What follows belongs to an exercise in optimizing a design on an open flow for small area, a short achievable clock period and few clock cycles per item; a production flow would make more cautious choices. Where RTL was checked, it was by simulation tests only, not by an equivalence proof against the original. The series may have gaps, and a smaller design here may also do less where the tests do not look. The RTL of runs 1 to 6 and 9 was laid out without a check of its function.

--- flow/design.v: outline only ---
// module cordic_vec_top: 2514 lines
module cordic_vec_top (
    input  logic clk,
    input  logic rst_n,
    input  logic in_valid,
    output logic in_ready,
    input  logic signed [15:0] x_start,
    input  logic signed [15:0] y_start,
    output logic out_valid,
    input  logic out_ready,
    output logic signed [15:0] mag,
    output logic signed [31:0] theta
);
  // ...
==> flow/run.sh <==
#!/bin/bash
# synth_recipe.tcl (not shown) runs the flow's synth.tcl, then flattens the netlist and writes it again
# the make line also repeats each setting of config.mk as NAME=value (left out here)
make -C /OpenROAD-flow-scripts/flow DESIGN_CONFIG=/design/flow/config.mk WORK_HOME=/design/flow/orfs CLKGATE_MAP_FILE= SYNTH_SCRIPT=/design/flow/synth_recipe.tcl finish
==> flow/config.mk <==
export PLATFORM = sky130hd
export DESIGN_NAME = cordic_vec_top
export DESIGN_NICKNAME = cordic_vec_top
export VERILOG_FILES = /design/flow/design.v
export SDC_FILE = /design/flow/constraint.sdc
export NUM_CORES = 4
export LEC_CHECK = 0
export CAP_MARGIN = 20
export CORE_MARGIN = 2
export CORE_UTILIZATION = 40
export SLEW_MARGIN = 20
==> flow/constraint.sdc <==
create_clock -name core_clock -period 9.0 [get_ports {clk}]
set_input_delay 1.8000 -clock core_clock [delete_from_list [all_inputs] [get_ports {clk}]]
set_output_delay 1.8000 -clock core_clock [all_outputs]
set_load 0.01 [all_outputs]
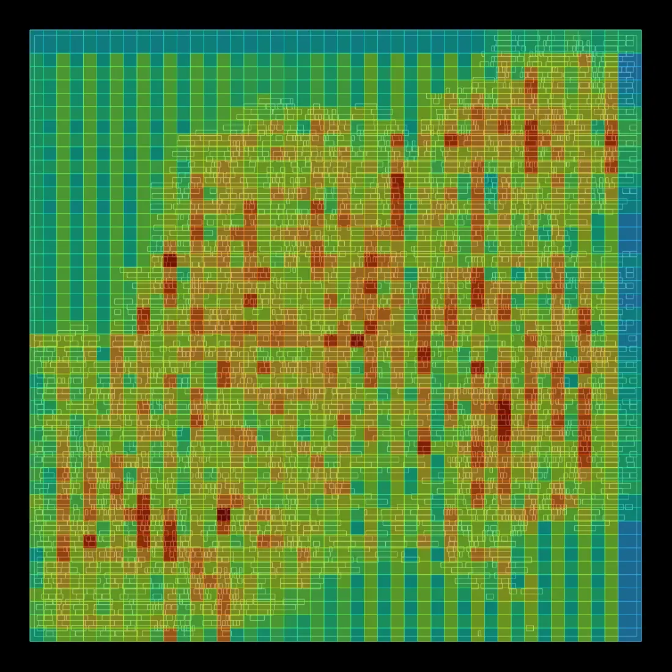
Figure 1: run 1, routing congestion map.
WL per Instance: 15.2 um
Global Route met1 Usage: 19.2%
GR met3 Demand/Resource: 2.28%
met2 Use GR: 25.3%

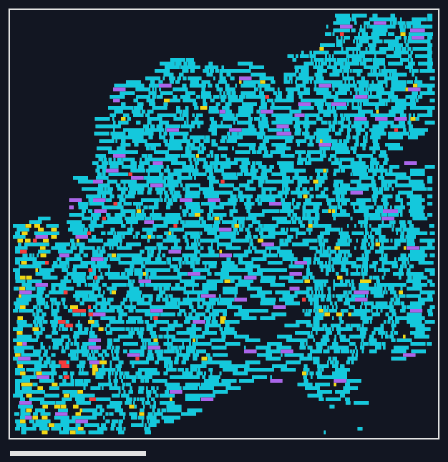
Figure 2: run 1, sizing map.
Scale bar: 100 um.
legend:
  purple:
    size: _6 and larger
    cells: 87
  yellow:
    size: _2 cells
    cells: 108
  red:
    size: _3 and _4 cells
    cells: 27
  cyan:
    size: _0 and _1 cells
    cells: 3219

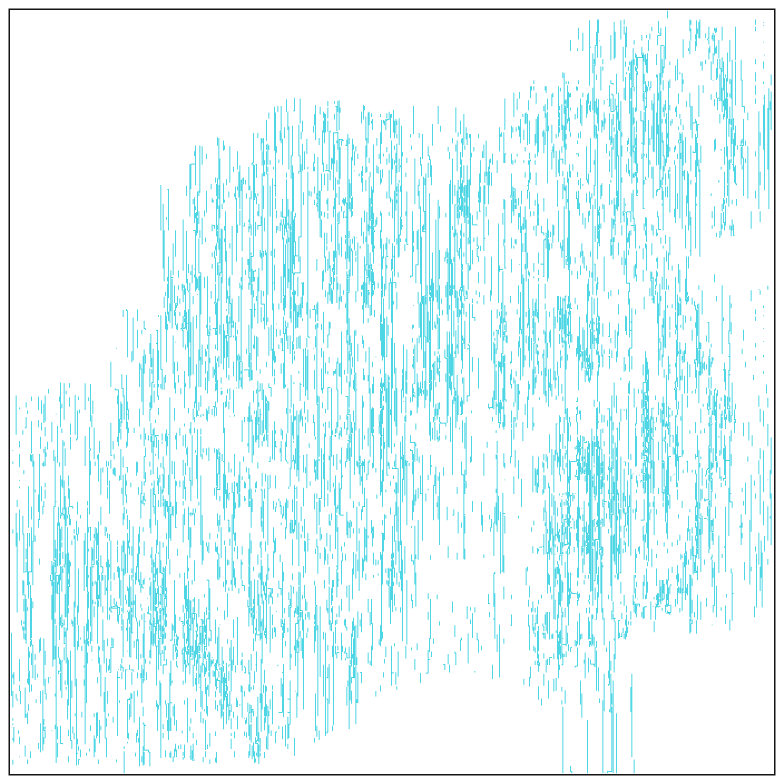
Figure 3: run 1, met2 routing.
main direction: vertical
longest straight run: 68.2 um
nets with wire on the layer: 3327
wire length on this layer: 34.5 mm
share of all routed wire: 48%

==> notes.md, run 1 <==
# IOs -> 86
Cells after Synth -> 3292
Sink Count -> 560
RePlAce Congestion -> 0.854
Hold_buf cts -> 0
First-pass GRT wire length -> 120000 um
Gr usage total -> 14.8%
FF-to-FF setup slack -> 1.64 ns
Max-slew violation count -> 0
Die extent in x -> 316 um
Port bufs -> 84
CTS HTree Levels -> 3
Setup bufs post-CTS -> 0
Commonest non-fill, non-tap cell in the layout -> edfxtp_1
CP startpoint kind -> flip-flop
Yosys reg bits -> 560
Number of setup violations in the final report -> 0
DR pass1 iterations -> 5
Synth Net Count -> 3947
Endpoint class of the critical path -> flip-flop
RSZ-0062 raised after global routing -> false
Yosys cell types -> 94
Mapped Area -> 38800 um^2
Final period util -> 81.8%
Via Count -> 23330
Mapped Avg Cell Area -> 11.8 um^2
DR iter-0 viols -> 1266
Sequential share of the synthesized area -> 42.3%
Minimum clock period -> 7.36 ns
Max_cap viols -> 0
Final layout net count -> 4043
Core footprint -> 96400 um^2
Vias in the first global route -> 23454
Final ANT Viol Nets -> 0
Grt total ovfl -> 0
Die area -> 99600 um^2
Num CTS Buffers -> 66
Clk_skew -> 0.0342 ns
Initial Utilization -> 40.3%
Drt drc -> 0
Initial antenna violation count -> 1
Syn-to-layout area delta -> 11.7%
Non-Filler Instances -> 4717
Chip Height -> 316 um
Post-route setup TNS -> 0 ns
Fmax -> 136 MHz
Crit path kind -> flip-flop to flip-flop
Worst EP arrival -> 7.75 ns
Proportion of layout cells with a drive suffix above 1 -> 6.45%
R2r worst-path depth -> 27
Placed Area -> 41200 um^2
Clock latency (worst-skew pair) -> 0.64 ns
Min-Delay Path Depth -> 0
Status -> timing/DRC/antenna clean
Ant diodes -> 0
Worst relative slew slack -> 25.8%
Req. time, crit path -> 9.39 ns
Slew @ Worst Pin -> 1.11 ns
Worst-path clk slew -> 0.06 ns
Routed WL -> 71500 um
Post-DP HPWL -> 55500 um
Final Instance Area -> 43400 um^2
Maximum clock insertion buffer count -> 3
Setup WS pre-CTS -> 1.54 ns
Post-synth EDFFs -> 514
Most frequent cells in the layout -> edfxtp_1, ha_1, inv_1
Row cnt -> 114
Fin Hold WS -> 0.401 ns
Worst Hold Class -> flip-flop to flip-flop
Cells after DPL -> 4596
Fin util -> 45.0%
Predominant post-synthesis flop cell -> edfxtp_1
Yosys warning count -> 1
Via density -> 4.95
Fin. Hold Viols -> 0
Post-CTS Resized -> 0
Worst Path Max Fanout -> 11
CTS tree -> yes
Largest net degree at the start of global routing -> 154
Post-synth ARST share -> 2.50%
Final Worst Setup Slack -> 1.64 ns
Clk root buf -> clkbuf_16
## run 1: cell type report
| cell class | instances | area, um^2 |
|---|---|---|
| inverters | 395 | 1480 |
| flip-flops and latches | 560 | 16400 |
| well taps | 1276 | 1600 |
| repair buffers | 99 | 982 |
| multi-input cells | 2266 | 20700 |
| fillers | 8987 | 53100 |
| clock inverters | 43 | 434 |
| clock buffers | 78 | 1780 |
## run 1: critical path, stage by stage, from the launching register on
cell      delay, ns
edfxtp_1       0.66
xor2_1         0.29
inv_1          0.07
ha_1           0.20
a21o_1         0.19
a21oi_1        0.21
nand3_1        0.21
a31oi_1        0.25
xor2_1         0.68
xnor2_1        0.24
ha_1           0.24
a21o_1         0.17
a31o_2         0.23
a31o_2         0.26
fa_1           0.38
xnor2_1        0.15
xnor2_1        0.68
xnor2_1        0.18
ha_1           0.27
and3_1         0.18
and3_1         0.17
and3_1         0.18
and3_1         0.18
and3_1         0.18
and3_1         0.18
and3_1         0.17
ha_1           0.18
xnor2_1        0.12
## run 1: routing by layer
| metal | vias up | track usage [%] | wire length, um |
|---|---|---|---|
| met4 | 0 | 4.74 | 1820 |
| met1 | 11164 | 19.2 | 32700 |
| met3 | 101 | 2.28 | 2440 |
| met2 | 356 | 25.3 | 34500 |
| met5 | - | 0 | 0 |
| li1 | 11709 | - | - |
## run 1: synthesized netlist by cell type (16+ instances only)
master	n	area, um^2
o31ai_1	19	143
clkbuf_1	51	191
nand3_1	34	170
nand2b_1	43	269
a211oi_1	21	158
nor2_1	121	454
a21oi_1	136	681
a21o_1	67	503
ha_1	432	5410
inv_1	393	1480
o21bai_1	16	120
o21a_1	16	120
xor2_1	210	1840
o211ai_1	18	135
nor2b_1	29	181
mux2_2	54	608
o21ai_0	105	526
or3_1	16	100
and3_1	64	400
nand2_1	127	477
dfxtp_1	32	641
nor3_1	62	310
and2_1	16	100
edfxtp_1	514	15400
xnor2_1	271	2370
fa_1	187	3740
## run 1: cell families (layout without fill, tap and decap cells)
logic type / after synthesis / in the layout / share of synthesized area [%]
flip-flops: 560 / 560 / 42.3
AO/OA/AOI/OAI: 513 / 513 / 8.79
AND/OR/NAND/NOR: 577 / 577 / 7.67
XOR/XNOR: 485 / 485 / 11.1
multiplexers: 71 / 71 / 2.06
buffers and inverters: 466 / 615 / 4.53
adder cells (fa/ha/maj): 619 / 619 / 23.6
other: 1 / 1 / 0.00966
--- run 2: outline of the changes from run 1 ---
flow/design.v: 2514 -> 3528 lines; modules unchanged: 0
  cordic_vec_top: edited, 2514 -> 3528 lines
==> run 2 against run 1 <==
Net effect: critical path type unchanged; worst hold slack worse by 0.0076 ns; sequential share of layout area is 1.7 points lower; area after synthesis grew 5.2%; count of clock-buffer cells in the layout is 14 higher; clock skew up 0.0034 ns; still clean on timing, DRC and antenna; cell area up 4.7%.
==> notes.md, run 2 <==
Post-synth EDFFs -> 514 (unchanged)
Die extent in x -> 324 um (+2.5%)
Initial antenna violation count -> 0 (-1)
Post-route setup TNS -> 0 ns (unchanged)
Min-Delay Path Depth -> 0 (unchanged)
Maximum clock insertion buffer count -> 3 (unchanged)
DR pass1 iterations -> 5 (unchanged)
WL per Instance -> 15.2 um (+0.25%)
Proportion of layout cells with a drive suffix above 1 -> 5.71% (-0.74 points)
Yosys cell types -> 106 (+13%)
Synth Net Count -> 4392 (+11%)
# IOs -> 86 (unchanged)
Clk root buf -> clkbuf_16
Number of setup violations in the final report -> 0 (unchanged)
Final period util -> 66.8% (-15 points)
Sequential share of the synthesized area -> 40.2% (-2.1 points)
Top-area cell type share of the netlist area -> 37.8% (-2.0 points)
Final ANT Viol Nets -> 0 (unchanged)
Yosys warning count -> 1 (unchanged)
Post-CTS Resized -> 0 (unchanged)
Most frequent cells in the layout -> edfxtp_1, xnor2_1, ha_1
Max-slew violation count -> 0 (unchanged)
Worst-path clk slew -> 0.07 ns (about the same)
Delay of the slowest critical-path stage -> 0.84 ns (+0.16 ns)
Predominant post-synthesis flop cell -> edfxtp_1
Placed Area -> 43200 um^2 (+4.9%)
Yosys reg bits -> 560 (unchanged)
Worst relative slew slack -> 31.6% (+5.8 points)
Drt drc -> 0 (unchanged)
Mapped Avg Cell Area -> 10.5 um^2 (-11%)
Ant diodes -> 0 (unchanged)
Chip Height -> 324 um (+2.5%)
Top cells by area, synth -> edfxtp_1, ha_1, xnor2_1
Req. time, crit path -> 9.38 ns (about the same)
Final Instance Area -> 45400 um^2 (+4.7%)
Worst Hold Class -> flip-flop to flip-flop
CP startpoint kind -> flip-flop
Register Area -> 16400 um^2 (unchanged)
Most common cell in the synthesized netlist -> edfxtp_1
# fillers -> 9679 (+7.7%)
Die area -> 105000 um^2 (+5.1%)
Fmax -> 166 MHz (+22%)
Cells after Synth -> 3888 (+18%)
RSZ-0062 raised after global routing -> false
Slew @ Worst Pin -> 1.03 ns (-0.0867 ns)
Max_cap viols -> 0 (unchanged)
Synth top cells by count -> edfxtp_1, xnor2_1, ha_1
Mapped Area -> 40900 um^2 (+5.2%)
Syn-to-layout area delta -> 11.2%
Largest net degree at the start of global routing -> 149 (-3.2%)
Hold_buf cts -> 0 (unchanged)
CP dominant cell by count -> a21o_1
Setup bufs post-CTS -> 0 (unchanged)
First-pass GRT wire length -> 136000 um (+13%)
CTS tree -> yes
Num CTS Buffers -> 68 (+3.0%)
Sink Count -> 560 (unchanged)
Via density -> 5.11 (+3.4%)
Status -> timing/DRC/antenna clean
Vias in the first global route -> 27109 (+16%)
Fin Hold WS -> 0.393 ns (-0.00756 ns)
Clk_skew -> 0.0375 ns (+0.00338 ns)
Post-synth top area cell -> edfxtp_1
Clock latency (worst-skew pair) -> 0.66 ns (+0.02 ns)
CTS HTree Levels -> 3 (unchanged)
DR iter-0 viols -> 1366 (+7.9%)
Post-DP HPWL -> 62300 um (+12%)
Fin util -> 44.7% (-0.28 points)
FF-to-FF setup slack -> 2.99 ns (+1.35 ns)
Critical-path top delay cell -> edfxtp_1
Fin. Hold Viols -> 0 (unchanged)
Port bufs -> 84 (unchanged)
Worst EP arrival -> 6.40 ns (-1.35 ns)
Initial Utilization -> 40.2% (-0.067 points)
Minimum clock period -> 6.01 ns (-1.35 ns)
Grt total ovfl -> 0 (unchanged)
Endpoint class of the critical path -> flip-flop
R2r worst-path depth -> 21 (-22%)
RePlAce Congestion -> 0.899 (+5.2%)
Final layout net count -> 4460 (+10%)
Crit-path cells -> xnor2_1 -> ha_1 -> nand3_1 -> or3_1 -> a211o_1 -> o211a_2 -> xor2_1 -> ha_1 -> a21o_1 -> a21o_1 -> a211oi_1 -> nand4_1 -> mux2_4 -> nand2_2 -> xnor2_1 -> ha_1 -> a31o_2 -> a21o_1 -> a21o_1 -> a21oi_1 -> xnor2_1
Core footprint -> 102000 um^2 (+5.4%)
Crit path kind -> flip-flop to flip-flop
Worst Path Max Fanout -> 20 (+9)
Footprint of the multi-input gates -> 22800 um^2 (+10%)
Gr usage total -> 15.8% (+0.98 points)
Commonest non-fill, non-tap cell in the layout -> edfxtp_1
Post-synth ARST share -> 2.50% (unchanged)
Row cnt -> 117 (+2.6%)
[run 2: per-stage QoR]
stage | worst slack, ns | instances
6_report | 2.99 | 5375
3_3_place_gp | 3.04 | 5254
4_1_cts | 2.94 | 5375
3_5_place_dp | 2.96 | 5254
5_1_grt | 2.62 | 5375
2_1_floorplan | 2.74 | 3888
[run 2: logic make-up (layout without fill, tap and decap cells)]
family                   Yosys count  in the layout  share of synthesized area [%]
AND/OR/NAND/NOR                  974            974                           12.1
AO/OA/AOI/OAI                    738            738                           11.8
XOR/XNOR                         631            631                           13.5
flip-flops                       560            560                           40.2
adder cells (fa/ha/maj)          468            468                           16.1
buffers and inverters            431            550                           4.03
multiplexers                      85             85                           2.25
other                              1              1                        0.00918
[run 2: critical path: cells and delay by family (launching register included)]
kind	cells	cell delay, ns
AOI/OAI and AO/OA	9	2.03
and+or+nand+nor	4	0.89
muxes	1	0.31
adders and majority gates	3	1.11
xor gates and xnor gates	4	0.57
DFF	1	0.84
[run 2: routing by layer]
metal  wire, um  global-route usage, %  part of all wire (%)
met1      37300                   20.1                    46
met2      39200                   27.4                    48
met3       2810                   2.39                   3.4
met4       2380                   5.13                   2.9
met5          0                      0                     0
[run 2: layout make-up]
| type | count | share of cell area [%] |
|---|---|---|
| clock buffers | 92 | 4.17 |
| clock inverters | 29 | 0.780 |
| inverters | 328 | 2.71 |
| multi-input cells | 2897 | 50.2 |
| flip-flops and latches | 560 | 36.2 |
| well taps | 1368 | 3.77 |
| repair buffers | 101 | 2.22 |
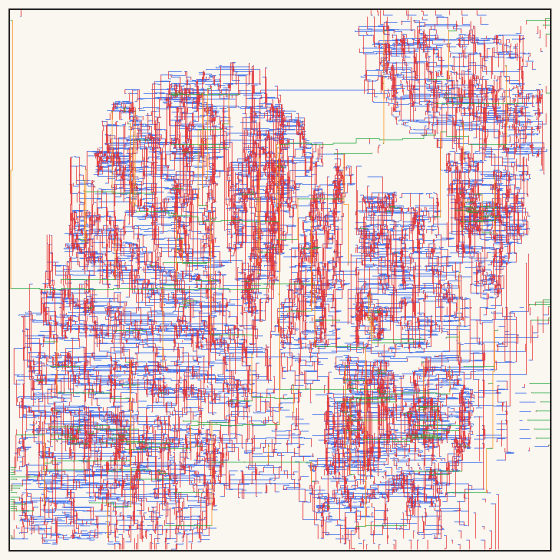
Figure 4: run 2, metal layers overlaid.
legend:
  red:
    layer: metal 2
    wire_length: 39.2 mm
  green:
    layer: metal 3
    wire_length: 2810 um
  blue:
    layer: metal 1
    wire_length: 37.3 mm
  orange:
    layer: metal 4
    wire_length: 2380 um

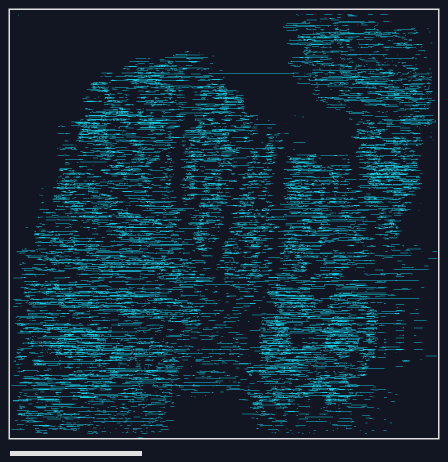
Figure 5: run 2, M1 wires.
Scale bar: 100 um.
wire length on this layer: 37.3 mm
longest straight run: 64.4 um
nets with wire on the layer: 4215
share of all routed wire: 46%
Global Route met1 Usage: 20.1%
Via Count: 27485
Routed WL: 81700 um

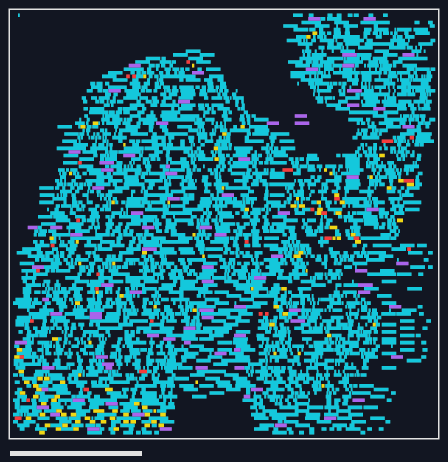
Figure 6: run 2, sizing map.
Scale bar: 100 um.
legend:
  yellow:
    size: _2 cells
    cells: 112
  red:
    size: _3 and _4 cells
    cells: 29
  cyan:
    size: _0 and _1 cells
    cells: 3778
  purple:
    size: _6 and larger
    cells: 88

## Run 3: large edit since run 2, in outline
flow/design.v: 3528 -> 4122 lines; modules unchanged: 0
  cordic_vec_top: edited, 3528 -> 4122 lines
--- a/flow/config.mk
+++ b/flow/config.mk
@@ -6,4 +6,5 @@
 export NUM_CORES = 4
 export LEC_CHECK = 0
+export ABC_CLOCK_PERIOD_IN_PS = 2000
 export CAP_MARGIN = 20
 export CORE_MARGIN = 2
==> run 3 against run 2 <==
Net effect: setup slack worse by 0.15 ns; critical endpoint is now s9_x[13]$_DFFE_PP_; fmax shrank 2.4%; global-route usage shrank 0.14 points; highest routed layer unchanged; critical path type unchanged.
==> notes.md, run 3 <==
Status -> timing/DRC/antenna clean
Gr usage total -> 15.7% (-0.14 points)
Crit path kind -> flip-flop to flip-flop
Fmax -> 162 MHz (-2.4%)
Number of setup violations in the final report -> 0 (unchanged)
Via density -> 5.07 (-0.80%)
Maximum clock insertion buffer count -> 3 (unchanged)
Largest net degree at the start of global routing -> 168 (+13%)
FF-to-FF setup slack -> 2.84 ns (-0.15 ns)
Worst EP arrival -> 6.55 ns (+0.15 ns)
Register Area -> 16400 um^2 (unchanged)
Syn-to-layout area delta -> 11.5%
Worst Hold Class -> flip-flop to flip-flop
Predominant post-synthesis flop cell -> edfxtp_1
RSZ-0062 raised after global routing -> false
Proportion of layout cells with a drive suffix above 1 -> 6.10% (+0.39 points)
Fin Hold WS -> 0.412 ns (+0.0189 ns)
Minimum clock period -> 6.16 ns (+0.149 ns)
Yosys cell types -> 99 (-6.6%)
Max-slew violation count -> 0 (unchanged)
Synth top cells by count -> edfxtp_1, xnor2_1, ha_1
Largest family of logic cells by synthesized area -> adder cells
Row cnt -> 116 (-0.85%)
Synth Area in Compound Gates -> 12.2% (+0.38 points)
Die area -> 104000 um^2 (-0.83%)
RePlAce Congestion -> 0.832 (-7.5%)
Crit-path cells -> xnor2_1 -> ha_1 -> a21o_1 -> a21o_1 -> o21a_1 -> o211ai_2 -> xnor2_1 -> ha_1 -> a21o_1 -> a21o_1 -> a221o_1 -> a31oi_1 -> mux2i_1 -> xor2_1 -> buf_4 -> ha_1 -> nand2_1 -> nor3b_1 -> nand4_1 -> nand2b_1 -> xnor2_1
Cells after Synth -> 3800 (-2.3%)
Post-CTS Resized -> 0 (unchanged)
CTS HTree Levels -> 3 (unchanged)
DR iter-0 viols -> 1427 (+4.5%)
Post-synth top area cell -> edfxtp_1
Hold_buf cts -> 0 (unchanged)
Grt total ovfl -> 0 (unchanged)
DR pass1 iterations -> 5 (unchanged)
Adder-cell share of the synthesized area -> 16.2% (+0.12 points)
Endpoint class of the critical path -> flip-flop
Post-route setup TNS -> 0 ns (unchanged)
Delay of the slowest critical-path stage -> 0.86 ns (+0.02 ns)
Final period util -> 68.5% (+1.7 points)
Post-synthesis mux area share -> 2.15% (-0.10 points)
Worst-path clk slew -> 0.06 ns (about the same)
Crit path buffers/inverters -> 1 (+1)
Mapped Area -> 40500 um^2 (-0.84%)
Yosys warning count -> 1 (unchanged)
Post-synth ARST share -> 2.50% (unchanged)
CP startpoint kind -> flip-flop
Port bufs -> 84 (unchanged)
Slew @ Worst Pin -> 0.945 ns (-0.0818 ns)
# fillers -> 9419 (-2.7%)
Critical-path top delay cell -> edfxtp_1
First-pass GRT wire length -> 134000 um (-1.3%)
Ant diodes -> 0 (unchanged)
Clock latency (worst-skew pair) -> 0.65 ns (about the same)
Min-Delay Path Depth -> 0 (unchanged)
Fin. Hold Viols -> 0 (unchanged)
Top cells by area, synth -> edfxtp_1, ha_1, xnor2_1
Drt drc -> 0 (unchanged)
Mapped Avg Cell Area -> 10.7 um^2 (+1.5%)
Req. time, crit path -> 9.38 ns (about the same)
Footprint of the multi-input gates -> 22500 um^2 (-1.4%)
Clk root buf -> clkbuf_16
Core footprint -> 100000 um^2 (-1.3%)
Commonest non-fill, non-tap cell in the layout -> edfxtp_1
WL per Instance -> 15.1 um (-0.67%)
Chip Height -> 322 um (-0.42%)
Family with the most delay on the worst path -> compound AO/OA/AOI/OAI gates
Most common cell in the synthesized netlist -> edfxtp_1
CTS tree -> yes
# IOs -> 86 (unchanged)
Initial Utilization -> 40.4% (+0.18 points)
Post-Synth XOR/XNOR Area -> 13.9% (+0.31 points)
Top-area cell type share of the netlist area -> 38.1% (+0.32 points)
Synth Area in Simple Gates -> 11.1% (-1.0 points)
Post-synth EDFFs -> 514 (unchanged)
Logic depth of the worst setup path including buffers -> 21 (unchanged)
Final ANT Viol Nets -> 0 (unchanged)
Max_cap viols -> 0 (unchanged)
Clk_skew -> 0.0428 ns (+0.00530 ns)
Setup bufs post-CTS -> 0 (unchanged)
[run 3: per-layer routing]
| layer | wire [um] | GRT usage [%] |
|---|---|---|
| met2 | 38200 | 27.1 |
| met5 | 0 | 0 |
| met3 | 2770 | 2.61 |
| met4 | 2630 | 5.41 |
| met1 | 36200 | 19.7 |
[run 3: cells by family (layout without fill, tap and decap cells)]
family / after synthesis / after routing
mux: 80 / 80
compound gates: 756 / 756
flops: 560 / 560
buf+inv: 425 / 558
other cells: 1 / 1
simple gates: 870 / 870
xor+xnor: 640 / 640
fa+ha+maj: 468 / 468
[run 3: cell type report]
cell class,count,area share [%]
clock buffer,83,4.03
clock inverter,46,1.14
inverter,327,2.72
multi-input combinational,2815,49.8
sequential,560,36.4
tap,1357,3.76
timing repair buffer,102,2.22
[run 3: per-stage QoR]
step                      util (%)  std cells  setup slack (ns)  instance area, um^2
after floorplan                  -       3800              2.39                40500
after CTS                     45.0       5290              2.79                45200
final                         45.0       5290              2.84                45200
after detailed placement      42.7       5161              2.77                42800
after global placement        42.7       5161              2.86                42800
after global routing          45.0       5290              2.25                45200
[run 3: worst register-to-register path: stages (launching register included)]
cell,delay [ns]
edfxtp_1,0.86
xnor2_1,0.16
ha_1,0.36
a21o_1,0.17
a21o_1,0.21
o21a_1,0.22
o211ai_2,0.72
xnor2_1,0.17
ha_1,0.40
a21o_1,0.19
a21o_1,0.18
a221o_1,0.35
a31oi_1,0.14
mux2i_1,0.10
xor2_1,0.18
buf_4,0.23
ha_1,0.21
nand2_1,0.07
nor3b_1,0.43
nand4_1,0.23
nand2b_1,0.22
xnor2_1,0.12
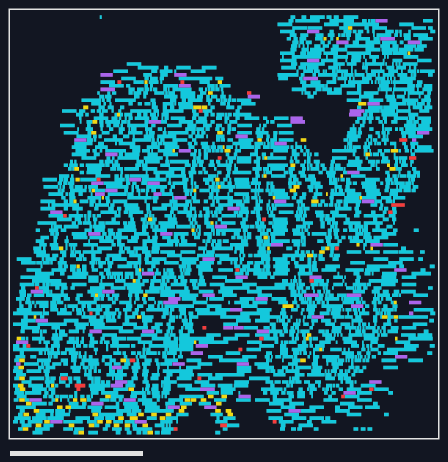
Figure 7: run 3, sizing map.
Scale bar: 100 um.
legend:
  yellow:
    size: _2 cells
    cells: 121
  red:
    size: _3 and _4 cells
    cells: 31
  cyan:
    size: _0 and _1 cells
    cells: 3693
  purple:
    size: _6 and larger
    cells: 88

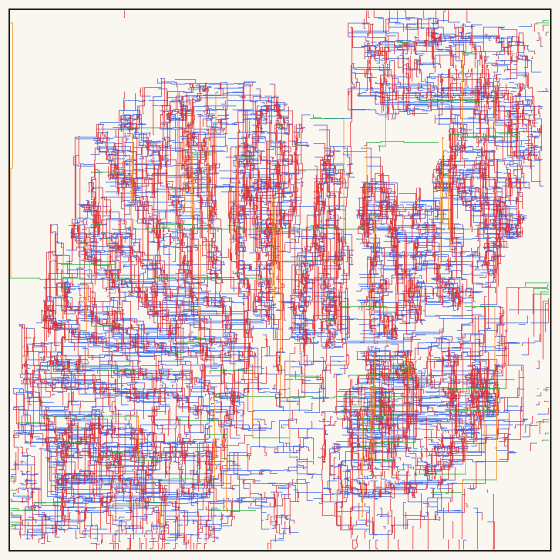
Figure 8: run 3, metal layers overlaid.
legend:
  blue:
    layer: metal 1
    wire_length: 36.2 mm
  orange:
    layer: metal 4
    wire_length: 2630 um
  green:
    layer: metal 3
    wire_length: 2770 um
  red:
    layer: metal 2
    wire_length: 38.2 mm

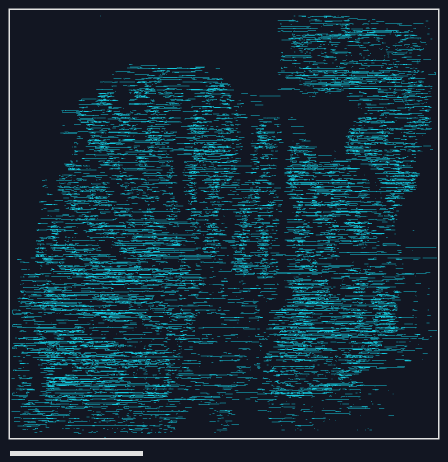
Figure 9: run 3, M1 wires.
Scale bar: 100 um.
wire length on this layer: 36.2 mm
share of all routed wire: 45%
nets with wire on the layer: 4146
Via Count: 26835
Routed WL: 79900 um
Global Route met1 Usage: 19.7%

## Run 4: what changed since run 3
--- a/flow/config.mk
+++ b/flow/config.mk
@@ -9,4 +9,5 @@
 export CAP_MARGIN = 20
 export CORE_MARGIN = 2
 export CORE_UTILIZATION = 40
+export SETUP_SLACK_MARGIN = 5
 export SLEW_MARGIN = 20
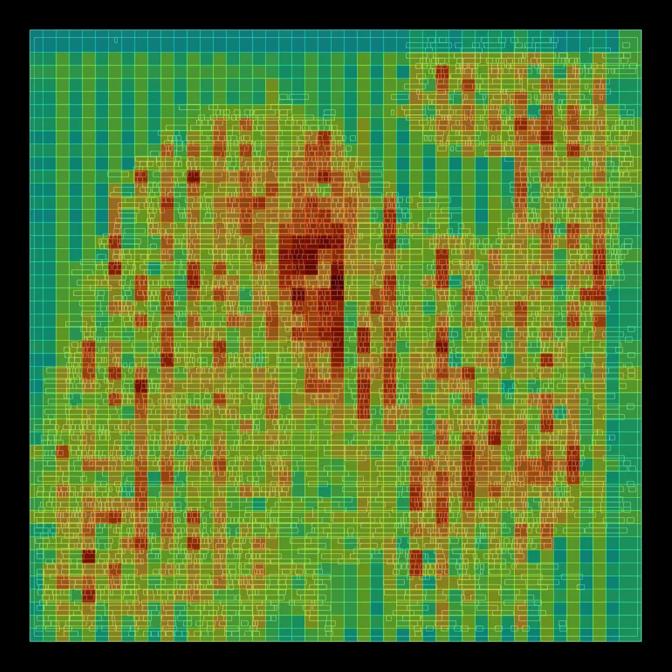
Figure 10: run 4, routing congestion map.
fin util: 49.2%
GR met3 Demand/Resource: 2.51%
met2 Use GR: 29.1%
most crowded layer after global routing: met2

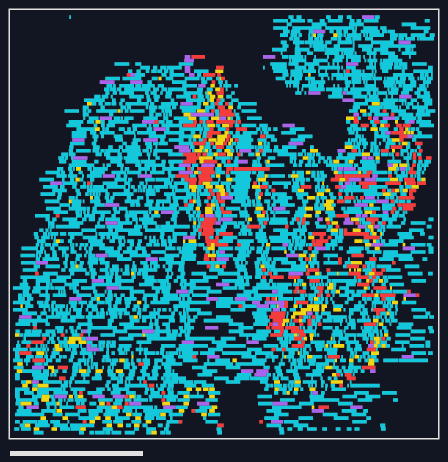
Figure 11: run 4, sizing map.
Scale bar: 100 um.
legend:
  red:
    size: _3 and _4 cells
    cells: 327
  yellow:
    size: _2 cells
    cells: 299
  cyan:
    size: _0 and _1 cells
    cells: 3394
  purple:
    size: _6 and larger
    cells: 137

==> run 4 against run 3 <==
Net effect: highest routed layer unchanged; register-to-register slack improved by 1.2 ns; critical path depth is 1 higher; non-clock buffer count grew 227; worst hold slack worse by 0.0049 ns; count of clock-buffer cells in the layout up 5; still clean; sequential share of layout area is 3.1 points lower; die area stayed put; critical path type unchanged; wire length up 8.1%.
==> notes.md, run 4 <==
Die extent in x -> 322 um
Max-slew violation count -> 0 (unchanged)
Slew @ Worst Pin -> 0.898 ns (-0.0466 ns)
Fin. Hold Viols -> 0 (unchanged)
RePlAce Congestion -> 0.852 (+2.5%)
Grt total ovfl -> 0 (unchanged)
Worst relative slew slack -> 39.6%
Yosys cell types -> 99 (unchanged)
Critical-path top delay cell -> edfxtp_1
Final period util -> 55.1% (-13 points)
Maximum clock insertion buffer count -> 3 (unchanged)
WL per Instance -> 15.7 um (+3.7%)
CP dominant cell by count -> a21o_1
Most common cell in the synthesized netlist -> edfxtp_1
Post-synth ARST share -> 2.50% (unchanged)
Cells after DPL -> 5163 (+0.039%)
Final Instance Area -> 49300 um^2 (+9.3%)
Commonest non-fill, non-tap cell in the layout -> edfxtp_1
Largest net degree at the start of global routing -> 132 (-21%)
Delay of the slowest critical-path stage -> 0.49 ns (-0.37 ns)
Routed WL -> 86300 um (+8.1%)
Syn-to-layout area delta -> 21.8%
Yosys reg bits -> 560
Mapped Area -> 40500 um^2 (unchanged)
RSZ-0062 raised after global routing -> true
Sink Count -> 560
CP startpoint kind -> flip-flop
DR iter-0 viols -> 1399 (-2.0%)
Post-route setup TNS -> 0 ns (unchanged)
# fillers -> 8986 (-4.6%)
Top cells by area, synth -> edfxtp_1, ha_1, xnor2_1
Min-Delay Path Depth -> 0 (unchanged)
Predominant post-synthesis flop cell -> edfxtp_1
Number of setup violations in the final report -> 0 (unchanged)
First-pass GRT wire length -> 140000 um (+4.1%)
Post-DP HPWL -> 61500 um
Row cnt -> 116 (unchanged)
Ant diodes -> 0 (unchanged)
Final layout net count -> 4606
Status -> timing/DRC/antenna clean
DR pass1 iterations -> 8 (+3)
Chip Height -> 322 um (unchanged)
CTS tree -> yes
CTS HTree Levels -> 3 (unchanged)
FF-to-FF setup slack -> 4.04 ns (+1.20 ns)
Core footprint -> 100000 um^2 (unchanged)
Mapped Avg Cell Area -> 10.7 um^2 (unchanged)
Req. time, crit path -> 9.37 ns (about the same)
Die area -> 104000 um^2 (unchanged)
Non-Filler Instances -> 5514 (+4.2%)
Most frequent cells in the layout -> edfxtp_1, xnor2_1, ha_1
Num CTS Buffers -> 68
Worst Path Max Fanout -> 6
Post-synth top area cell -> edfxtp_1
Placed Area -> 43300 um^2 (+1.2%)
Drt drc -> 0 (unchanged)
Crit-path cells -> xnor2_1 -> ha_1 -> a21o_1 -> a21o_1 -> o21a_1 -> o211ai_4 -> buf_12 -> xnor2_4 -> ha_4 -> a21o_1 -> a21o_1 -> a221o_1 -> a31oi_1 -> mux2i_2 -> xor2_4 -> buf_12 -> xnor2_2 -> ha_1 -> or2_2 -> a21oi_2 -> a31oi_2 -> xnor2_1
Post-synth EDFFs -> 514 (unchanged)
Fmax -> 202 MHz (+24%)
Clock latency (worst-skew pair) -> 0.65 ns (about the same)
Max_cap viols -> 0 (unchanged)
Gr usage total -> 16.4% (+0.71 points)
Global Route met1 Usage -> 20.4% (+0.71 points)
Sequential share of the synthesized area -> 40.5%
Cells after Synth -> 3800 (unchanged)
Vias in the first global route -> 27722
Top-area cell type share of the netlist area -> 38.1% (unchanged)
Port bufs -> 84 (unchanged)
Via density -> 5.13 (+1.1%)
Crit path buffers/inverters -> 2 (+1)
Synth top cells by count -> edfxtp_1, xnor2_1, ha_1
R2r worst-path depth -> 22
Yosys warning count -> 1 (unchanged)
Crit path kind -> flip-flop to flip-flop
Initial antenna violation count -> 0
Final ANT Viol Nets -> 0 (unchanged)
Via Count -> 28269 (+5.3%)
Initial Utilization -> 40.4% (unchanged)
# IOs -> 86 (unchanged)
Worst Hold Class -> flip-flop to flip-flop
Family with the most delay on the worst path -> compound AO/OA/AOI/OAI gates
Synth Net Count -> 4304
Worst-path clk slew -> 0.06 ns (about the same)
Endpoint class of the critical path -> flip-flop
Worst EP arrival -> 5.34 ns (-1.21 ns)
Minimum clock period -> 4.96 ns (-1.20 ns)
Clk root buf -> clkbuf_16
Clk_skew -> 0.0392 ns (-0.00366 ns)
Logic depth of the worst setup path including buffers -> 22 (+4.8%)
Proportion of layout cells with a drive suffix above 1 -> 18.4% (+12 points)
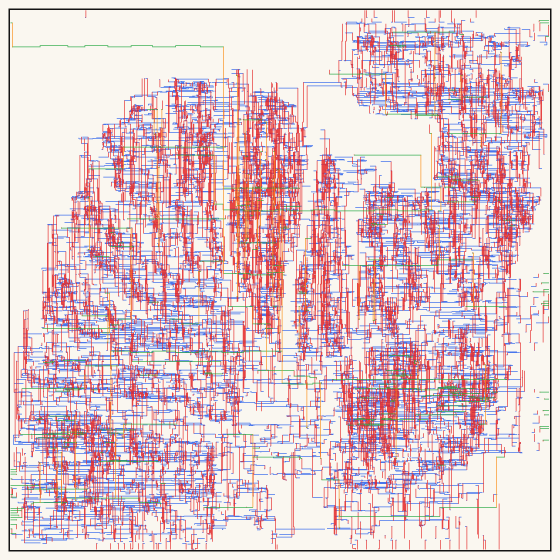
Figure 12: run 4, metal layers overlaid.
legend:
  green:
    layer: metal 3
    wire_length: 2870 um
  blue:
    layer: metal 1
    wire_length: 38.2 mm
  red:
    layer: metal 2
    wire_length: 43.0 mm
  orange:
    layer: metal 4
    wire_length: 2270 um

-- run 4: cells by family after synthesis --
kind of cell	share of synthesized area [%]
simple gates	11.1
buf+inv	3.99
compound gates	12.2
fa+ha+maj	16.2
xor+xnor	13.9
mux	2.15
flops	40.5
other cells	0.00926
-- run 4: area by class of cell --
class,instances,area (um^2),share of cell area [%]
Multi-Input combinational cell,2816,24700,50.1
Sequential cell,560,16400,33.3
Timing Repair Buffer,329,3020,6.12
Clock buffer,88,1810,3.66
Tap cell,1357,1700,3.44
Inverter,327,1240,2.52
Clock inverter,37,443,0.898
-- run 4: what timing repair did --
action / CTS / global route
cloned: 3 / 1
endpoints found under the setup margin: 112 / 255
hold endpoints to repair: 0 / 0
pin swaps: 121 / 115
resized for setup: 199 / 183
hold buffers: 0 / 0
buffers inserted: 149 / 73
-- run 4: metrics by stage --
step                worst slack [ns]  hold slack [ns]
global placement                2.66            0.401
finish                          4.04            0.407
detailed placement              2.70            0.405
floorplan                       3.86            0.400
global route                    3.84            0.416
CTS                             4.06            0.398
-- run 4: per-layer routing --
metal	up-vias	routed length, um
li1	14135	-
met1	13580	38200
met2	422	43000
met3	132	2870
met4	0	2270
met5	-	0
--- run 5: outline of the changes from run 4 ---
flow/design.v: 4122 -> 4515 lines; modules unchanged: 0
  cordic_vec_top: edited, 4122 -> 4515 lines
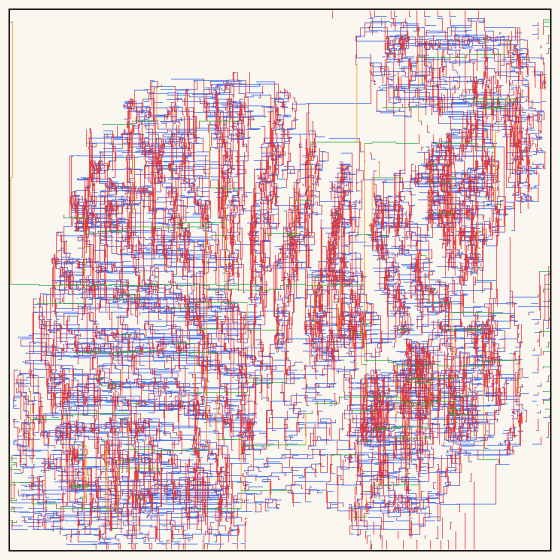
Figure 13: run 5, metal layers overlaid.
legend:
  green:
    layer: metal 3
    wire_length: 2310 um
  red:
    layer: metal 2
    wire_length: 41.8 mm
  orange:
    layer: metal 4
    wire_length: 1820 um
  blue:
    layer: metal 1
    wire_length: 37.6 mm
Via Count: 27252
Routed WL: 83600 um
WL per Instance: 15.4 um
gr usage total: 15.4%

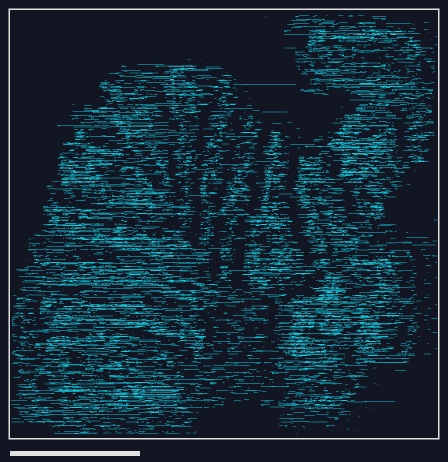
Figure 14: run 5, M1 wires.
Scale bar: 100 um.
main direction: horizontal
nets with wire on the layer: 4289
wire length on this layer: 37.6 mm
longest straight run: 46.9 um
Global Route met1 Usage: 19.5%

==> run 5 against run 4 <==
Net effect: clock skew is 0.022 ns lower; worst hold slack better by 0.0037 ns; utilization shrank 1.9 points; still clean; area after synthesis up 5.0%; critical path depth fell by 2; die area is 4.9% higher; setup slack improved by 0.56 ns; critical endpoint is now s13_zl[14]$_DFFE_PP_; via count fell by 3.6%.
==> notes.md, run 5 <==
Post-synth EDFFs -> 607 (+18%)
FF-to-FF setup slack -> 4.60 ns (+0.56 ns)
DR pass1 iterations -> 16 (+8)
Min-Delay Path Depth -> 0 (unchanged)
R2r worst-path depth -> 20 (-9.1%)
Placed Area -> 45200 um^2 (+4.3%)
Top-area cell type share of the netlist area -> 42.9% (+4.8 points)
# IOs -> 86 (unchanged)
Fin. Hold Viols -> 0 (unchanged)
Synth Net Count -> 4267 (-0.86%)
Proportion of layout cells with a drive suffix above 1 -> 13.1% (-5.3 points)
Maximum clock insertion buffer count -> 3 (unchanged)
Initial Utilization -> 40.3% (-0.061 points)
Max-slew violation count -> 0 (unchanged)
Sequential share of the synthesized area -> 45.3% (+4.8 points)
Critical-path top delay cell -> fa_1
Num CTS Buffers -> 78 (+15%)
Port bufs -> 84 (unchanged)
Initial antenna violation count -> 0 (unchanged)
Die area -> 109000 um^2 (+4.9%)
Yosys reg bits -> 655 (+17%)
CP dominant cell by count -> a21oi_2
Drt drc -> 0 (unchanged)
Grt total ovfl -> 0 (unchanged)
Crit path kind -> flip-flop to flip-flop
Clk_skew -> 0.0170 ns (-0.0222 ns)
Via density -> 5.02 (-2.2%)
# fillers -> 9600 (+6.8%)
Clk root buf -> clkbuf_16
Post-synth ARST share -> 2.44% (-0.057 points)
Crit-path cells -> buf_6 -> ha_4 -> nand2_4 -> o211ai_1 -> o21ai_1 -> fa_1 -> fa_1 -> inv_2 -> ha_4 -> fa_2 -> a21o_1 -> a21oi_2 -> o21bai_1 -> a21oi_2 -> o21bai_1 -> a21oi_2 -> o211ai_1 -> a21o_1 -> a21oi_2 -> xnor2_1
CP startpoint kind -> flip-flop
Post-synth top area cell -> edfxtp_1
Worst Path Max Fanout -> 3 (-3)
Predominant post-synthesis flop cell -> edfxtp_1
Yosys cell types -> 98 (-1.0%)
Slew @ Worst Pin -> 0.996 ns (+0.0975 ns)
Max_cap viols -> 0 (unchanged)
Fmax -> 227 MHz (+13%)
Delay of the slowest critical-path stage -> 0.55 ns (+0.06 ns)
Req. time, crit path -> 9.39 ns (+0.02 ns)
Row cnt -> 119 (+2.6%)
Cells after Synth -> 3751 (-1.3%)
Vias in the first global route -> 27142 (-2.1%)
Status -> timing/DRC/antenna clean
Mapped Avg Cell Area -> 11.3 um^2 (+6.3%)
Mapped Area -> 42500 um^2 (+5.0%)
CTS HTree Levels -> 3 (unchanged)
Worst-path clk slew -> 0.06 ns (about the same)
Final period util -> 48.9% (-6.2 points)
RePlAce Congestion -> 0.852 (about the same)
Worst relative slew slack -> 33.6% (-5.9 points)
Post-route setup TNS -> 0 ns (unchanged)
First-pass GRT wire length -> 137000 um (-2.1%)
Final Instance Area -> 49900 um^2 (+1.0%)
Synth top cells by count -> edfxtp_1, xnor2_1, ha_1
Sink Count -> 655 (+17%)
Chip Height -> 330 um (+2.4%)
Worst EP arrival -> 4.79 ns (-0.55 ns)
Core footprint -> 105000 um^2 (+5.1%)
Final ANT Viol Nets -> 0 (unchanged)
Top cells by area, synth -> edfxtp_1, ha_1, xnor2_1
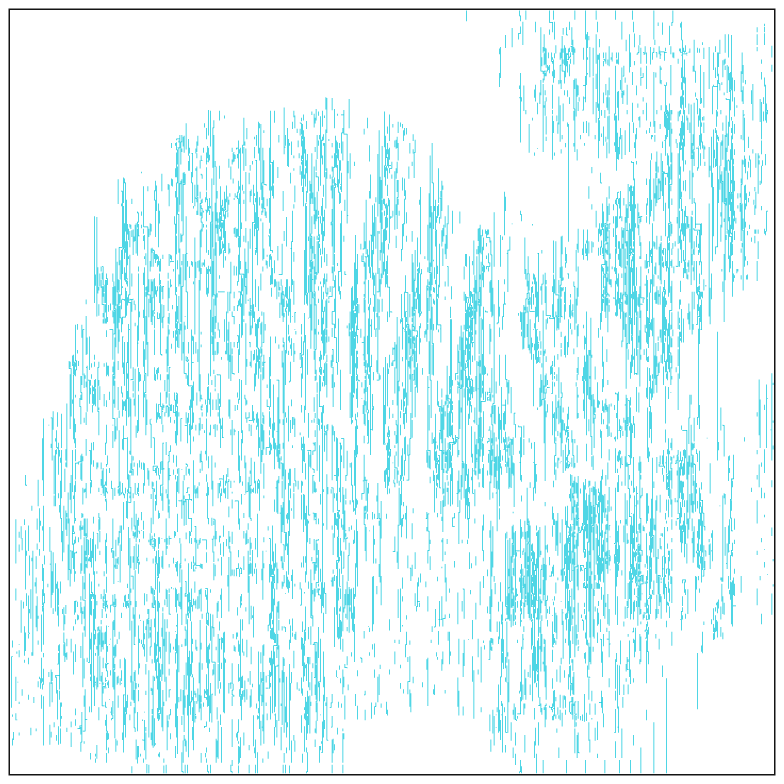
Figure 15: run 5, met2 routing.
wire length on this layer: 41.8 mm
share of all routed wire: 50%
nets with wire on the layer: 3785
longest straight run: 86.1 um
met2 Use GR: 27.4%

-- run 5: cell types whose count changed in the layout (fill, tap and decap cells not counted), sizes merged, moves of 26 or more --
cell	change
a21o	-38
a21oi	-36
buf	-84
edfxtp	+93
inv	-37
nor2	+26
xnor2	+41
-- run 5: cells by family after synthesis --
group | share of synthesized area [%]
compound gates | 9.88
simple gates | 9.83
flops | 45.3
fa+ha+maj | 15.8
other cells | 0.00882
mux | 1.79
buf+inv | 3.46
xor+xnor | 13.9
-- run 5: per-layer routing --
layer  global-route usage, %  vias to the layer above  share of wire [%]
li1                        -                    13807                  -
met1                    19.5                    12993                 45
met2                    27.4                      333                 50
met3                    2.11                      119                2.8
met4                    4.23                        0                2.2
met5                       0                        -                  0
-- run 5: layout make-up --
type / count / share of cell area, %
clock inverters: 47 / 1.20
clock buffers: 96 / 4.13
inverters: 284 / 2.19
well taps: 1391 / 3.49
repair buffers: 246 / 4.51
flip-flops and latches: 655 / 38.6
multi-input cells: 2714 / 45.8
-- run 5: through the flow --
stage | setup WS [ns] | instances | hold slack [ns]
2_1_floorplan | 4.68 | 3751 | 0.400
3_3_place_gp | 3.92 | 5149 | 0.400
3_5_place_dp | 3.88 | 5149 | 0.405
4_1_cts | 4.63 | 5393 | 0.413
5_1_grt | 4.43 | 5433 | 0.420
6_report | 4.60 | 5433 | 0.411
-- run 5: what timing repair did --
| item | CTS | global route |
|---|---|---|
| setup buffers | 100 | 40 |
| gates resized for setup | 81 | 95 |
| hold endpoints to repair | 0 | 0 |
| pin swaps | 47 | 68 |
| hold buffers | 0 | 0 |
| setup endpoints to repair | 63 | 40 |
| cloned | 1 | 0 |
-- run 5: worst max-delay path: cells and delay by family (launching register included) --
kind                       cells  cell delay (ns)
DFF                            1             0.47
AOI/OAI and AO/OA             11             1.61
buffers and inverters          2             0.23
adders and majority gates      5             1.71
and+or+nand+nor                1             0.06
xor gates and xnor gates       1             0.07
--- run 6: outline of the changes from run 5 ---
flow/design.v: 4515 -> 4574 lines; modules unchanged: 0
  cordic_vec_top: edited, 4515 -> 4574 lines
==> run 6 against run 5 <==
Net effect: fmax rose by 6.7%; cell count fell by 2.0%; sequential cell count rose by 52; via count fell by 3.0%; still clean.
==> notes.md, run 6 <==
Worst Hold Class -> flip-flop to flip-flop
Post-DP HPWL -> 59800 um
Chip Height -> 333 um (+1.0%)
Clk root buf -> clkbuf_16
Req. time, crit path -> 9.40 ns (about the same)
Via Count -> 26438 (-3.0%)
Fin Hold WS -> 0.412 ns (+0.00126 ns)
Final Worst Setup Slack -> 4.88 ns (+0.276 ns)
Setup WS pre-CTS -> 3.99 ns (+0.107 ns)
# IOs -> 86 (unchanged)
RSZ-0062 raised after global routing -> true
FF-to-FF setup slack -> 4.88 ns (+0.28 ns)
Min-Delay Path Depth -> 0 (unchanged)
Endpoint class of the critical path -> flip-flop
Sink Count -> 707 (+7.9%)
Largest net degree at the start of global routing -> 172
Post-synth top area cell -> edfxtp_1
Initial antenna violation count -> 1 (+1)
Max-slew violation count -> 0 (unchanged)
Predominant post-synthesis flop cell -> edfxtp_1
Worst Path Max Fanout -> 4 (+1)
Mapped Avg Cell Area -> 11.8 um^2 (+4.0%)
Final ANT Viol Nets -> 0 (unchanged)
Status -> timing/DRC/antenna clean
Max_cap viols -> 0 (unchanged)
Post-synth ARST share -> 2.40% (-0.038 points)
DR pass1 iterations -> 5 (-11)
Fin. Hold Viols -> 0 (unchanged)
CTS tree -> yes
Most frequent cells in the layout -> edfxtp_1, xnor2_1, ha_1
CTS HTree Levels -> 3 (unchanged)
Proportion of layout cells with a drive suffix above 1 -> 8.88% (-4.2 points)
Cells after Synth -> 3683 (-1.8%)
Final Instance Area -> 49500 um^2 (-0.82%)
GR met3 Demand/Resource -> 2.55% (+0.44 points)
Yosys warning count -> 1
Drt drc -> 0 (unchanged)
Logic depth of the worst setup path including buffers -> 19 (-5.0%)
Yosys cell types -> 82 (-16%)
Register Area -> 20800 um^2
Synth top cells by count -> edfxtp_1, xnor2_1, ha_1
Syn-to-layout area delta -> 14.0%
Die area -> 111000 um^2 (+2.0%)
Yosys reg bits -> 707 (+7.9%)
Core footprint -> 107000 um^2 (+1.8%)
CP startpoint kind -> flip-flop
Port bufs -> 84 (unchanged)
Top-area cell type share of the netlist area -> 45.5% (+2.7 points)
Commonest non-fill, non-tap cell in the layout -> edfxtp_1
Die extent in x -> 333 um
First-pass GRT wire length -> 134000 um (-1.7%)
Fmax -> 242 MHz (+6.7%)
Clk_skew -> 0.0196 ns (+0.00265 ns)
Final period util -> 45.8% (-3.1 points)
Worst-path clk slew -> 0.06 ns (about the same)
Routed WL -> 81500 um (-2.5%)
Slew @ Worst Pin -> 1.07 ns (+0.0711 ns)
Worst relative slew slack -> 28.9% (-4.7 points)
Clock latency (worst-skew pair) -> 0.64 ns
Gr usage total -> 14.8% (-0.60 points)
Sequential share of the synthesized area -> 48.0% (+2.7 points)
Most crowded layer after global routing -> met2
R2r worst-path depth -> 19 (-5.0%)
Number of setup violations in the final report -> 0
Post-synth EDFFs -> 658 (+8.4%)
Delay of the slowest critical-path stage -> 0.54 ns (about the same)
Most common cell in the synthesized netlist -> edfxtp_1
Crit path kind -> flip-flop to flip-flop
Initial Utilization -> 40.4% (+0.091 points)
DR iter-0 viols -> 1410
Synth Net Count -> 4206 (-1.4%)
Non-Filler Instances -> 5322 (-2.0%)
Num CTS Buffers -> 84 (+7.7%)
# fillers -> 9684 (+0.88%)
Cells after DPL -> 5113 (-0.70%)
Grt total ovfl -> 0 (unchanged)
Minimum clock period -> 4.12 ns
Global Route met1 Usage -> 18.2% (-1.3 points)
Via density -> 4.97 (-0.96%)
Vias in the first global route -> 26647 (-1.8%)
Crit-path cells -> buf_12 -> clkinv_8 -> ha_4 -> nor4b_4 -> nand4b_1 -> o21ai_2 -> o31ai_4 -> buf_6 -> xor2_2 -> ha_1 -> ha_2 -> or4_4 -> nor3_4 -> o31ai_4 -> o22ai_2 -> o2111ai_2 -> a21o_1 -> a21oi_2 -> xor2_1
Top cells by area, synth -> edfxtp_1, ha_1, xnor2_1
Worst EP arrival -> 4.52 ns (-0.27 ns)
Footprint of the multi-input gates -> 21600 um^2
CP dominant cell by count -> o31ai_4
Ant diodes -> 0
Placed Area -> 46000 um^2 (+1.8%)
Maximum clock insertion buffer count -> 3 (unchanged)
Family with the most delay on the worst path -> compound AO/OA/AOI/OAI gates
Final layout net count -> 4376
Mapped Area -> 43400 um^2 (+2.1%)
Critical-path top delay cell -> or4_4
RePlAce Congestion -> 0.837 (-1.7%)
Post-route setup TNS -> 0 ns (unchanged)
Crit path buffers/inverters -> 3 (+1)
Row cnt -> 120 (+0.84%)
-- run 6: changes by cell type in the layout (fill, tap and decap cells not counted), moves of 18 or more --
cell | previous run | this run
ha_4 | 21 | 1
edfxtp_1 | 607 | 658
buf_4 | 135 | 67
xor2_1 | 195 | 233
ha_1 | 362 | 390
a21oi_2 | 27 | 9
nor2_1 | 235 | 211
-- run 6: layer usage --
layer,part of all wire [%],up-vias
li1,-,13413
met1,44,12524
met2,49,364
met3,3.6,137
met4,2.8,0
met5,0,-
-- run 6: layout make-up --
cell class | count | area share [%]
clock buffer | 101 | 4.46
clock inverter | 51 | 0.967
inverter | 266 | 2.04
multi-input combinational | 2633 | 43.7
sequential | 707 | 42.1
tap | 1403 | 3.55
timing repair buffer | 161 | 3.12
-- run 6: repair_timing --
item	in CTS	in global routing
resized for setup	44	28
hold buffers	0	0
pin swaps	22	25
gates cloned	2	0
setup endpoints to repair	58	21
setup buffers	36	19
-- run 6: cell families after synthesis --
family	count (synthesis)	share of synthesized area, %
AO/OA/AOI/OAI	596	8.77
XOR/XNOR	690	13.9
adder cells (fa/ha/maj)	487	15.6
buffers and inverters	343	3.01
flip-flops	707	48.0
multiplexers	70	1.75
other	1	0.00864
AND/OR/NAND/NOR	789	8.89
-- run 6: worst reg2reg max path, delay by kind of cell (launching register included) --
kind	cells	cell delay, ns
and+or+nand+nor	4	1.15
buffers and inverters	3	0.34
DFF	1	0.42
AOI/OAI and AO/OA	7	1.16
adders and majority gates	3	0.59
xor gates and xnor gates	2	0.21
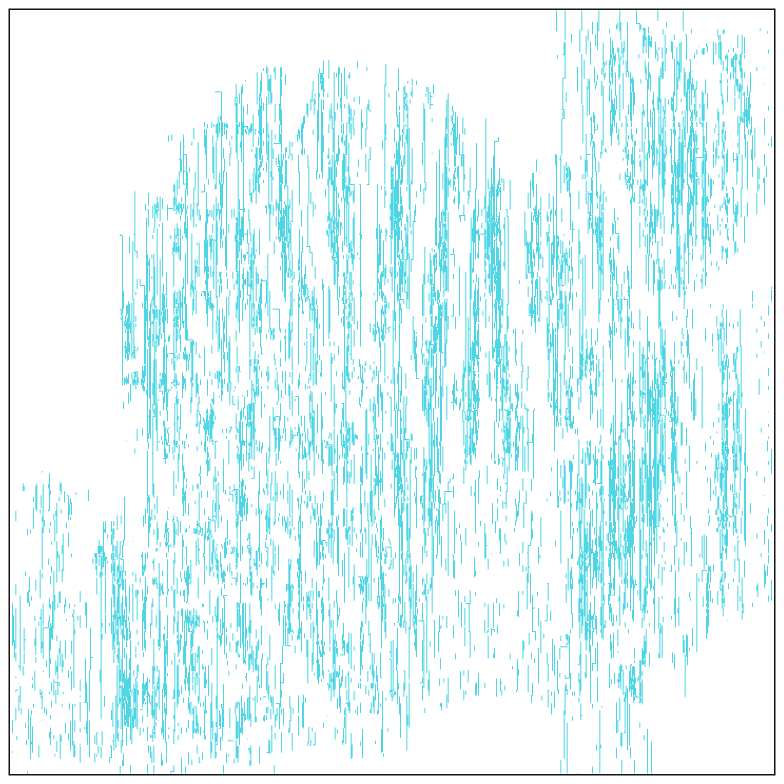
Figure 16: run 6, met2 routing.
wire length on this layer: 40.0 mm
share of all routed wire: 49%
main direction: vertical
longest straight run: 79.9 um
nets with wire on the layer: 3645

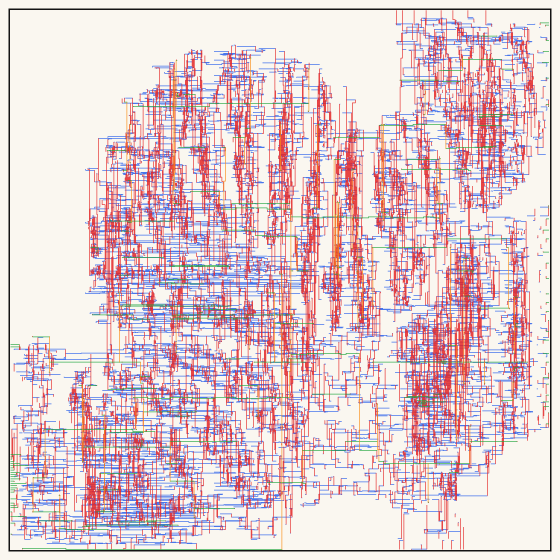
Figure 17: run 6, metal layers overlaid.
legend:
  red:
    layer: metal 2
    wire_length: 40.0 mm
  green:
    layer: metal 3
    wire_length: 2960 um
  blue:
    layer: metal 1
    wire_length: 36.2 mm
  orange:
    layer: metal 4
    wire_length: 2300 um

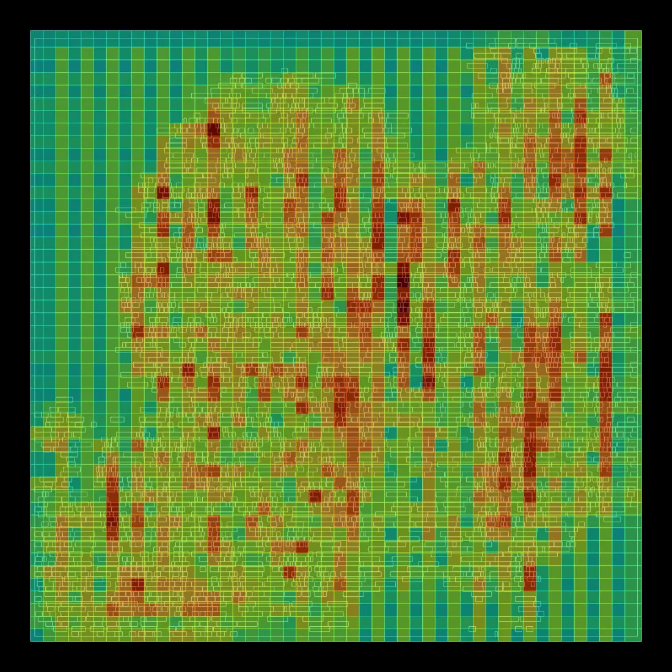
Figure 18: run 6, routing congestion map.
fin util: 46.1%
met2 Use GR: 26.1%
WL per Instance: 15.3 um

==> run 7: too many edits to list; what changed since run 6 <==
flow/design.v: 4574 -> 4536 lines; modules unchanged: 0
  cordic_vec_top: edited, 4574 -> 4536 lines
==> flow/flow/run.sh (new file) <==
#!/bin/bash
# Own flow: the standard synthesis and layout (standard.sh), but with the
# post-synthesis / post-CTS / post-route repair_timing aiming at a larger
# setup margin (the clock period and all constraints stay the design's).
set -euo pipefail
MARGIN=$(cat flow/margin.txt)
bash standard.sh synth > synth.log 2>&1
# same make command as standard.sh, with SETUP_SLACK_MARGIN raised
CMD=$(grep '^make ' standard.sh | sed -e 's/"\${@:-finish}"//' -e "s/SETUP_SLACK_MARGIN=[^ ]*//")
eval "$CMD SETUP_SLACK_MARGIN=$MARGIN finish" > layout.log 2>&1
RES=$(ls -d orfs/results/*/cordic_vec_top/base)
: # left out here: write the final layout as DEF
==> flow/flow/margin.txt (new file) <==
6
==> flow/standard.sh (new file) <==
#!/bin/bash
# synth_recipe.tcl (not shown) runs the flow's synth.tcl, then flattens the netlist and writes it again
# the make line also repeats each setting of config.mk as NAME=value (left out here)
make -C /OpenROAD-flow-scripts/flow DESIGN_CONFIG=/design/flow/config.mk WORK_HOME=/design/flow/orfs CLKGATE_MAP_FILE= SYNTH_SCRIPT=/design/flow/synth_recipe.tcl "${@:-finish}"
removed: flow/run.sh
==> run 7 against run 6 <==
Net effect: wire length grew 12%; via count grew 7.1%; synthesized cell count grew 3.6%; fmax up 14%; critical path depth up 2; cell count up 6.3%; highest routed layer unchanged.
==> notes.md, run 7 <==
Synth top cells by count -> edfxtp_1, xnor2_1, ha_1
Clock latency (worst-skew pair) -> 0.65 ns (about the same)
Post-synth EDFFs -> 663 (+0.76%)
Endpoint class of the critical path -> flip-flop
Ant diodes -> 0 (unchanged)
R2r worst-path depth -> 21 (+2)
Worst-path clk slew -> 0.06 ns (about the same)
Initial antenna violation count -> 2 (+1)
Most frequent cells in the layout -> edfxtp_1, xnor2_1, ha_1
DR pass1 iterations -> 5 (unchanged)
Family with the most delay on the worst path -> compound AO/OA/AOI/OAI gates
Number of setup violations in the final report -> 0 (unchanged)
Die area -> 113000 um^2 (+2.0%)
Final ANT Viol Nets -> 0 (unchanged)
Final period util -> 40.1% (-5.8 points)
Hold_buf cts -> 0 (unchanged)
Num CTS Buffers -> 83 (-1.2%)
Delay of the slowest critical-path stage -> 0.38 ns (-0.16 ns)
Max-slew violation count -> 0 (unchanged)
Cells after Synth -> 3814 (+3.6%)
Req. time, crit path -> 9.38 ns (-0.02 ns)
Crit path buffers/inverters -> 2 (-1)
CP startpoint kind -> flip-flop
Mapped Avg Cell Area -> 11.6 um^2 (-1.5%)
DR iter-0 viols -> 1468 (+4.1%)
Worst Path Max Fanout -> 7 (+3)
Critical-path top delay cell -> edfxtp_1
Post-DP HPWL -> 62700 um (+4.8%)
FF-to-FF setup slack -> 5.39 ns (+0.52 ns)
Top-area cell type share of the netlist area -> 45.0% (-0.56 points)
CTS tree -> yes
Non-Filler Instances -> 5659 (+6.3%)
CTS HTree Levels -> 3 (unchanged)
Sequential share of the synthesized area -> 47.4% (-0.61 points)
Min-Delay Path Depth -> 0 (unchanged)
Post-route setup TNS -> 0 ns (unchanged)
Maximum clock insertion buffer count -> 3 (unchanged)
Drt drc -> 0 (unchanged)
Worst Hold Class -> flip-flop to flip-flop
Largest net degree at the start of global routing -> 162 (-5.8%)
Fmax -> 277 MHz (+14%)
First-pass GRT wire length -> 144000 um (+7.1%)
Yosys warning count -> 1 (unchanged)
Vias in the first global route -> 27517 (+3.3%)
# IOs -> 86 (unchanged)
Final Worst Setup Slack -> 5.39 ns (+0.518 ns)
Most common cell in the synthesized netlist -> edfxtp_1
Commonest non-fill, non-tap cell in the layout -> edfxtp_1
Grt total ovfl -> 0 (unchanged)
Slew @ Worst Pin -> 0.913 ns (-0.154 ns)
Status -> timing/DRC/antenna clean
Syn-to-layout area delta -> 19.1%
Via density -> 5.00 (+0.75%)
Proportion of layout cells with a drive suffix above 1 -> 16.4% (+7.5 points)
Row cnt -> 122 (+1.7%)
CP dominant cell by count -> o21a_1
Port bufs -> 84 (unchanged)
Predominant post-synthesis flop cell -> edfxtp_1
Setup WS pre-CTS -> 4.59 ns (+0.605 ns)
Max_cap viols -> 0 (unchanged)
Post-synth ARST share -> 2.39% (-0.017 points)
Die extent in x -> 337 um (+1.0%)
Crit path kind -> flip-flop to flip-flop
Chip Height -> 337 um (+1.0%)
Cells after DPL -> 5313 (+3.9%)
RePlAce Congestion -> 0.833 (-0.56%)
Fin. Hold Viols -> 0 (unchanged)
Worst EP arrival -> 3.99 ns (-0.53 ns)
Post-synth top area cell -> edfxtp_1
Crit-path cells -> buf_6 -> xnor2_4 -> ha_4 -> and3_4 -> a21oi_4 -> a31oi_2 -> o21a_1 -> nor2_2 -> xnor2_2 -> buf_6 -> xnor2_4 -> ha_4 -> a21oi_2 -> nor2b_1 -> o21a_1 -> o21a_1 -> o21ai_1 -> nand2b_1 -> nor2_1 -> mux2i_1 -> xnor2_1
Minimum clock period -> 3.61 ns (-0.518 ns)
Final layout net count -> 4627 (+5.7%)
Clk_skew -> 0.0313 ns (+0.0117 ns)
Mapped Area -> 44300 um^2 (+2.0%)
Yosys reg bits -> 712 (+0.71%)
Sink Count -> 712 (+0.71%)
Synth Net Count -> 4340 (+3.2%)
Fin Hold WS -> 0.417 ns (+0.00535 ns)
Core footprint -> 110000 um^2 (+2.7%)
Logic depth of the worst setup path including buffers -> 21 (+2)
Yosys cell types -> 82 (unchanged)
Top cells by area, synth -> edfxtp_1, ha_1, xnor2_1
Worst relative slew slack -> 39.1% (+10 points)
RSZ-0062 raised after global routing -> true
Clk root buf -> clkbuf_16
Initial Utilization -> 40.2% (-0.25 points)
Testbench counts for the RTL of run 7, summed over its fixed seeds: cycles 16,128, items 16,000.
run 7: cell type report:
cell class                      count  area (um^2)
Timing Repair Buffer              293         2690
Tap cell                         1488         1860
Clock inverter                     55          638
Multi-Input combinational cell   2728        23300
Sequential cell                   712        21000
Fill cell                        9948        57500
Clock buffer                      100         2170
Inverter                          283         1080
run 7: through the flow:
step | instance area, um^2 | util, %
6_report | 52700 | 47.8
3_3_place_gp | 47000 | 42.6
4_1_cts | 51300 | 46.6
5_1_grt | 52700 | 47.8
3_5_place_dp | 47000 | 42.6
2_1_floorplan | 44600 | -
run 7: metal layers:
metal | up-vias | global-route usage, % | share of wire [%]
met5 | - | 0 | 0
li1 | 14190 | - | -
met4 | 0 | 4.55 | 2.4
met3 | 142 | 2.17 | 4.0
met1 | 13497 | 21.1 | 46
met2 | 494 | 26.5 | 47
run 7: worst reg2reg max path, cell delays in order, from the launching register on:
cell and delay [ns]:
edfxtp_1 0.38, buf_6 0.17, xnor2_4 0.14, ha_4 0.25, and3_4 0.18, a21oi_4 0.12
a31oi_2 0.11, o21a_1 0.20, nor2_2 0.12, xnor2_2 0.12, buf_6 0.16, xnor2_4 0.13
ha_4 0.24, a21oi_2 0.13, nor2b_1 0.06, o21a_1 0.16, o21a_1 0.16, o21ai_1 0.12
nand2b_1 0.08, nor2_1 0.09, mux2i_1 0.09, xnor2_1 0.13
run 7: timing repair:
action | CTS | global route
cloned | 8 | 3
resized for setup | 358 | 185
setup buffers | 111 | 69
pin swaps | 73 | 92
setup endpoints to repair | 818 | 305
hold endpoints to repair | 0 | 0
run 7: cells by family after synthesis:
family	count (synthesis)	share of synthesized area, %
adders and majority gates	490	15.6
DFF	712	47.4
muxes	75	1.89
other	1	0.00847
buffers and inverters	376	3.23
AOI/OAI and AO/OA	680	9.65
and+or+nand+nor	805	8.93
xor gates and xnor gates	675	13.4
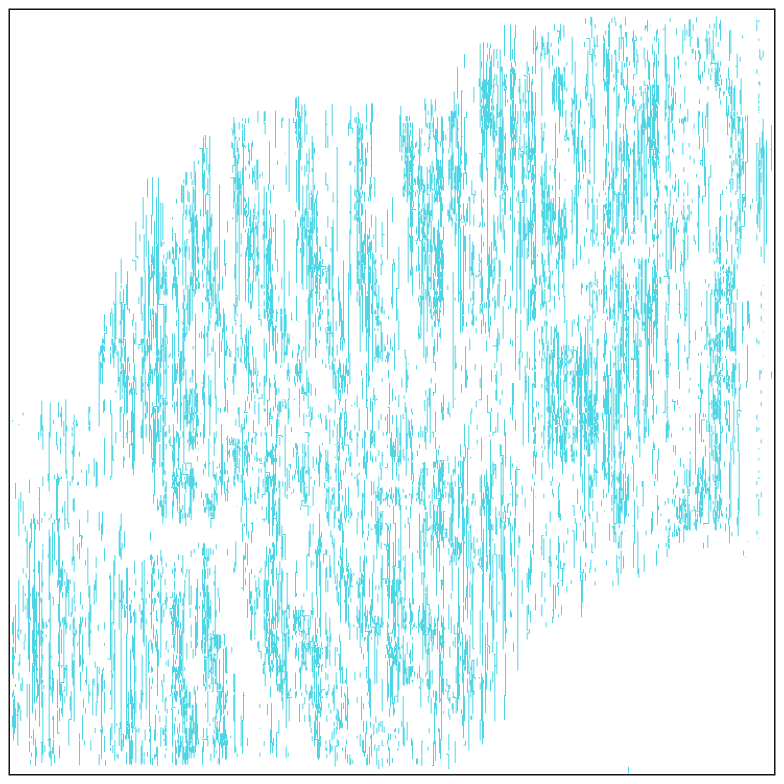
Figure 19: run 7, met2 routing.
wire length on this layer: 43.1 mm
longest straight run: 81.6 um
main direction: vertical
share of all routed wire: 47%
nets with wire on the layer: 3843

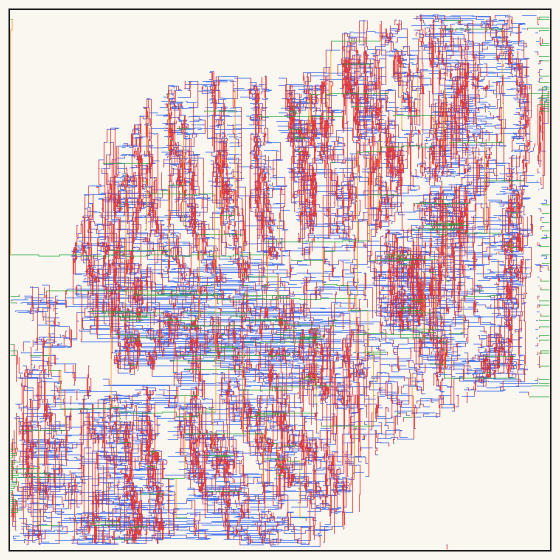
Figure 20: run 7, metal layers overlaid.
legend:
  orange:
    layer: metal 4
    wire_length: 2170 um
  blue:
    layer: metal 1
    wire_length: 42.0 mm
  green:
    layer: metal 3
    wire_length: 3630 um
  red:
    layer: metal 2
    wire_length: 43.1 mm
Routed WL: 91000 um
Via Count: 28323
WL per Instance: 16.1 um
gr usage total: 15.7%

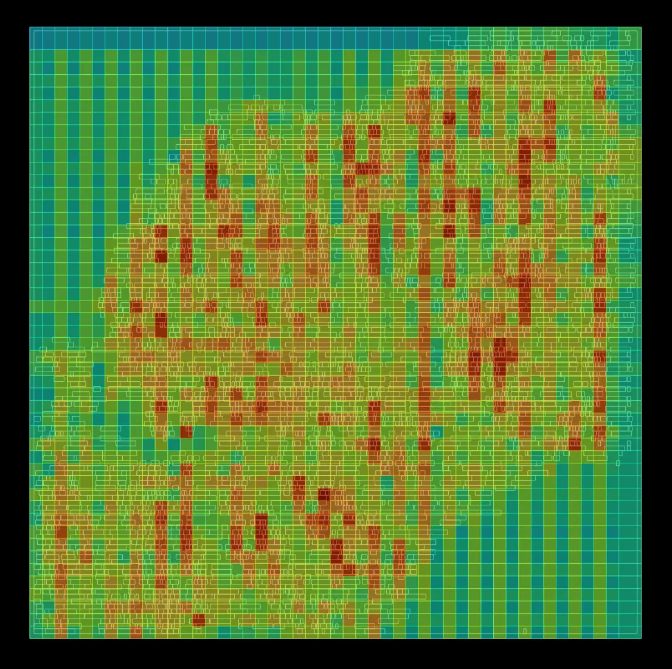
Figure 21: run 7, routing congestion map.
met2 Use GR: 26.5%
Global Route met1 Usage: 21.1%

## Run 8: what changed since run 7
==> flow/run.sh (new file) <==
#!/bin/bash
# synth_recipe.tcl (not shown) runs the flow's synth.tcl, then flattens the netlist and writes it again
# the make line also repeats each setting of config.mk as NAME=value (left out here)
make -C /OpenROAD-flow-scripts/flow DESIGN_CONFIG=/design/flow/config.mk WORK_HOME=/design/flow/orfs CLKGATE_MAP_FILE= SYNTH_SCRIPT=/design/flow/synth_recipe.tcl finish
removed: flow/flow/run.sh
removed: flow/flow/margin.txt
removed: flow/standard.sh
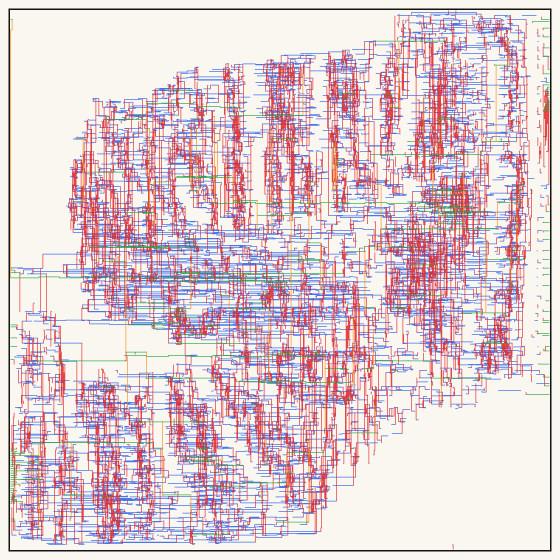
Figure 22: run 8, metal layers overlaid.
legend:
  blue:
    layer: metal 1
    wire_length: 40.7 mm
  red:
    layer: metal 2
    wire_length: 38.2 mm
  green:
    layer: metal 3
    wire_length: 3300 um
  orange:
    layer: metal 4
    wire_length: 1860 um

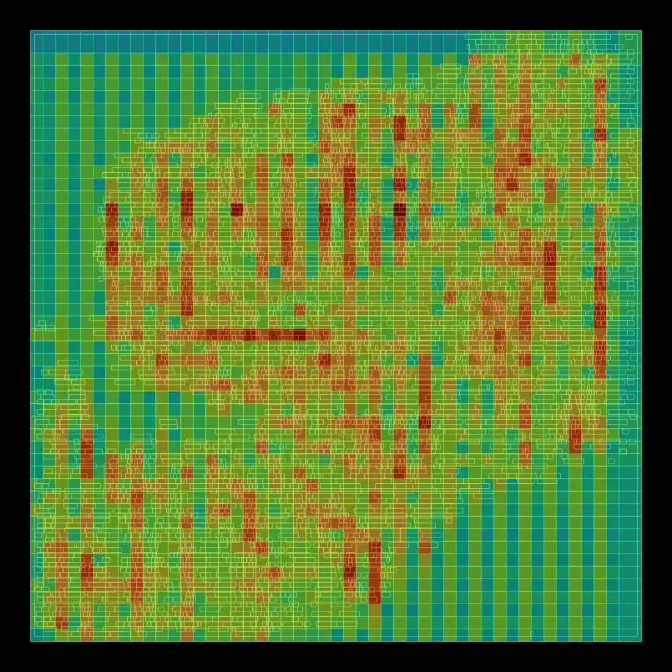
Figure 23: run 8, routing congestion map.
gr usage total: 14.8%
met2 Use GR: 23.8%
fin util: 45.3%

==> run 8 against run 7 <==
Net effect: global-route usage down 0.92 points; cell area decreased by 5.2%; worst hold slack worse by 0.021 ns; clock skew is 0.013 ns higher; die area unchanged.
==> notes.md, run 8 <==
Die extent in x -> 337 um (unchanged)
Endpoint class of the critical path -> flip-flop
Ant diodes -> 0 (unchanged)
Minimum clock period -> 3.87 ns (+0.265 ns)
Commonest non-fill, non-tap cell in the layout -> edfxtp_1
Cells after Synth -> 3814 (unchanged)
RePlAce Congestion -> 0.836 (+0.43%)
Chip Height -> 337 um (unchanged)
Fmax -> 258 MHz (-6.8%)
Number of setup violations in the final report -> 0 (unchanged)
Setup WS pre-CTS -> 4.36 ns (-0.237 ns)
Worst-path clk slew -> 0.06 ns (about the same)
Synth top cells by count -> edfxtp_1, xnor2_1, ha_1
Routed WL -> 84100 um (-7.6%)
Max_cap viols -> 0 (unchanged)
Final ANT Viol Nets -> 0 (unchanged)
Final layout net count -> 4463 (-3.5%)
WL per Instance -> 15.3 um (-4.8%)
Yosys cell types -> 82 (unchanged)
Slew @ Worst Pin -> 1.01 ns (+0.0990 ns)
Predominant post-synthesis flop cell -> edfxtp_1
Via density -> 4.93 (-1.5%)
Yosys reg bits -> 712 (unchanged)
Vias in the first global route -> 26139 (-5.0%)
# fillers -> 10121 (+1.7%)
Worst EP arrival -> 4.25 ns (+0.26 ns)
Clk_skew -> 0.0440 ns (+0.0127 ns)
Fin. Hold Viols -> 0 (unchanged)
Most common cell in the synthesized netlist -> edfxtp_1
Port bufs -> 84 (unchanged)
Mapped Area -> 44300 um^2 (unchanged)
Top-area cell type share of the netlist area -> 45.0% (unchanged)
Max-slew violation count -> 0 (unchanged)
Min-Delay Path Depth -> 0 (unchanged)
Grt total ovfl -> 0 (unchanged)
Status -> timing/DRC/antenna clean
Post-synth ARST share -> 2.39% (unchanged)
Final Worst Setup Slack -> 5.13 ns (-0.265 ns)
Syn-to-layout area delta -> 12.9%
DR pass1 iterations -> 5 (unchanged)
Num CTS Buffers -> 81 (-2.4%)
Post-synth top area cell -> edfxtp_1
Clock latency (worst-skew pair) -> 0.64 ns (about the same)
Core footprint -> 110000 um^2 (unchanged)
Most frequent cells in the layout -> edfxtp_1, xnor2_1, ha_1
FF-to-FF setup slack -> 5.13 ns (-0.27 ns)
First-pass GRT wire length -> 136000 um (-5.4%)
CTS tree -> yes
Final period util -> 43.0% (+2.9 points)
Post-route setup TNS -> 0 ns (unchanged)
CTS HTree Levels -> 3 (unchanged)
DR iter-0 viols -> 1432 (-2.5%)
Worst relative slew slack -> 32.5% (-6.6 points)
Sequential share of the synthesized area -> 47.4% (unchanged)
Worst Hold Class -> flip-flop to flip-flop
Req. time, crit path -> 9.38 ns (about the same)
Crit path kind -> flip-flop to flip-flop
Proportion of layout cells with a drive suffix above 1 -> 7.04% (-9.4 points)
Initial antenna violation count -> 0 (-2)
Top cells by area, synth -> edfxtp_1, ha_1, xnor2_1
Via Count -> 27084 (-4.4%)
Post-DP HPWL -> 62000 um (-1.1%)
Maximum clock insertion buffer count -> 3 (unchanged)
Row cnt -> 122 (unchanged)
RSZ-0062 raised after global routing -> true
Clk root buf -> clkbuf_16
Mapped Avg Cell Area -> 11.6 um^2 (unchanged)
Die area -> 113000 um^2 (unchanged)
Sink Count -> 712 (unchanged)
R2r worst-path depth -> 19 (-9.5%)
Largest net degree at the start of global routing -> 169 (+4.3%)
Synth Net Count -> 4340 (unchanged)
Worst Path Max Fanout -> 6 (-1)
Drt drc -> 0 (unchanged)
Initial Utilization -> 40.2% (unchanged)
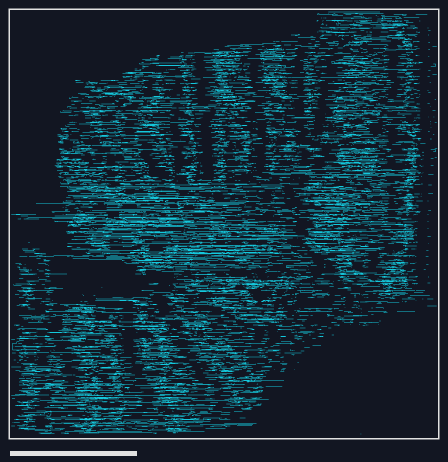
Figure 24: run 8, M1 wires.
Scale bar: 100 um.
wire length on this layer: 40.7 mm
main direction: horizontal
longest straight run: 83.3 um
share of all routed wire: 48%
nets with wire on the layer: 4224

## run 8: cell count changes in the layout (fill, tap and decap cells not counted), sizes merged, moves of 2 or more
cell           previous run  this run
clkdlybuf4s50            30        84
clkinv                   36        29
clkinvlp                  6         8
buf                     249        47
bufbuf                    6         0
dlymetal6s2s              4         0
clkbuf                  103       100
## run 8: cells by family (layout without fill, tap and decap cells)
family                   count (synthesis)  count (layout)  synth area share [%]
AO/OA/AOI/OAI                          680             680                  9.65
XOR/XNOR                               675             675                  13.4
adder cells (fa/ha/maj)                490             490                  15.6
buffers and inverters                  376             566                  3.23
flip-flops                             712             712                  47.4
multiplexers                            75              75                  1.89
other                                    1               1               0.00847
AND/OR/NAND/NOR                        805             806                  8.93
## run 8: critical path, stage by stage, from the launching register on
cell and delay, ns:
edfxtp_1 0.50, xnor2_1 0.18, ha_1 0.37, and3_1 0.20
a21oi_2 0.13, a31oi_1 0.13, o21a_1 0.20, nor2_2 0.11
xnor2_2 0.16, buf_6 0.18, xnor2_1 0.08, ha_1 0.35
nor2b_1 0.17, o21a_1 0.16, o21a_1 0.15, o21ai_0 0.15
nand2b_1 0.09, nor2_1 0.10, mux2i_1 0.09, xnor2_1 0.13
## run 8: repair_timing
action                                 4_1_cts  5_1_grt
hold buffers                                 0        0
buffers inserted                             3       26
setup endpoints to repair                    4       86
resized for setup                            2        9
gates cloned                                 0        2
endpoints found under the hold margin        0        0
pin swaps                                    0        3
## run 8: through the flow
step / cell area, um^2 / hold slack [ns] / cells
2_1_floorplan: 44300 / 0.400 / 3814
3_3_place_gp: 46800 / 0.400 / 5311
3_5_place_dp: 46800 / 0.405 / 5311
4_1_cts: 49700 / 0.392 / 5465
5_1_grt: 50000 / 0.391 / 5493
6_report: 50000 / 0.397 / 5493
## run 8: metal layers
layer | part of all wire (%) | GRT usage (%)
met5 | 0 | 0
met4 | 2.2 | 4.14
met3 | 3.9 | 2.46
met2 | 45 | 23.8
met1 | 48 | 20.5
## run 8: layout make-up
class                      instances  area (um^2)  share of cell area [%]
inverter                         283         1060                    2.13
clock inverter                    52          589                    1.18
sequential                       712        21000                    42.0
multi-input combinational       2727        21900                    43.9
clock buffer                      99         2290                    4.59
timing repair buffer             132         1250                    2.49
tap                             1488         1860                    3.73
--- run 9: outline of the changes from run 8 ---
flow/design.v: 4536 -> 4617 lines; modules unchanged: 0
  cordic_vec_top: edited, 4536 -> 4617 lines
==> flow/flow/run.sh (new file) <==
#!/bin/bash
# Own flow: the standard synthesis and layout (standard.sh), but with the
# post-synthesis / post-CTS / post-route repair_timing aiming at a larger
# setup margin (the clock period and all constraints stay the design's).
set -euo pipefail
MARGIN=$(cat flow/margin.txt)
bash standard.sh synth > synth.log 2>&1
# same make command as standard.sh, with SETUP_SLACK_MARGIN raised
CMD=$(grep '^make ' standard.sh | sed -e 's/"\${@:-finish}"//' -e "s/SETUP_SLACK_MARGIN=[^ ]*//")
eval "$CMD SETUP_SLACK_MARGIN=$MARGIN finish" > layout.log 2>&1
RES=$(ls -d orfs/results/*/cordic_vec_top/base)
: # left out here: write the final layout as DEF
==> flow/flow/margin.txt (new file) <==
6
==> flow/standard.sh (new file) <==
#!/bin/bash
# synth_recipe.tcl (not shown) runs the flow's synth.tcl, then flattens the netlist and writes it again
# the make line also repeats each setting of config.mk as NAME=value (left out here)
make -C /OpenROAD-flow-scripts/flow DESIGN_CONFIG=/design/flow/config.mk WORK_HOME=/design/flow/orfs CLKGATE_MAP_FILE= SYNTH_SCRIPT=/design/flow/synth_recipe.tcl "${@:-finish}"
removed: flow/run.sh
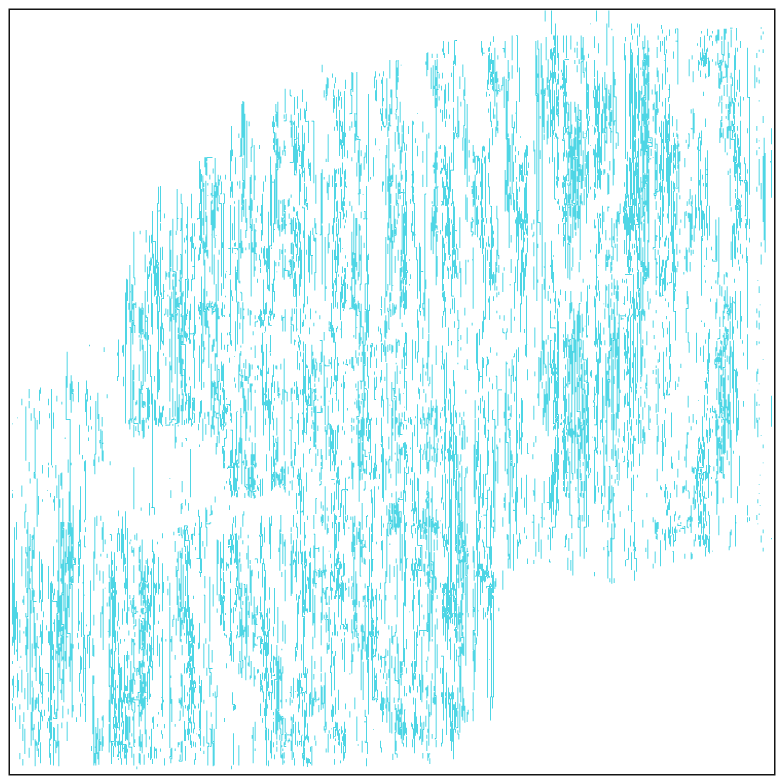
Figure 25: run 9, met2 routing.
share of all routed wire: 46%
longest straight run: 94.5 um
Via Count: 28574
met2 Use GR: 25.8%
Routed WL: 91800 um

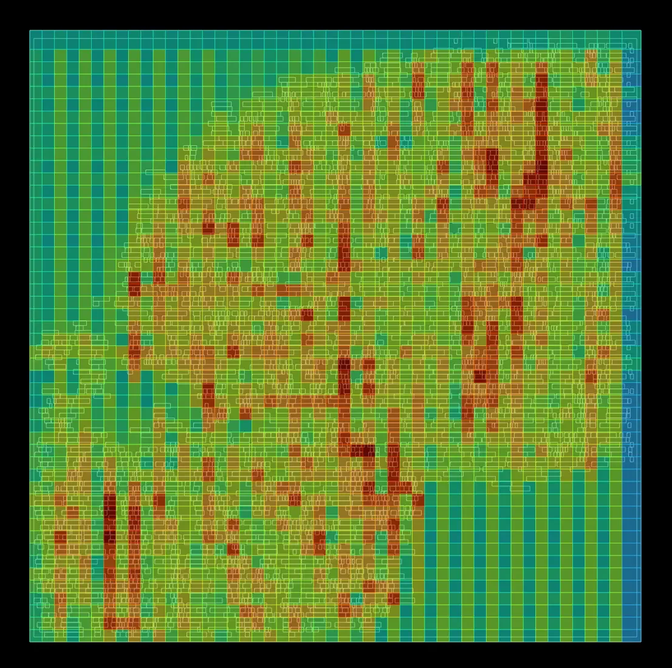
Figure 26: run 9, routing congestion map.
gr usage total: 15.6%
WL per Instance: 16.2 um

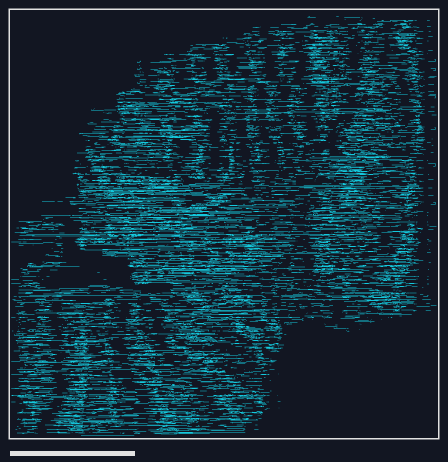
Figure 27: run 9, M1 wires.
Scale bar: 100 um.
nets with wire on the layer: 4407
longest straight run: 67.2 um
share of all routed wire: 47%
Global Route met1 Usage: 20.9%

==> run 9 against run 8 <==
Net effect: still clean on timing, DRC and antenna; synthesized cell count increased by 1.6%; utilization increased by 1.8 points; setup slack better by 0.71 ns; non-clock buffer count up 94; first-iteration DRC count grew 10%; critical endpoint is now s1_y[15]$_DFFE_PP_.
==> notes.md, run 9 <==
Most common cell in the synthesized netlist -> edfxtp_1
R2r worst-path depth -> 12 (-7)
RSZ-0062 raised after global routing -> true
Cells after DPL -> 5392 (+1.5%)
Status -> timing/DRC/antenna clean
Endpoint class of the critical path -> flip-flop
CP startpoint kind -> flip-flop
Fin util -> 47.1% (+1.8 points)
Post-route setup TNS -> 0 ns (unchanged)
Fmax -> 317 MHz (+23%)
Post-DP HPWL -> 63900 um (+3.0%)
Placed Area -> 48300 um^2 (+3.2%)
Clock latency (worst-skew pair) -> 0.66 ns (+0.02 ns)
Final Worst Setup Slack -> 5.84 ns (+0.715 ns)
Yosys reg bits -> 735 (+3.2%)
Fin. Hold Viols -> 0 (unchanged)
Max_cap viols -> 0 (unchanged)
DR iter-0 viols -> 1579 (+10%)
FF-to-FF setup slack -> 5.84 ns (+0.71 ns)
Sequential share of the synthesized area -> 47.5% (+0.071 points)
Initial Utilization -> 40.5% (+0.30 points)
Final ANT Viol Nets -> 0 (unchanged)
Final period util -> 35.1% (-7.9 points)
Die area -> 117000 um^2 (+3.1%)
Grt total ovfl -> 0 (unchanged)
Post-synth EDFFs -> 685
Setup WS pre-CTS -> 4.42 ns (+0.0667 ns)
Sink Count -> 735 (+3.2%)
Slew @ Worst Pin -> 0.802 ns (-0.210 ns)
Worst-path clk slew -> 0.06 ns (about the same)
CTS tree -> yes
Maximum clock insertion buffer count -> 3 (unchanged)
Chip Height -> 342 um (+1.5%)
Num CTS Buffers -> 85 (+4.9%)
Synth top cells by count -> edfxtp_1, xnor2_1, ha_1
Mapped Avg Cell Area -> 11.8 um^2 (+1.5%)
Most frequent cells in the layout -> edfxtp_1, xnor2_1, ha_1
Worst relative slew slack -> 46.4% (+14 points)
Clk root buf -> clkbuf_16
Row cnt -> 123 (+0.82%)
Min-Delay Path Depth -> 0 (unchanged)
Number of flip-flops in the largest register -> 31
Clk_skew -> 0.0292 ns (-0.0148 ns)
Yosys cell types -> 86 (+4.9%)
Worst Path Max Fanout -> 5 (-1)
Top cells by area, synth -> edfxtp_1, ha_1, xnor2_1
Minimum clock period -> 3.16 ns (-0.715 ns)
Max-slew violation count -> 0 (unchanged)
Core footprint -> 113000 um^2 (+2.4%)
Commonest non-fill, non-tap cell in the layout -> edfxtp_1
Cells after Synth -> 3876 (+1.6%)
Fin Hold WS -> 0.403 ns (+0.00663 ns)
Via density -> 5.03 (+2.1%)
RePlAce Congestion -> 0.845 (+1.1%)
First-pass GRT wire length -> 147000 um (+8.2%)
Post-synth top area cell -> edfxtp_1
Final layout net count -> 4648 (+4.1%)
# IOs -> 86
Req. time, crit path -> 9.40 ns (+0.02 ns)
Delay of the slowest critical-path stage -> 0.43 ns (-0.07 ns)
CTS HTree Levels -> 3 (unchanged)
Synth Net Count -> 4417 (+1.8%)
Final Instance Area -> 53100 um^2 (+6.4%)
Worst Hold Class -> flip-flop to flip-flop
DR pass1 iterations -> 5 (unchanged)
Critical-path top delay cell -> or4_4
Predominant post-synthesis flop cell -> edfxtp_1
Crit path kind -> flip-flop to flip-flop
Mapped Area -> 45600 um^2 (+3.1%)
Port bufs -> 84 (unchanged)
Die extent in x -> 342 um (+1.5%)
Non-Filler Instances -> 5678 (+3.4%)
Vias in the first global route -> 28407 (+8.7%)
Initial antenna violation count -> 2 (+2)
Crit-path cells -> buf_6 -> xor2_1 -> ha_1 -> inv_2 -> fa_2 -> nor2b_4 -> o31a_1 -> or4_4 -> a32o_2 -> a311oi_2 -> o21ai_1 -> xnor2_1
Top-area cell type share of the netlist area -> 45.1% (+0.089 points)
Post-synth ARST share -> 2.45% (+0.061 points)
Largest net degree at the start of global routing -> 93 (-45%)
Proportion of layout cells with a drive suffix above 1 -> 13.0% (+6.0 points)
Drt drc -> 0 (unchanged)
Worst EP arrival -> 3.56 ns (-0.69 ns)
Yosys warning count -> 1
Number of setup violations in the final report -> 0 (unchanged)
Syn-to-layout area delta -> 16.4%
# fillers -> 10094 (-0.27%)
## run 9: kinds of logic after synthesis
group | count (synthesis) | share of synthesized area (%)
other cells | 1 | 0.00821
simple gates | 859 | 9.63
fa+ha+maj | 505 | 15.8
mux | 70 | 1.67
buf+inv | 359 | 3.01
flops | 735 | 47.5
compound gates | 693 | 9.82
xor+xnor | 654 | 12.5
## run 9: cell type report
class	instances	area, um^2	share of cell area (%)
clock inverter	55	539	1.01
multi-input combinational	2784	23400	44.1
timing repair buffer	226	2270	4.26
sequential	735	21700	40.8
tap	1500	1880	3.53
antenna	1	2.50	0.00471
inverter	275	1040	1.97
clock buffer	102	2310	4.34
## run 9: routing by layer
layer,global-route usage (%),vias to the layer above,routed length (um)
li1,-,14434,-
met5,0,-,0
met1,20.9,13516,43100
met2,25.8,467,42700
met4,5.28,0,2600
met3,2.26,157,3460
## run 9: repair_timing
action	in CTS	in global routing
setup endpoints to repair	807	623
pin swaps	27	50
hold buffers	0	0
setup buffers	87	23
cloned	12	6
gates resized for setup	299	125
endpoints found under the hold margin	0	0
## run 9: critical path: cells and delay by family (launching register included)
family,cells,cell delay (ns)
xor+xnor,2,0.27
simple gates,2,0.48
flops,1,0.38
buf+inv,2,0.23
fa+ha+maj,2,0.57
compound gates,4,0.97
Figure 28. Metal layers overlaid (run 9).
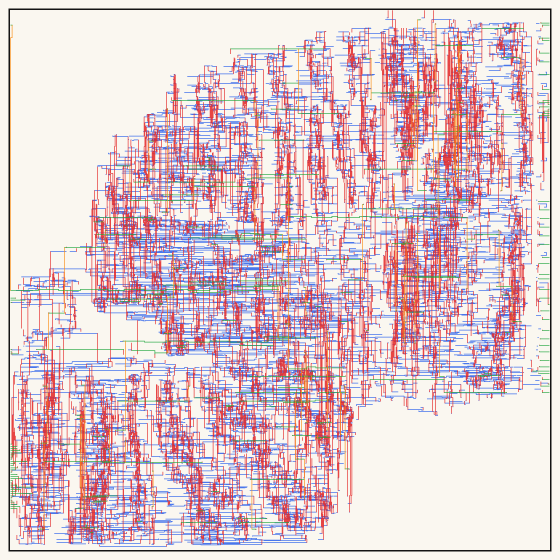

==> run 10: too many edits to list; what changed since run 9 <==
flow/design.v: 4617 -> 4529 lines; modules unchanged: 0
  cordic_vec_top: edited, 4617 -> 4529 lines
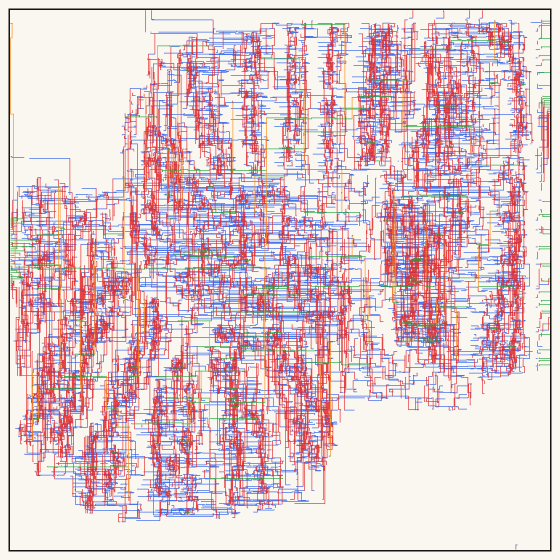
Figure 29: run 10, metal layers overlaid.
legend:
  red:
    layer: metal 2
    wire_length: 44.9 mm
  blue:
    layer: metal 1
    wire_length: 41.6 mm
  green:
    layer: metal 3
    wire_length: 3170 um
  orange:
    layer: metal 4
    wire_length: 2610 um
gr usage total: 15.6%
Via Count: 29066
Routed WL: 92300 um
WL per Instance: 16.2 um

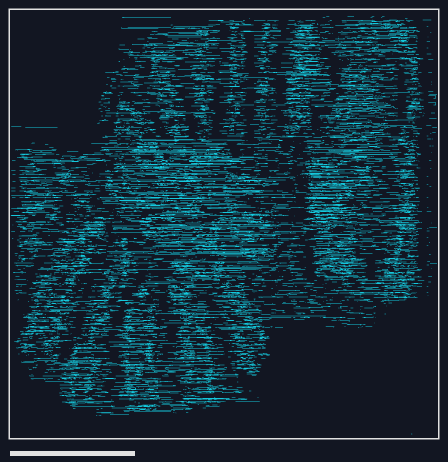
Figure 30: run 10, M1 wires.
Scale bar: 100 um.
longest straight run: 69.5 um
nets with wire on the layer: 4425
main direction: horizontal
wire length on this layer: 41.6 mm
share of all routed wire: 45%
Global Route met1 Usage: 20.2%

==> run 10 against run 9 <==
Net effect: critical path depth is 3 lower; clock skew grew 0.0090 ns; first-iteration DRC count shrank 5.1%; still clean on timing, DRC and antenna; utilization shrank 0.60 points; count of clock-buffer cells in the layout unchanged; via count grew 1.7%; cell count rose by 0.53%; sequential cell count increased by 1; fmax is 0.75% lower.
==> notes.md, run 10 <==
Worst relative slew slack -> 35.7% (-11 points)
Critical-path top delay cell -> fa_1
Worst EP arrival -> 3.59 ns (+0.03 ns)
Largest net degree at the start of global routing -> 82 (-12%)
Fin. Hold Viols -> 0 (unchanged)
Sink Count -> 736 (+0.14%)
Most frequent cells in the layout -> edfxtp_1, xnor2_1, ha_1
Top cells by area, synth -> edfxtp_1, ha_1, xnor2_1
Cells after Synth -> 3952 (+2.0%)
Final period util -> 35.3% (+0.26 points)
Minimum clock period -> 3.18 ns (+0.0238 ns)
RSZ-0062 raised after global routing -> true
Top-area cell type share of the netlist area -> 45.1% (about the same)
Max-slew violation count -> 0 (unchanged)
# IOs -> 86 (unchanged)
Proportion of layout cells with a drive suffix above 1 -> 11.6% (-1.4 points)
Crit path kind -> flip-flop to flip-flop
Ant diodes -> 0 (-1)
Grt total ovfl -> 0 (unchanged)
Delay of the slowest critical-path stage -> 0.59 ns (+0.16 ns)
Synth Net Count -> 4466 (+1.1%)
Logic depth of the worst setup path including buffers -> 9 (-3)
DR pass1 iterations -> 5 (unchanged)
FF-to-FF setup slack -> 5.82 ns (-0.02 ns)
First-pass GRT wire length -> 147000 um (-0.11%)
CTS HTree Levels -> 3 (unchanged)
Clk_skew -> 0.0382 ns (+0.00899 ns)
Post-route setup TNS -> 0 ns (unchanged)
Initial antenna violation count -> 1 (-1)
CP startpoint kind -> flip-flop
Post-synth top area cell -> edfxtp_1
Req. time, crit path -> 9.41 ns (about the same)
Number of setup violations in the final report -> 0 (unchanged)
Mapped Area -> 45700 um^2 (+0.10%)
DR iter-0 viols -> 1499 (-5.1%)
Status -> timing/DRC/antenna clean
Die extent in x -> 342 um (about the same)
Yosys cell types -> 92 (+7.0%)
Mapped Avg Cell Area -> 11.6 um^2 (-1.8%)
Syn-to-layout area delta -> 15.0%
RePlAce Congestion -> 0.850 (+0.56%)
Clk root buf -> clkbuf_16
Final layout net count -> 4653 (+0.11%)
Maximum clock insertion buffer count -> 3 (unchanged)
Hold_buf cts -> 0 (unchanged)
Commonest non-fill, non-tap cell in the layout -> edfxtp_1
Die area -> 117000 um^2 (about the same)
Clock latency (worst-skew pair) -> 0.68 ns (+0.02 ns)
Vias in the first global route -> 28354 (-0.19%)
Post-DP HPWL -> 65400 um (+2.3%)
Worst Path Max Fanout -> 3 (-2)
Slew @ Worst Pin -> 0.962 ns (+0.160 ns)
Endpoint class of the critical path -> flip-flop
Initial Utilization -> 40.5% (about the same)
Fmax -> 314 MHz (-0.75%)
Crit-path cells -> fa_1 -> fa_1 -> fa_1 -> inv_1 -> ha_2 -> a2111oi_4 -> a21oi_2 -> a2111oi_2 -> nor2_1
Num CTS Buffers -> 84 (-1.2%)
Sequential share of the synthesized area -> 47.5% (about the same)
Worst Hold Class -> flip-flop to flip-flop
Max_cap viols -> 0 (unchanged)
Crit path buffers/inverters -> 1 (-1)
CP dominant cell by count -> fa_1
Worst-path clk slew -> 0.06 ns (about the same)
Yosys reg bits -> 736 (+0.14%)
Final ANT Viol Nets -> 0 (unchanged)
Predominant post-synthesis flop cell -> edfxtp_1
Post-synth ARST share -> 2.45% (-0.0033 points)
Yosys warning count -> 1 (unchanged)
Chip Height -> 342 um (about the same)
R2r worst-path depth -> 9 (-3)
Post-synth EDFFs -> 686 (+0.15%)
Family with the most delay on the worst path -> adder cells
Min-Delay Path Depth -> 0 (unchanged)
Most common cell in the synthesized netlist -> edfxtp_1
Port bufs -> 84 (unchanged)
Row cnt -> 123 (unchanged)
Synth top cells by count -> edfxtp_1, xnor2_1, ha_1
Core footprint -> 113000 um^2 (+0.14%)
CTS tree -> yes
Via density -> 5.09 (+1.2%)
Drt drc -> 0 (unchanged)
Testbench counts for the RTL of run 10, summed over its fixed seeds: cycles 16,136, items 16,000.
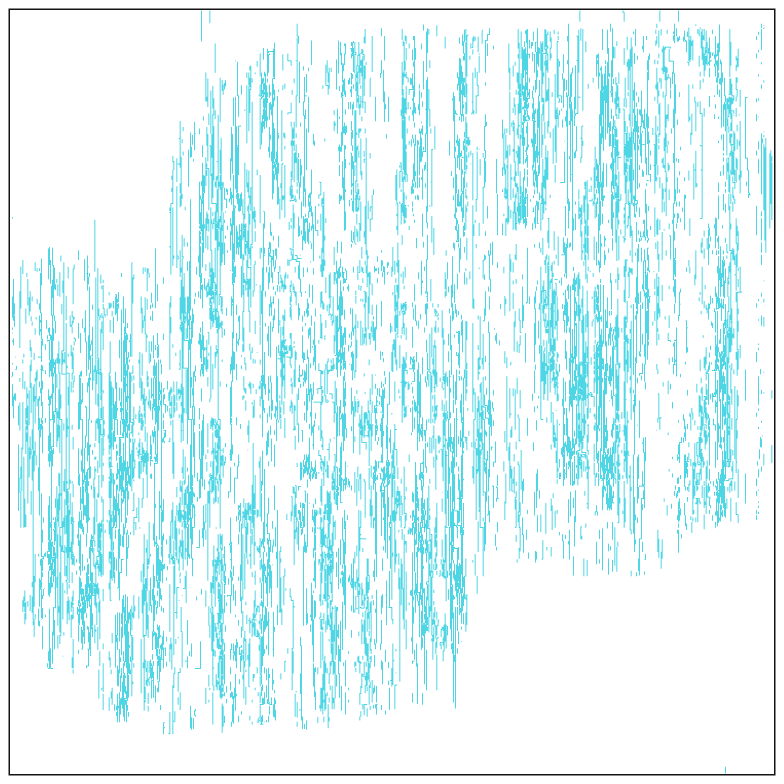
Figure 31: run 10, met2 routing.
share of all routed wire: 49%
wire length on this layer: 44.9 mm
met2 Use GR: 26.9%

-- run 10: changes by cell type in the layout (fill, tap and decap cells not counted), moves of 11 or more --
cell     before  now
fa_1        118   94
nor2b_1      58   38
xnor2_1     410  429
inv_1       258  232
nor4_1       14   25
a31oi_1      20   33
nor2_1      184  228
buf_4       102   79
o21ai_0     100  151
nand2_1     193  208
-- run 10: cells by family (layout without fill, tap and decap cells) --
group,after synthesis,count (layout),share of synthesized area [%]
XOR/XNOR,668,668,12.8
AO/OA/AOI/OAI,770,770,10.8
other,1,1,0.00821
multiplexers,76,76,1.86
AND/OR/NAND/NOR,879,881,9.42
adder cells (fa/ha/maj),478,478,14.7
flip-flops,736,736,47.5
buffers and inverters,344,598,2.92
-- run 10: metrics by stage --
step           setup WS (ns)  util [%]  hold slack, ns  cell area, um^2  std cells
2_1_floorplan           4.79         -           0.400            45800       3952
4_1_cts                 5.83      45.8           0.409            51800       5670
5_1_grt                 5.64      46.5           0.410            52500       5708
3_5_place_dp            4.32      42.7           0.405            48200       5456
3_3_place_gp            4.35      42.7           0.401            48200       5456
6_report                5.82      46.5           0.402            52500       5708
-- run 10: timing repair --
| item | CTS | global route |
|---|---|---|
| setup buffers | 50 | 36 |
| endpoints found under the hold margin | 0 | 0 |
| pin swaps | 19 | 22 |
| endpoints found under the setup margin | 765 | 446 |
| gates cloned | 9 | 2 |
| resized for setup | 279 | 94 |
-- run 10: final cells by class --
cell class                      count  area (um^2)
Sequential cell                   736        21700
Timing Repair Buffer              198         1940
Multi-Input combinational cell   2874        23300
Inverter                          245          931
Clock inverter                     53          616
Clock buffer                      102         2210
Fill cell                       10291        60400
Tap cell                         1500         1880
-- run 10: routing by layer --
metal	vias to the layer above	wire, um	GRT usage (%)
li1	14633	-	-
met1	13828	41600	20.2
met2	453	44900	26.9
met3	152	3170	2.18
met4	0	2610	4.68
met5	-	0	0
==> run 11: too many edits to list; what changed since run 10 <==
flow/design.v: 4529 -> 3888 lines; modules unchanged: 0
  cordic_vec_top: edited, 4529 -> 3888 lines
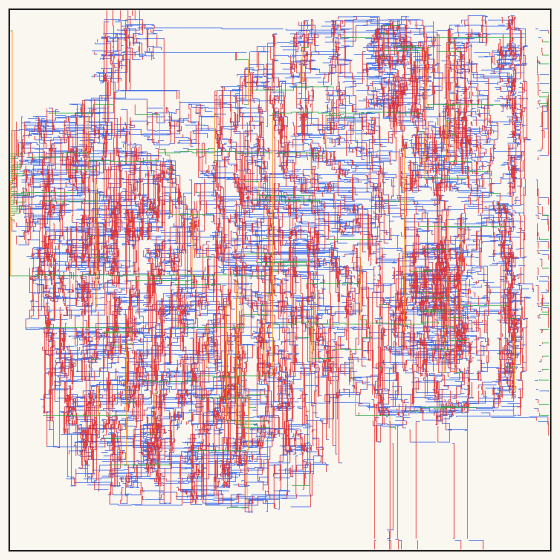
Figure 32: run 11, metal layers overlaid.
legend:
  green:
    layer: metal 3
    wire_length: 2670 um
  blue:
    layer: metal 1
    wire_length: 36.9 mm
  red:
    layer: metal 2
    wire_length: 45.3 mm
  orange:
    layer: metal 4
    wire_length: 2420 um
Routed WL: 87300 um
WL per Instance: 16.9 um
Via Count: 25431
gr usage total: 15.5%

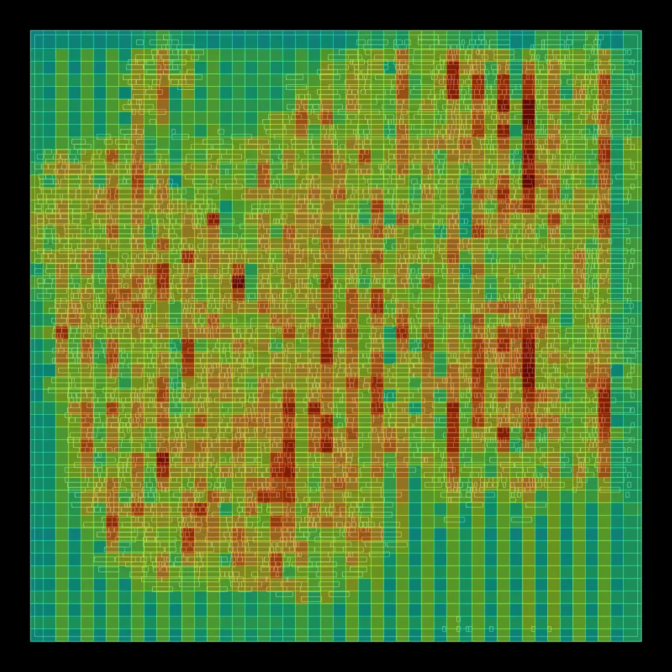
Figure 33: run 11, routing congestion map.
fin util: 47.7%
GR met3 Demand/Resource: 2.44%
Global Route met1 Usage: 18.7%

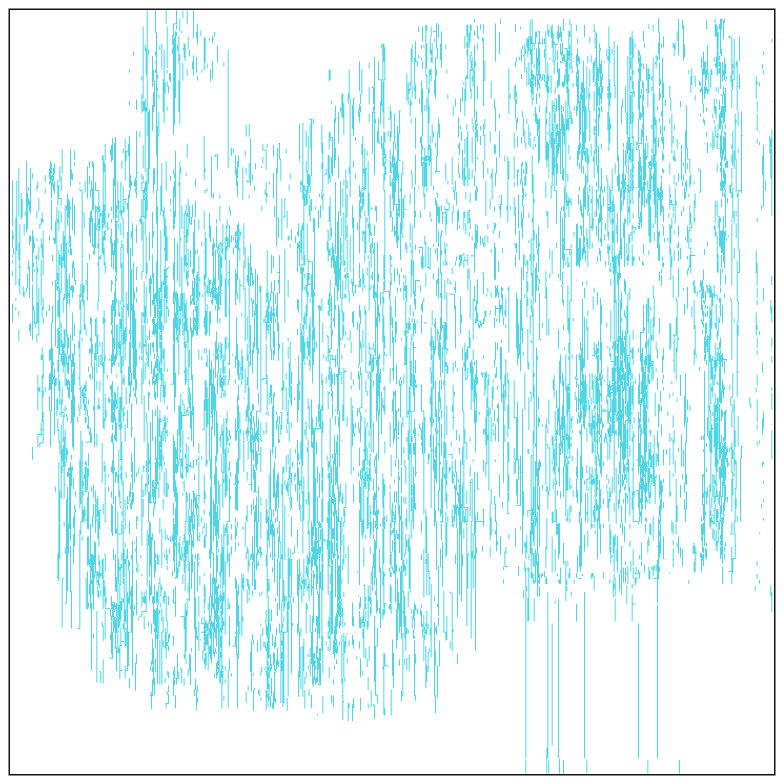
Figure 34: run 11, met2 routing.
nets with wire on the layer: 3645
share of all routed wire: 52%
main direction: vertical
wire length on this layer: 45.3 mm
met2 Use GR: 28.0%

==> run 11 against run 10 <==
Net effect: still clean on timing, DRC and antenna; cell count shrank 9.5%; cell area shrank 1.4%; die area shrank 4.5%; critical path type unchanged; highest routed layer unchanged.
==> notes.md, run 11 <==
Most frequent cells in the layout -> edfxtp_1, ha_1, inv_1
Grt total ovfl -> 0 (unchanged)
Hold_buf cts -> 0 (unchanged)
Num CTS Buffers -> 85 (+1.2%)
DR iter-0 viols -> 1200 (-20%)
Sink Count -> 735 (-0.14%)
Row cnt -> 121 (-1.6%)
Req. time, crit path -> 9.39 ns (-0.02 ns)
Commonest non-fill, non-tap cell in the layout -> edfxtp_1
Largest net degree at the start of global routing -> 135 (+65%)
Post-route setup TNS -> 0 ns (unchanged)
Final ANT Viol Nets -> 0 (unchanged)
Core footprint -> 109000 um^2 (-3.9%)
CTS tree -> yes
RSZ-0062 raised after global routing -> true
Yosys cell types -> 94 (+2.2%)
Chip Height -> 334 um (-2.3%)
Worst Path Max Fanout -> 4 (+1)
RePlAce Congestion -> 0.846 (-0.53%)
Die extent in x -> 334 um (-2.3%)
Post-synth EDFFs -> 685 (-0.15%)
Most common cell in the synthesized netlist -> edfxtp_1
First-pass GRT wire length -> 138000 um (-6.4%)
Final Worst Setup Slack -> 5.81 ns (-0.0136 ns)
Clk root buf -> clkbuf_16
Min-Delay Path Depth -> 0 (unchanged)
Endpoint class of the critical path -> flip-flop
Synth top cells by count -> edfxtp_1, ha_1, inv_1
Die area -> 112000 um^2 (-4.5%)
Minimum clock period -> 3.19 ns (+0.0136 ns)
Maximum clock insertion buffer count -> 3 (unchanged)
Clk_skew -> 0.0501 ns (+0.0119 ns)
FF-to-FF setup slack -> 5.81 ns (about the same)
Initial Utilization -> 40.2% (-0.27 points)
DR pass1 iterations -> 4 (-1)
Non-Filler Instances -> 5168 (-9.5%)
Yosys reg bits -> 735 (-0.14%)
CTS HTree Levels -> 3 (unchanged)
Status -> timing/DRC/antenna clean
Fmax -> 313 MHz (-0.43%)
Cells after DPL -> 4833 (-11%)
Final period util -> 35.5% (+0.15 points)
Sequential share of the synthesized area -> 49.7% (+2.2 points)
# IOs -> 86 (unchanged)
Worst Hold Class -> flip-flop to flip-flop
Worst EP arrival -> 3.59 ns (about the same)
Worst-path clk slew -> 0.06 ns (about the same)
Mapped Area -> 43600 um^2 (-4.6%)
Fin. Hold Viols -> 0 (unchanged)
Final layout net count -> 4288 (-7.8%)
Setup WS pre-CTS -> 4.69 ns (+0.369 ns)
Port bufs -> 84 (unchanged)
Max_cap viols -> 0 (unchanged)
Worst relative slew slack -> 47.3% (+12 points)
R2r worst-path depth -> 15 (+6)
Ant diodes -> 0 (unchanged)
# fillers -> 9468 (-8.0%)
Post-DP HPWL -> 60500 um (-7.5%)
Top cells by area, synth -> edfxtp_1, ha_1, fa_1
Via density -> 4.92 (-3.4%)
Slew @ Worst Pin -> 0.790 ns (-0.172 ns)
Synth Net Count -> 3989 (-11%)
Crit path kind -> flip-flop to flip-flop
Yosys warning count -> 1 (unchanged)
Syn-to-layout area delta -> 18.8%
Top-area cell type share of the netlist area -> 47.2% (+2.1 points)
Initial antenna violation count -> 1 (unchanged)
CP startpoint kind -> flip-flop
Mapped Avg Cell Area -> 12.9 um^2 (+11%)
Predominant post-synthesis flop cell -> edfxtp_1
Cells after Synth -> 3388 (-14%)
Vias in the first global route -> 26012 (-8.3%)
Drt drc -> 0 (unchanged)
Post-synth top area cell -> edfxtp_1
Post-synth ARST share -> 2.45% (+0.0033 points)
Max-slew violation count -> 0 (unchanged)
Clock latency (worst-skew pair) -> 0.67 ns (about the same)
Number of flip-flops in the largest register -> 31
Number of setup violations in the final report -> 0 (unchanged)
Proportion of layout cells with a drive suffix above 1 -> 16.9% (+5.3 points)
Testbench counts for the RTL of run 11, summed over its fixed seeds: cycles 16,136, items 16,000.
## run 11: logic make-up after synthesis
logic type | after synthesis | synth area share, %
simple gates | 561 | 6.72
buf+inv | 372 | 3.27
xor+xnor | 580 | 11.6
fa+ha+maj | 566 | 19.2
other cells | 1 | 0.00860
compound gates | 502 | 7.65
mux | 71 | 1.80
flops | 735 | 49.7
## run 11: area by class of cell
| type | count | area, um^2 | area share (%) |
|---|---|---|---|
| multi-input cells | 2283 | 21900 | 42.2 |
| clock buffers | 106 | 2280 | 4.40 |
| well taps | 1414 | 1770 | 3.41 |
| repair buffers | 277 | 2590 | 5.00 |
| flip-flops and latches | 735 | 21700 | 41.8 |
| clock inverters | 48 | 502 | 0.968 |
| inverters | 305 | 1170 | 2.26 |
## run 11: what timing repair did
item	in CTS	in global routing
gates cloned	8	5
pin swaps	46	97
gates resized for setup	313	173
setup endpoints to repair	813	308
buffers inserted	110	58
## run 11: through the flow
step / area, um^2 / utilization [%] / hold slack (ns)
after floorplan: 43900 / - / 0.400
after global placement: 46200 / 42.6 / 0.400
after detailed placement: 46200 / 42.6 / 0.405
after CTS: 50400 / 46.4 / 0.360
after global routing: 51800 / 47.7 / 0.375
final: 51800 / 47.7 / 0.378
## run 11: per-layer routing
metal | vias up | track usage (%) | share of wire [%]
li1 | 12650 | - | -
met1 | 12317 | 18.7 | 42
met2 | 322 | 28.0 | 52
met3 | 142 | 2.44 | 3.1
met4 | 0 | 4.88 | 2.8
met5 | - | 0 | 0
## run 11: critical path, cell delays in order, from the launching register on
cell	delay [ns]
edfxtp_1	0.47
buf_6	0.18
xnor2_2	0.12
ha_1	0.33
o21ai_2	0.18
a21oi_2	0.06
or4b_4	0.48
and2_4	0.17
inv_4	0.06
ha_4	0.13
o21ai_4	0.06
a21oi_4	0.17
buf_4	0.13
and2_4	0.12
nand4_1	0.10
xor2_1	0.16
## Run 12: what changed since run 11
--- a/flow/config.mk
+++ b/flow/config.mk
@@ -9,5 +9,7 @@
 export CAP_MARGIN = 20
 export CORE_MARGIN = 2
 export CORE_UTILIZATION = 40
+export CTS_CLUSTER_DIAMETER = 100
+export CTS_CLUSTER_SIZE = 30
 export SETUP_SLACK_MARGIN = 5
 export SLEW_MARGIN = 20
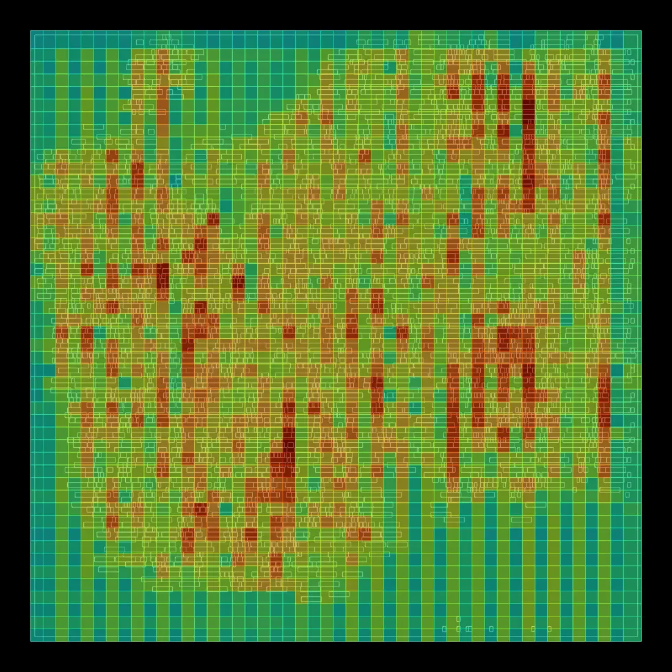
Figure 35: run 12, routing congestion map.
met2 Use GR: 27.7%
WL per Instance: 16.9 um
GR met3 Demand/Resource: 1.73%

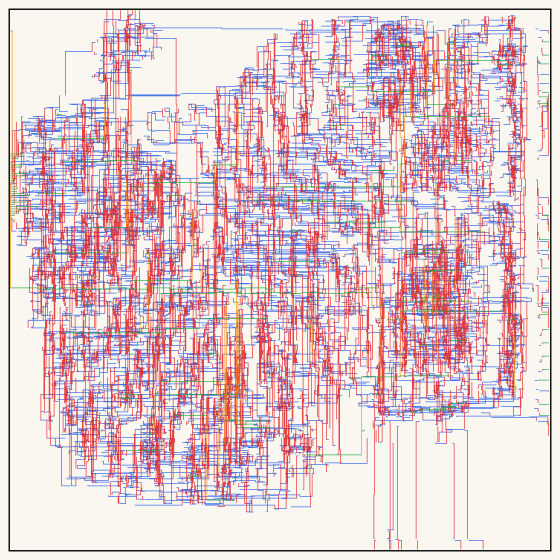
Figure 36: run 12, metal layers overlaid.
legend:
  red:
    layer: metal 2
    wire_length: 44.8 mm
  orange:
    layer: metal 4
    wire_length: 2430 um
  green:
    layer: metal 3
    wire_length: 2310 um
  blue:
    layer: metal 1
    wire_length: 36.7 mm

==> run 12 against run 11 <==
Net effect: still clean on timing, DRC and antenna; fmax grew 1.3%; register-to-register slack gained 0.04 ns; sequential share of layout area grew 1.2 points; cell count shrank 1.3%; area after synthesis is the same; synthesized cell count is the same; utilization shrank 1.3 points; worst hold slack gained 0.050 ns; setup slack gained 0.039 ns; first-iteration DRC count shrank 8.6%; critical path type unchanged; critical endpoint is now s1_x[13]$_DFFE_PP_; largest cell class unchanged; highest routed layer unchanged.
==> notes.md, run 12 <==
Number of setup violations in the final report -> 0 (unchanged)
Post-synth EDFFs -> 685 (unchanged)
Adder-cell share of the synthesized area -> 19.2% (unchanged)
Final layout net count -> 4265 (-0.54%)
Worst relative slew slack -> 47.8% (+0.42 points)
Chip Height -> 334 um (unchanged)
Clk_skew -> 0.0466 ns (-0.00348 ns)
CP startpoint kind -> flip-flop
Hold_buf cts -> 0 (unchanged)
Delay of the slowest critical-path stage -> 0.47 ns (about the same)
Core footprint -> 109000 um^2 (unchanged)
Die extent in x -> 334 um (unchanged)
R2r worst-path depth -> 14 (-1)
Most common cell in the synthesized netlist -> edfxtp_1
Post-synth top area cell -> edfxtp_1
Most frequent cells in the layout -> edfxtp_1, ha_1, xor2_1
Synth top cells by count -> edfxtp_1, ha_1, inv_1
CTS HTree Levels -> 2 (-1)
Drt drc -> 0 (unchanged)
Max-slew violation count -> 0 (unchanged)
Min-Delay Path Depth -> 0 (unchanged)
Placed Area -> 46200 um^2 (unchanged)
Initial Utilization -> 40.2% (unchanged)
Yosys cell types -> 94 (unchanged)
Predominant post-synthesis flop cell -> edfxtp_1
Post-route setup TNS -> 0 ns (unchanged)
Largest net degree at the start of global routing -> 130 (-3.7%)
Yosys warning count -> 1 (unchanged)
Sequential share of the synthesized area -> 49.7% (unchanged)
Top-area cell type share of the netlist area -> 47.2% (unchanged)
Crit path kind -> flip-flop to flip-flop
Clk root buf -> clkbuf_16
Row cnt -> 121 (unchanged)
Worst-path clk slew -> 0.11 ns (+0.05 ns)
Die area -> 112000 um^2 (unchanged)
Maximum clock insertion buffer count -> 3 (unchanged)
Crit-path cells -> buf_12 -> xor2_1 -> ha_1 -> ha_4 -> nor2b_4 -> o31a_1 -> o21ai_2 -> a21oi_2 -> buf_6 -> o41ai_4 -> buf_4 -> buf_4 -> o21ai_2 -> xor2_1
Synth Area in Compound Gates -> 7.65% (unchanged)
Max_cap viols -> 0 (unchanged)
Via density -> 4.93 (about the same)
Cells after DPL -> 4833 (unchanged)
Largest family of logic cells by synthesized area -> adder cells
Non-Filler Instances -> 5101 (-1.3%)
Sink Count -> 735 (unchanged)
Cells after Synth -> 3388 (unchanged)
Worst Hold Class -> flip-flop to flip-flop
First-pass GRT wire length -> 134000 um (-2.2%)
Grt total ovfl -> 0 (unchanged)
Worst Path Max Fanout -> 6 (+2)
Final Worst Setup Slack -> 5.85 ns (+0.0395 ns)
Endpoint class of the critical path -> flip-flop
Minimum clock period -> 3.15 ns (-0.0395 ns)
Ant diodes -> 0 (unchanged)
Number of flip-flops in the largest register -> 31 (unchanged)
Num CTS Buffers -> 37 (-56%)
Critical-path top delay cell -> edfxtp_1
CTS tree -> yes
Fmax -> 317 MHz (+1.3%)
Final period util -> 35.1% (-0.44 points)
Status -> timing/DRC/antenna clean
Worst EP arrival -> 3.52 ns (-0.07 ns)
Post-DP HPWL -> 60500 um (unchanged)
Proportion of layout cells with a drive suffix above 1 -> 16.0% (-0.89 points)
Post-synthesis mux area share -> 1.80% (unchanged)
Final ANT Viol Nets -> 0 (unchanged)
Req. time, crit path -> 9.36 ns (-0.03 ns)
Post-Synth XOR/XNOR Area -> 11.6% (unchanged)
Initial antenna violation count -> 1 (unchanged)
Port bufs -> 84 (unchanged)
Clock latency (worst-skew pair) -> 0.63 ns (-0.04 ns)
Mapped Avg Cell Area -> 12.9 um^2 (unchanged)
Syn-to-layout area delta -> 15.6%
Synth Area in Simple Gates -> 6.72% (unchanged)
Setup WS pre-CTS -> 4.69 ns (unchanged)
Fin. Hold Viols -> 0 (unchanged)
FF-to-FF setup slack -> 5.85 ns (+0.04 ns)
RSZ-0062 raised after global routing -> true
# IOs -> 86 (unchanged)
Synth Net Count -> 3989 (unchanged)
DR pass1 iterations -> 5 (+1)
RePlAce Congestion -> 0.846 (unchanged)
Slew @ Worst Pin -> 0.781 ns (-0.00880 ns)
Commonest non-fill, non-tap cell in the layout -> edfxtp_1
Mapped Area -> 43600 um^2 (unchanged)
Gr usage total -> 15.0% (-0.42 points)
Top cells by area, synth -> edfxtp_1, ha_1, fa_1
Yosys reg bits -> 735 (unchanged)
Vias in the first global route -> 25394 (-2.4%)
DR iter-0 viols -> 1097 (-8.6%)
Post-synth ARST share -> 2.45% (unchanged)
Final Instance Area -> 50400 um^2 (-2.7%)
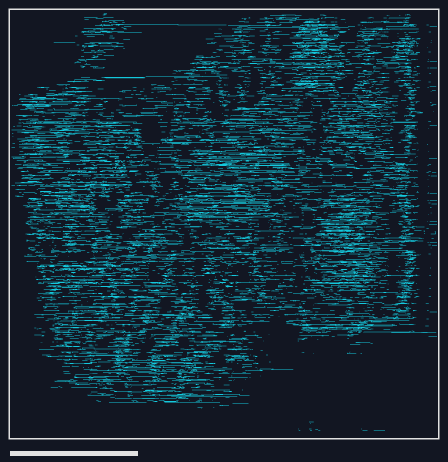
Figure 37: run 12, M1 wires.
Scale bar: 100 um.
share of all routed wire: 43%
wire length on this layer: 36.7 mm
Via Count: 25124
Routed WL: 86300 um

==> run 12: cell counts after synthesis <==
Identical to the previous run, type by type.
==> run 12: worst max-delay path: cells and delay by family, from the launching register on <==
| kind | cells | cell delay [ns] |
|---|---|---|
| AO/OA/AOI/OAI | 5 | 0.80 |
| buffers and inverters | 4 | 0.61 |
| XOR/XNOR | 2 | 0.31 |
| adder cells (fa/ha/maj) | 2 | 0.57 |
| AND/OR/NAND/NOR | 1 | 0.12 |
| flip-flops | 1 | 0.47 |
==> run 12: cell families (layout without fill, tap and decap cells) <==
family          Yosys count  count (layout)
compound gates          502             502
xor+xnor                580             580
fa+ha+maj               566             566
buf+inv                 372             669
flops                   735             735
mux                      71              71
other cells               1               1
simple gates            561             563
==> run 12: metal layers <==
| metal | routed length, um | track usage, % |
|---|---|---|
| met1 | 36700 | 18.5 |
| met2 | 44800 | 27.7 |
| met3 | 2310 | 1.73 |
| met4 | 2430 | 4.22 |
| met5 | 0 | 0 |
==> run 12: cell type report <==
class / instances / area [um^2]
Tap cell: 1414 / 1770
Timing Repair Buffer: 302 / 2830
Clock buffer: 41 / 941
Multi-Input combinational cell: 2283 / 21700
Fill cell: 9609 / 58100
Clock inverter: 21 / 323
Inverter: 305 / 1170
Sequential cell: 735 / 21700
==> run 12: stage by stage <==
step	hold slack, ns	util (%)
after floorplan	0.400	-
after global placement	0.400	42.6
after detailed placement	0.405	42.6
after CTS	0.429	44.9
after global routing	0.433	46.4
final	0.428	46.4
==> run 12: repair_timing <==
| item | in CTS | in global routing |
|---|---|---|
| gates cloned | 8 | 7 |
| endpoints found under the setup margin | 812 | 229 |
| gates resized for setup | 307 | 182 |
| pin swaps | 40 | 106 |
| buffers inserted | 103 | 88 |

## what the ideal ports hide
The results above use ideal ports. As a check the final layouts listed here were re-extracted and re-timed, cells and wires unchanged.
Step 1 sets driving cells, clkbuf_16 on the clock port and buf_2 on the other inputs (assumed; they add their load-dependent delay and slew).
Step 2 adds t to the input delays and takes it off the output delays; t is the mean of the earliest and latest rising clock arrival at the registers after step 1. Input paths then give back, and output paths get back, about the clock's delay inside the block.
a / b / c = ideal ports / drivers / drivers and shift; a / b = the first two.
| run | shift t [ns] | setup WS [ns] | worst setup path at the end |
|---|---|---|---|
| run 1 | 0.686 | 1.636 / 1.636 / 1.636 | register to register |
| run 2 | 0.701 | 2.986 / 2.986 / 2.986 | register to register |
| run 3 | 0.693 | 2.836 / 2.836 / 2.836 | register to register |
| run 4 | 0.692 | 4.038 / 4.038 / 4.038 | register to register |
| run 5 | 0.702 | 4.600 / 4.600 / 4.600 | register to register |
| run 6 | 0.698 | 4.876 / 4.876 / 4.664 | input to register |
| run 7 | 0.702 | 5.394 / 5.394 / 5.294 | input to register |
| run 8 | 0.683 | 5.128 / 5.112 / 4.522 | input to register |
| run 9 | 0.720 | 5.843 / 5.796 / 5.338 | input to register |
| run 10 | 0.728 | 5.819 / 5.819 / 5.354 | input to register |
| run 11 | 0.711 | 5.806 / 5.806 / 5.338 | input to register |
| run 12 | 0.673 | 5.845 / 5.840 / 5.353 | input to register |
After both steps every run listed still meets setup and hold. For run 8, which loses most, drivers alone change the setup slack by -0.016 ns; drivers and shift together by -0.606 ns.
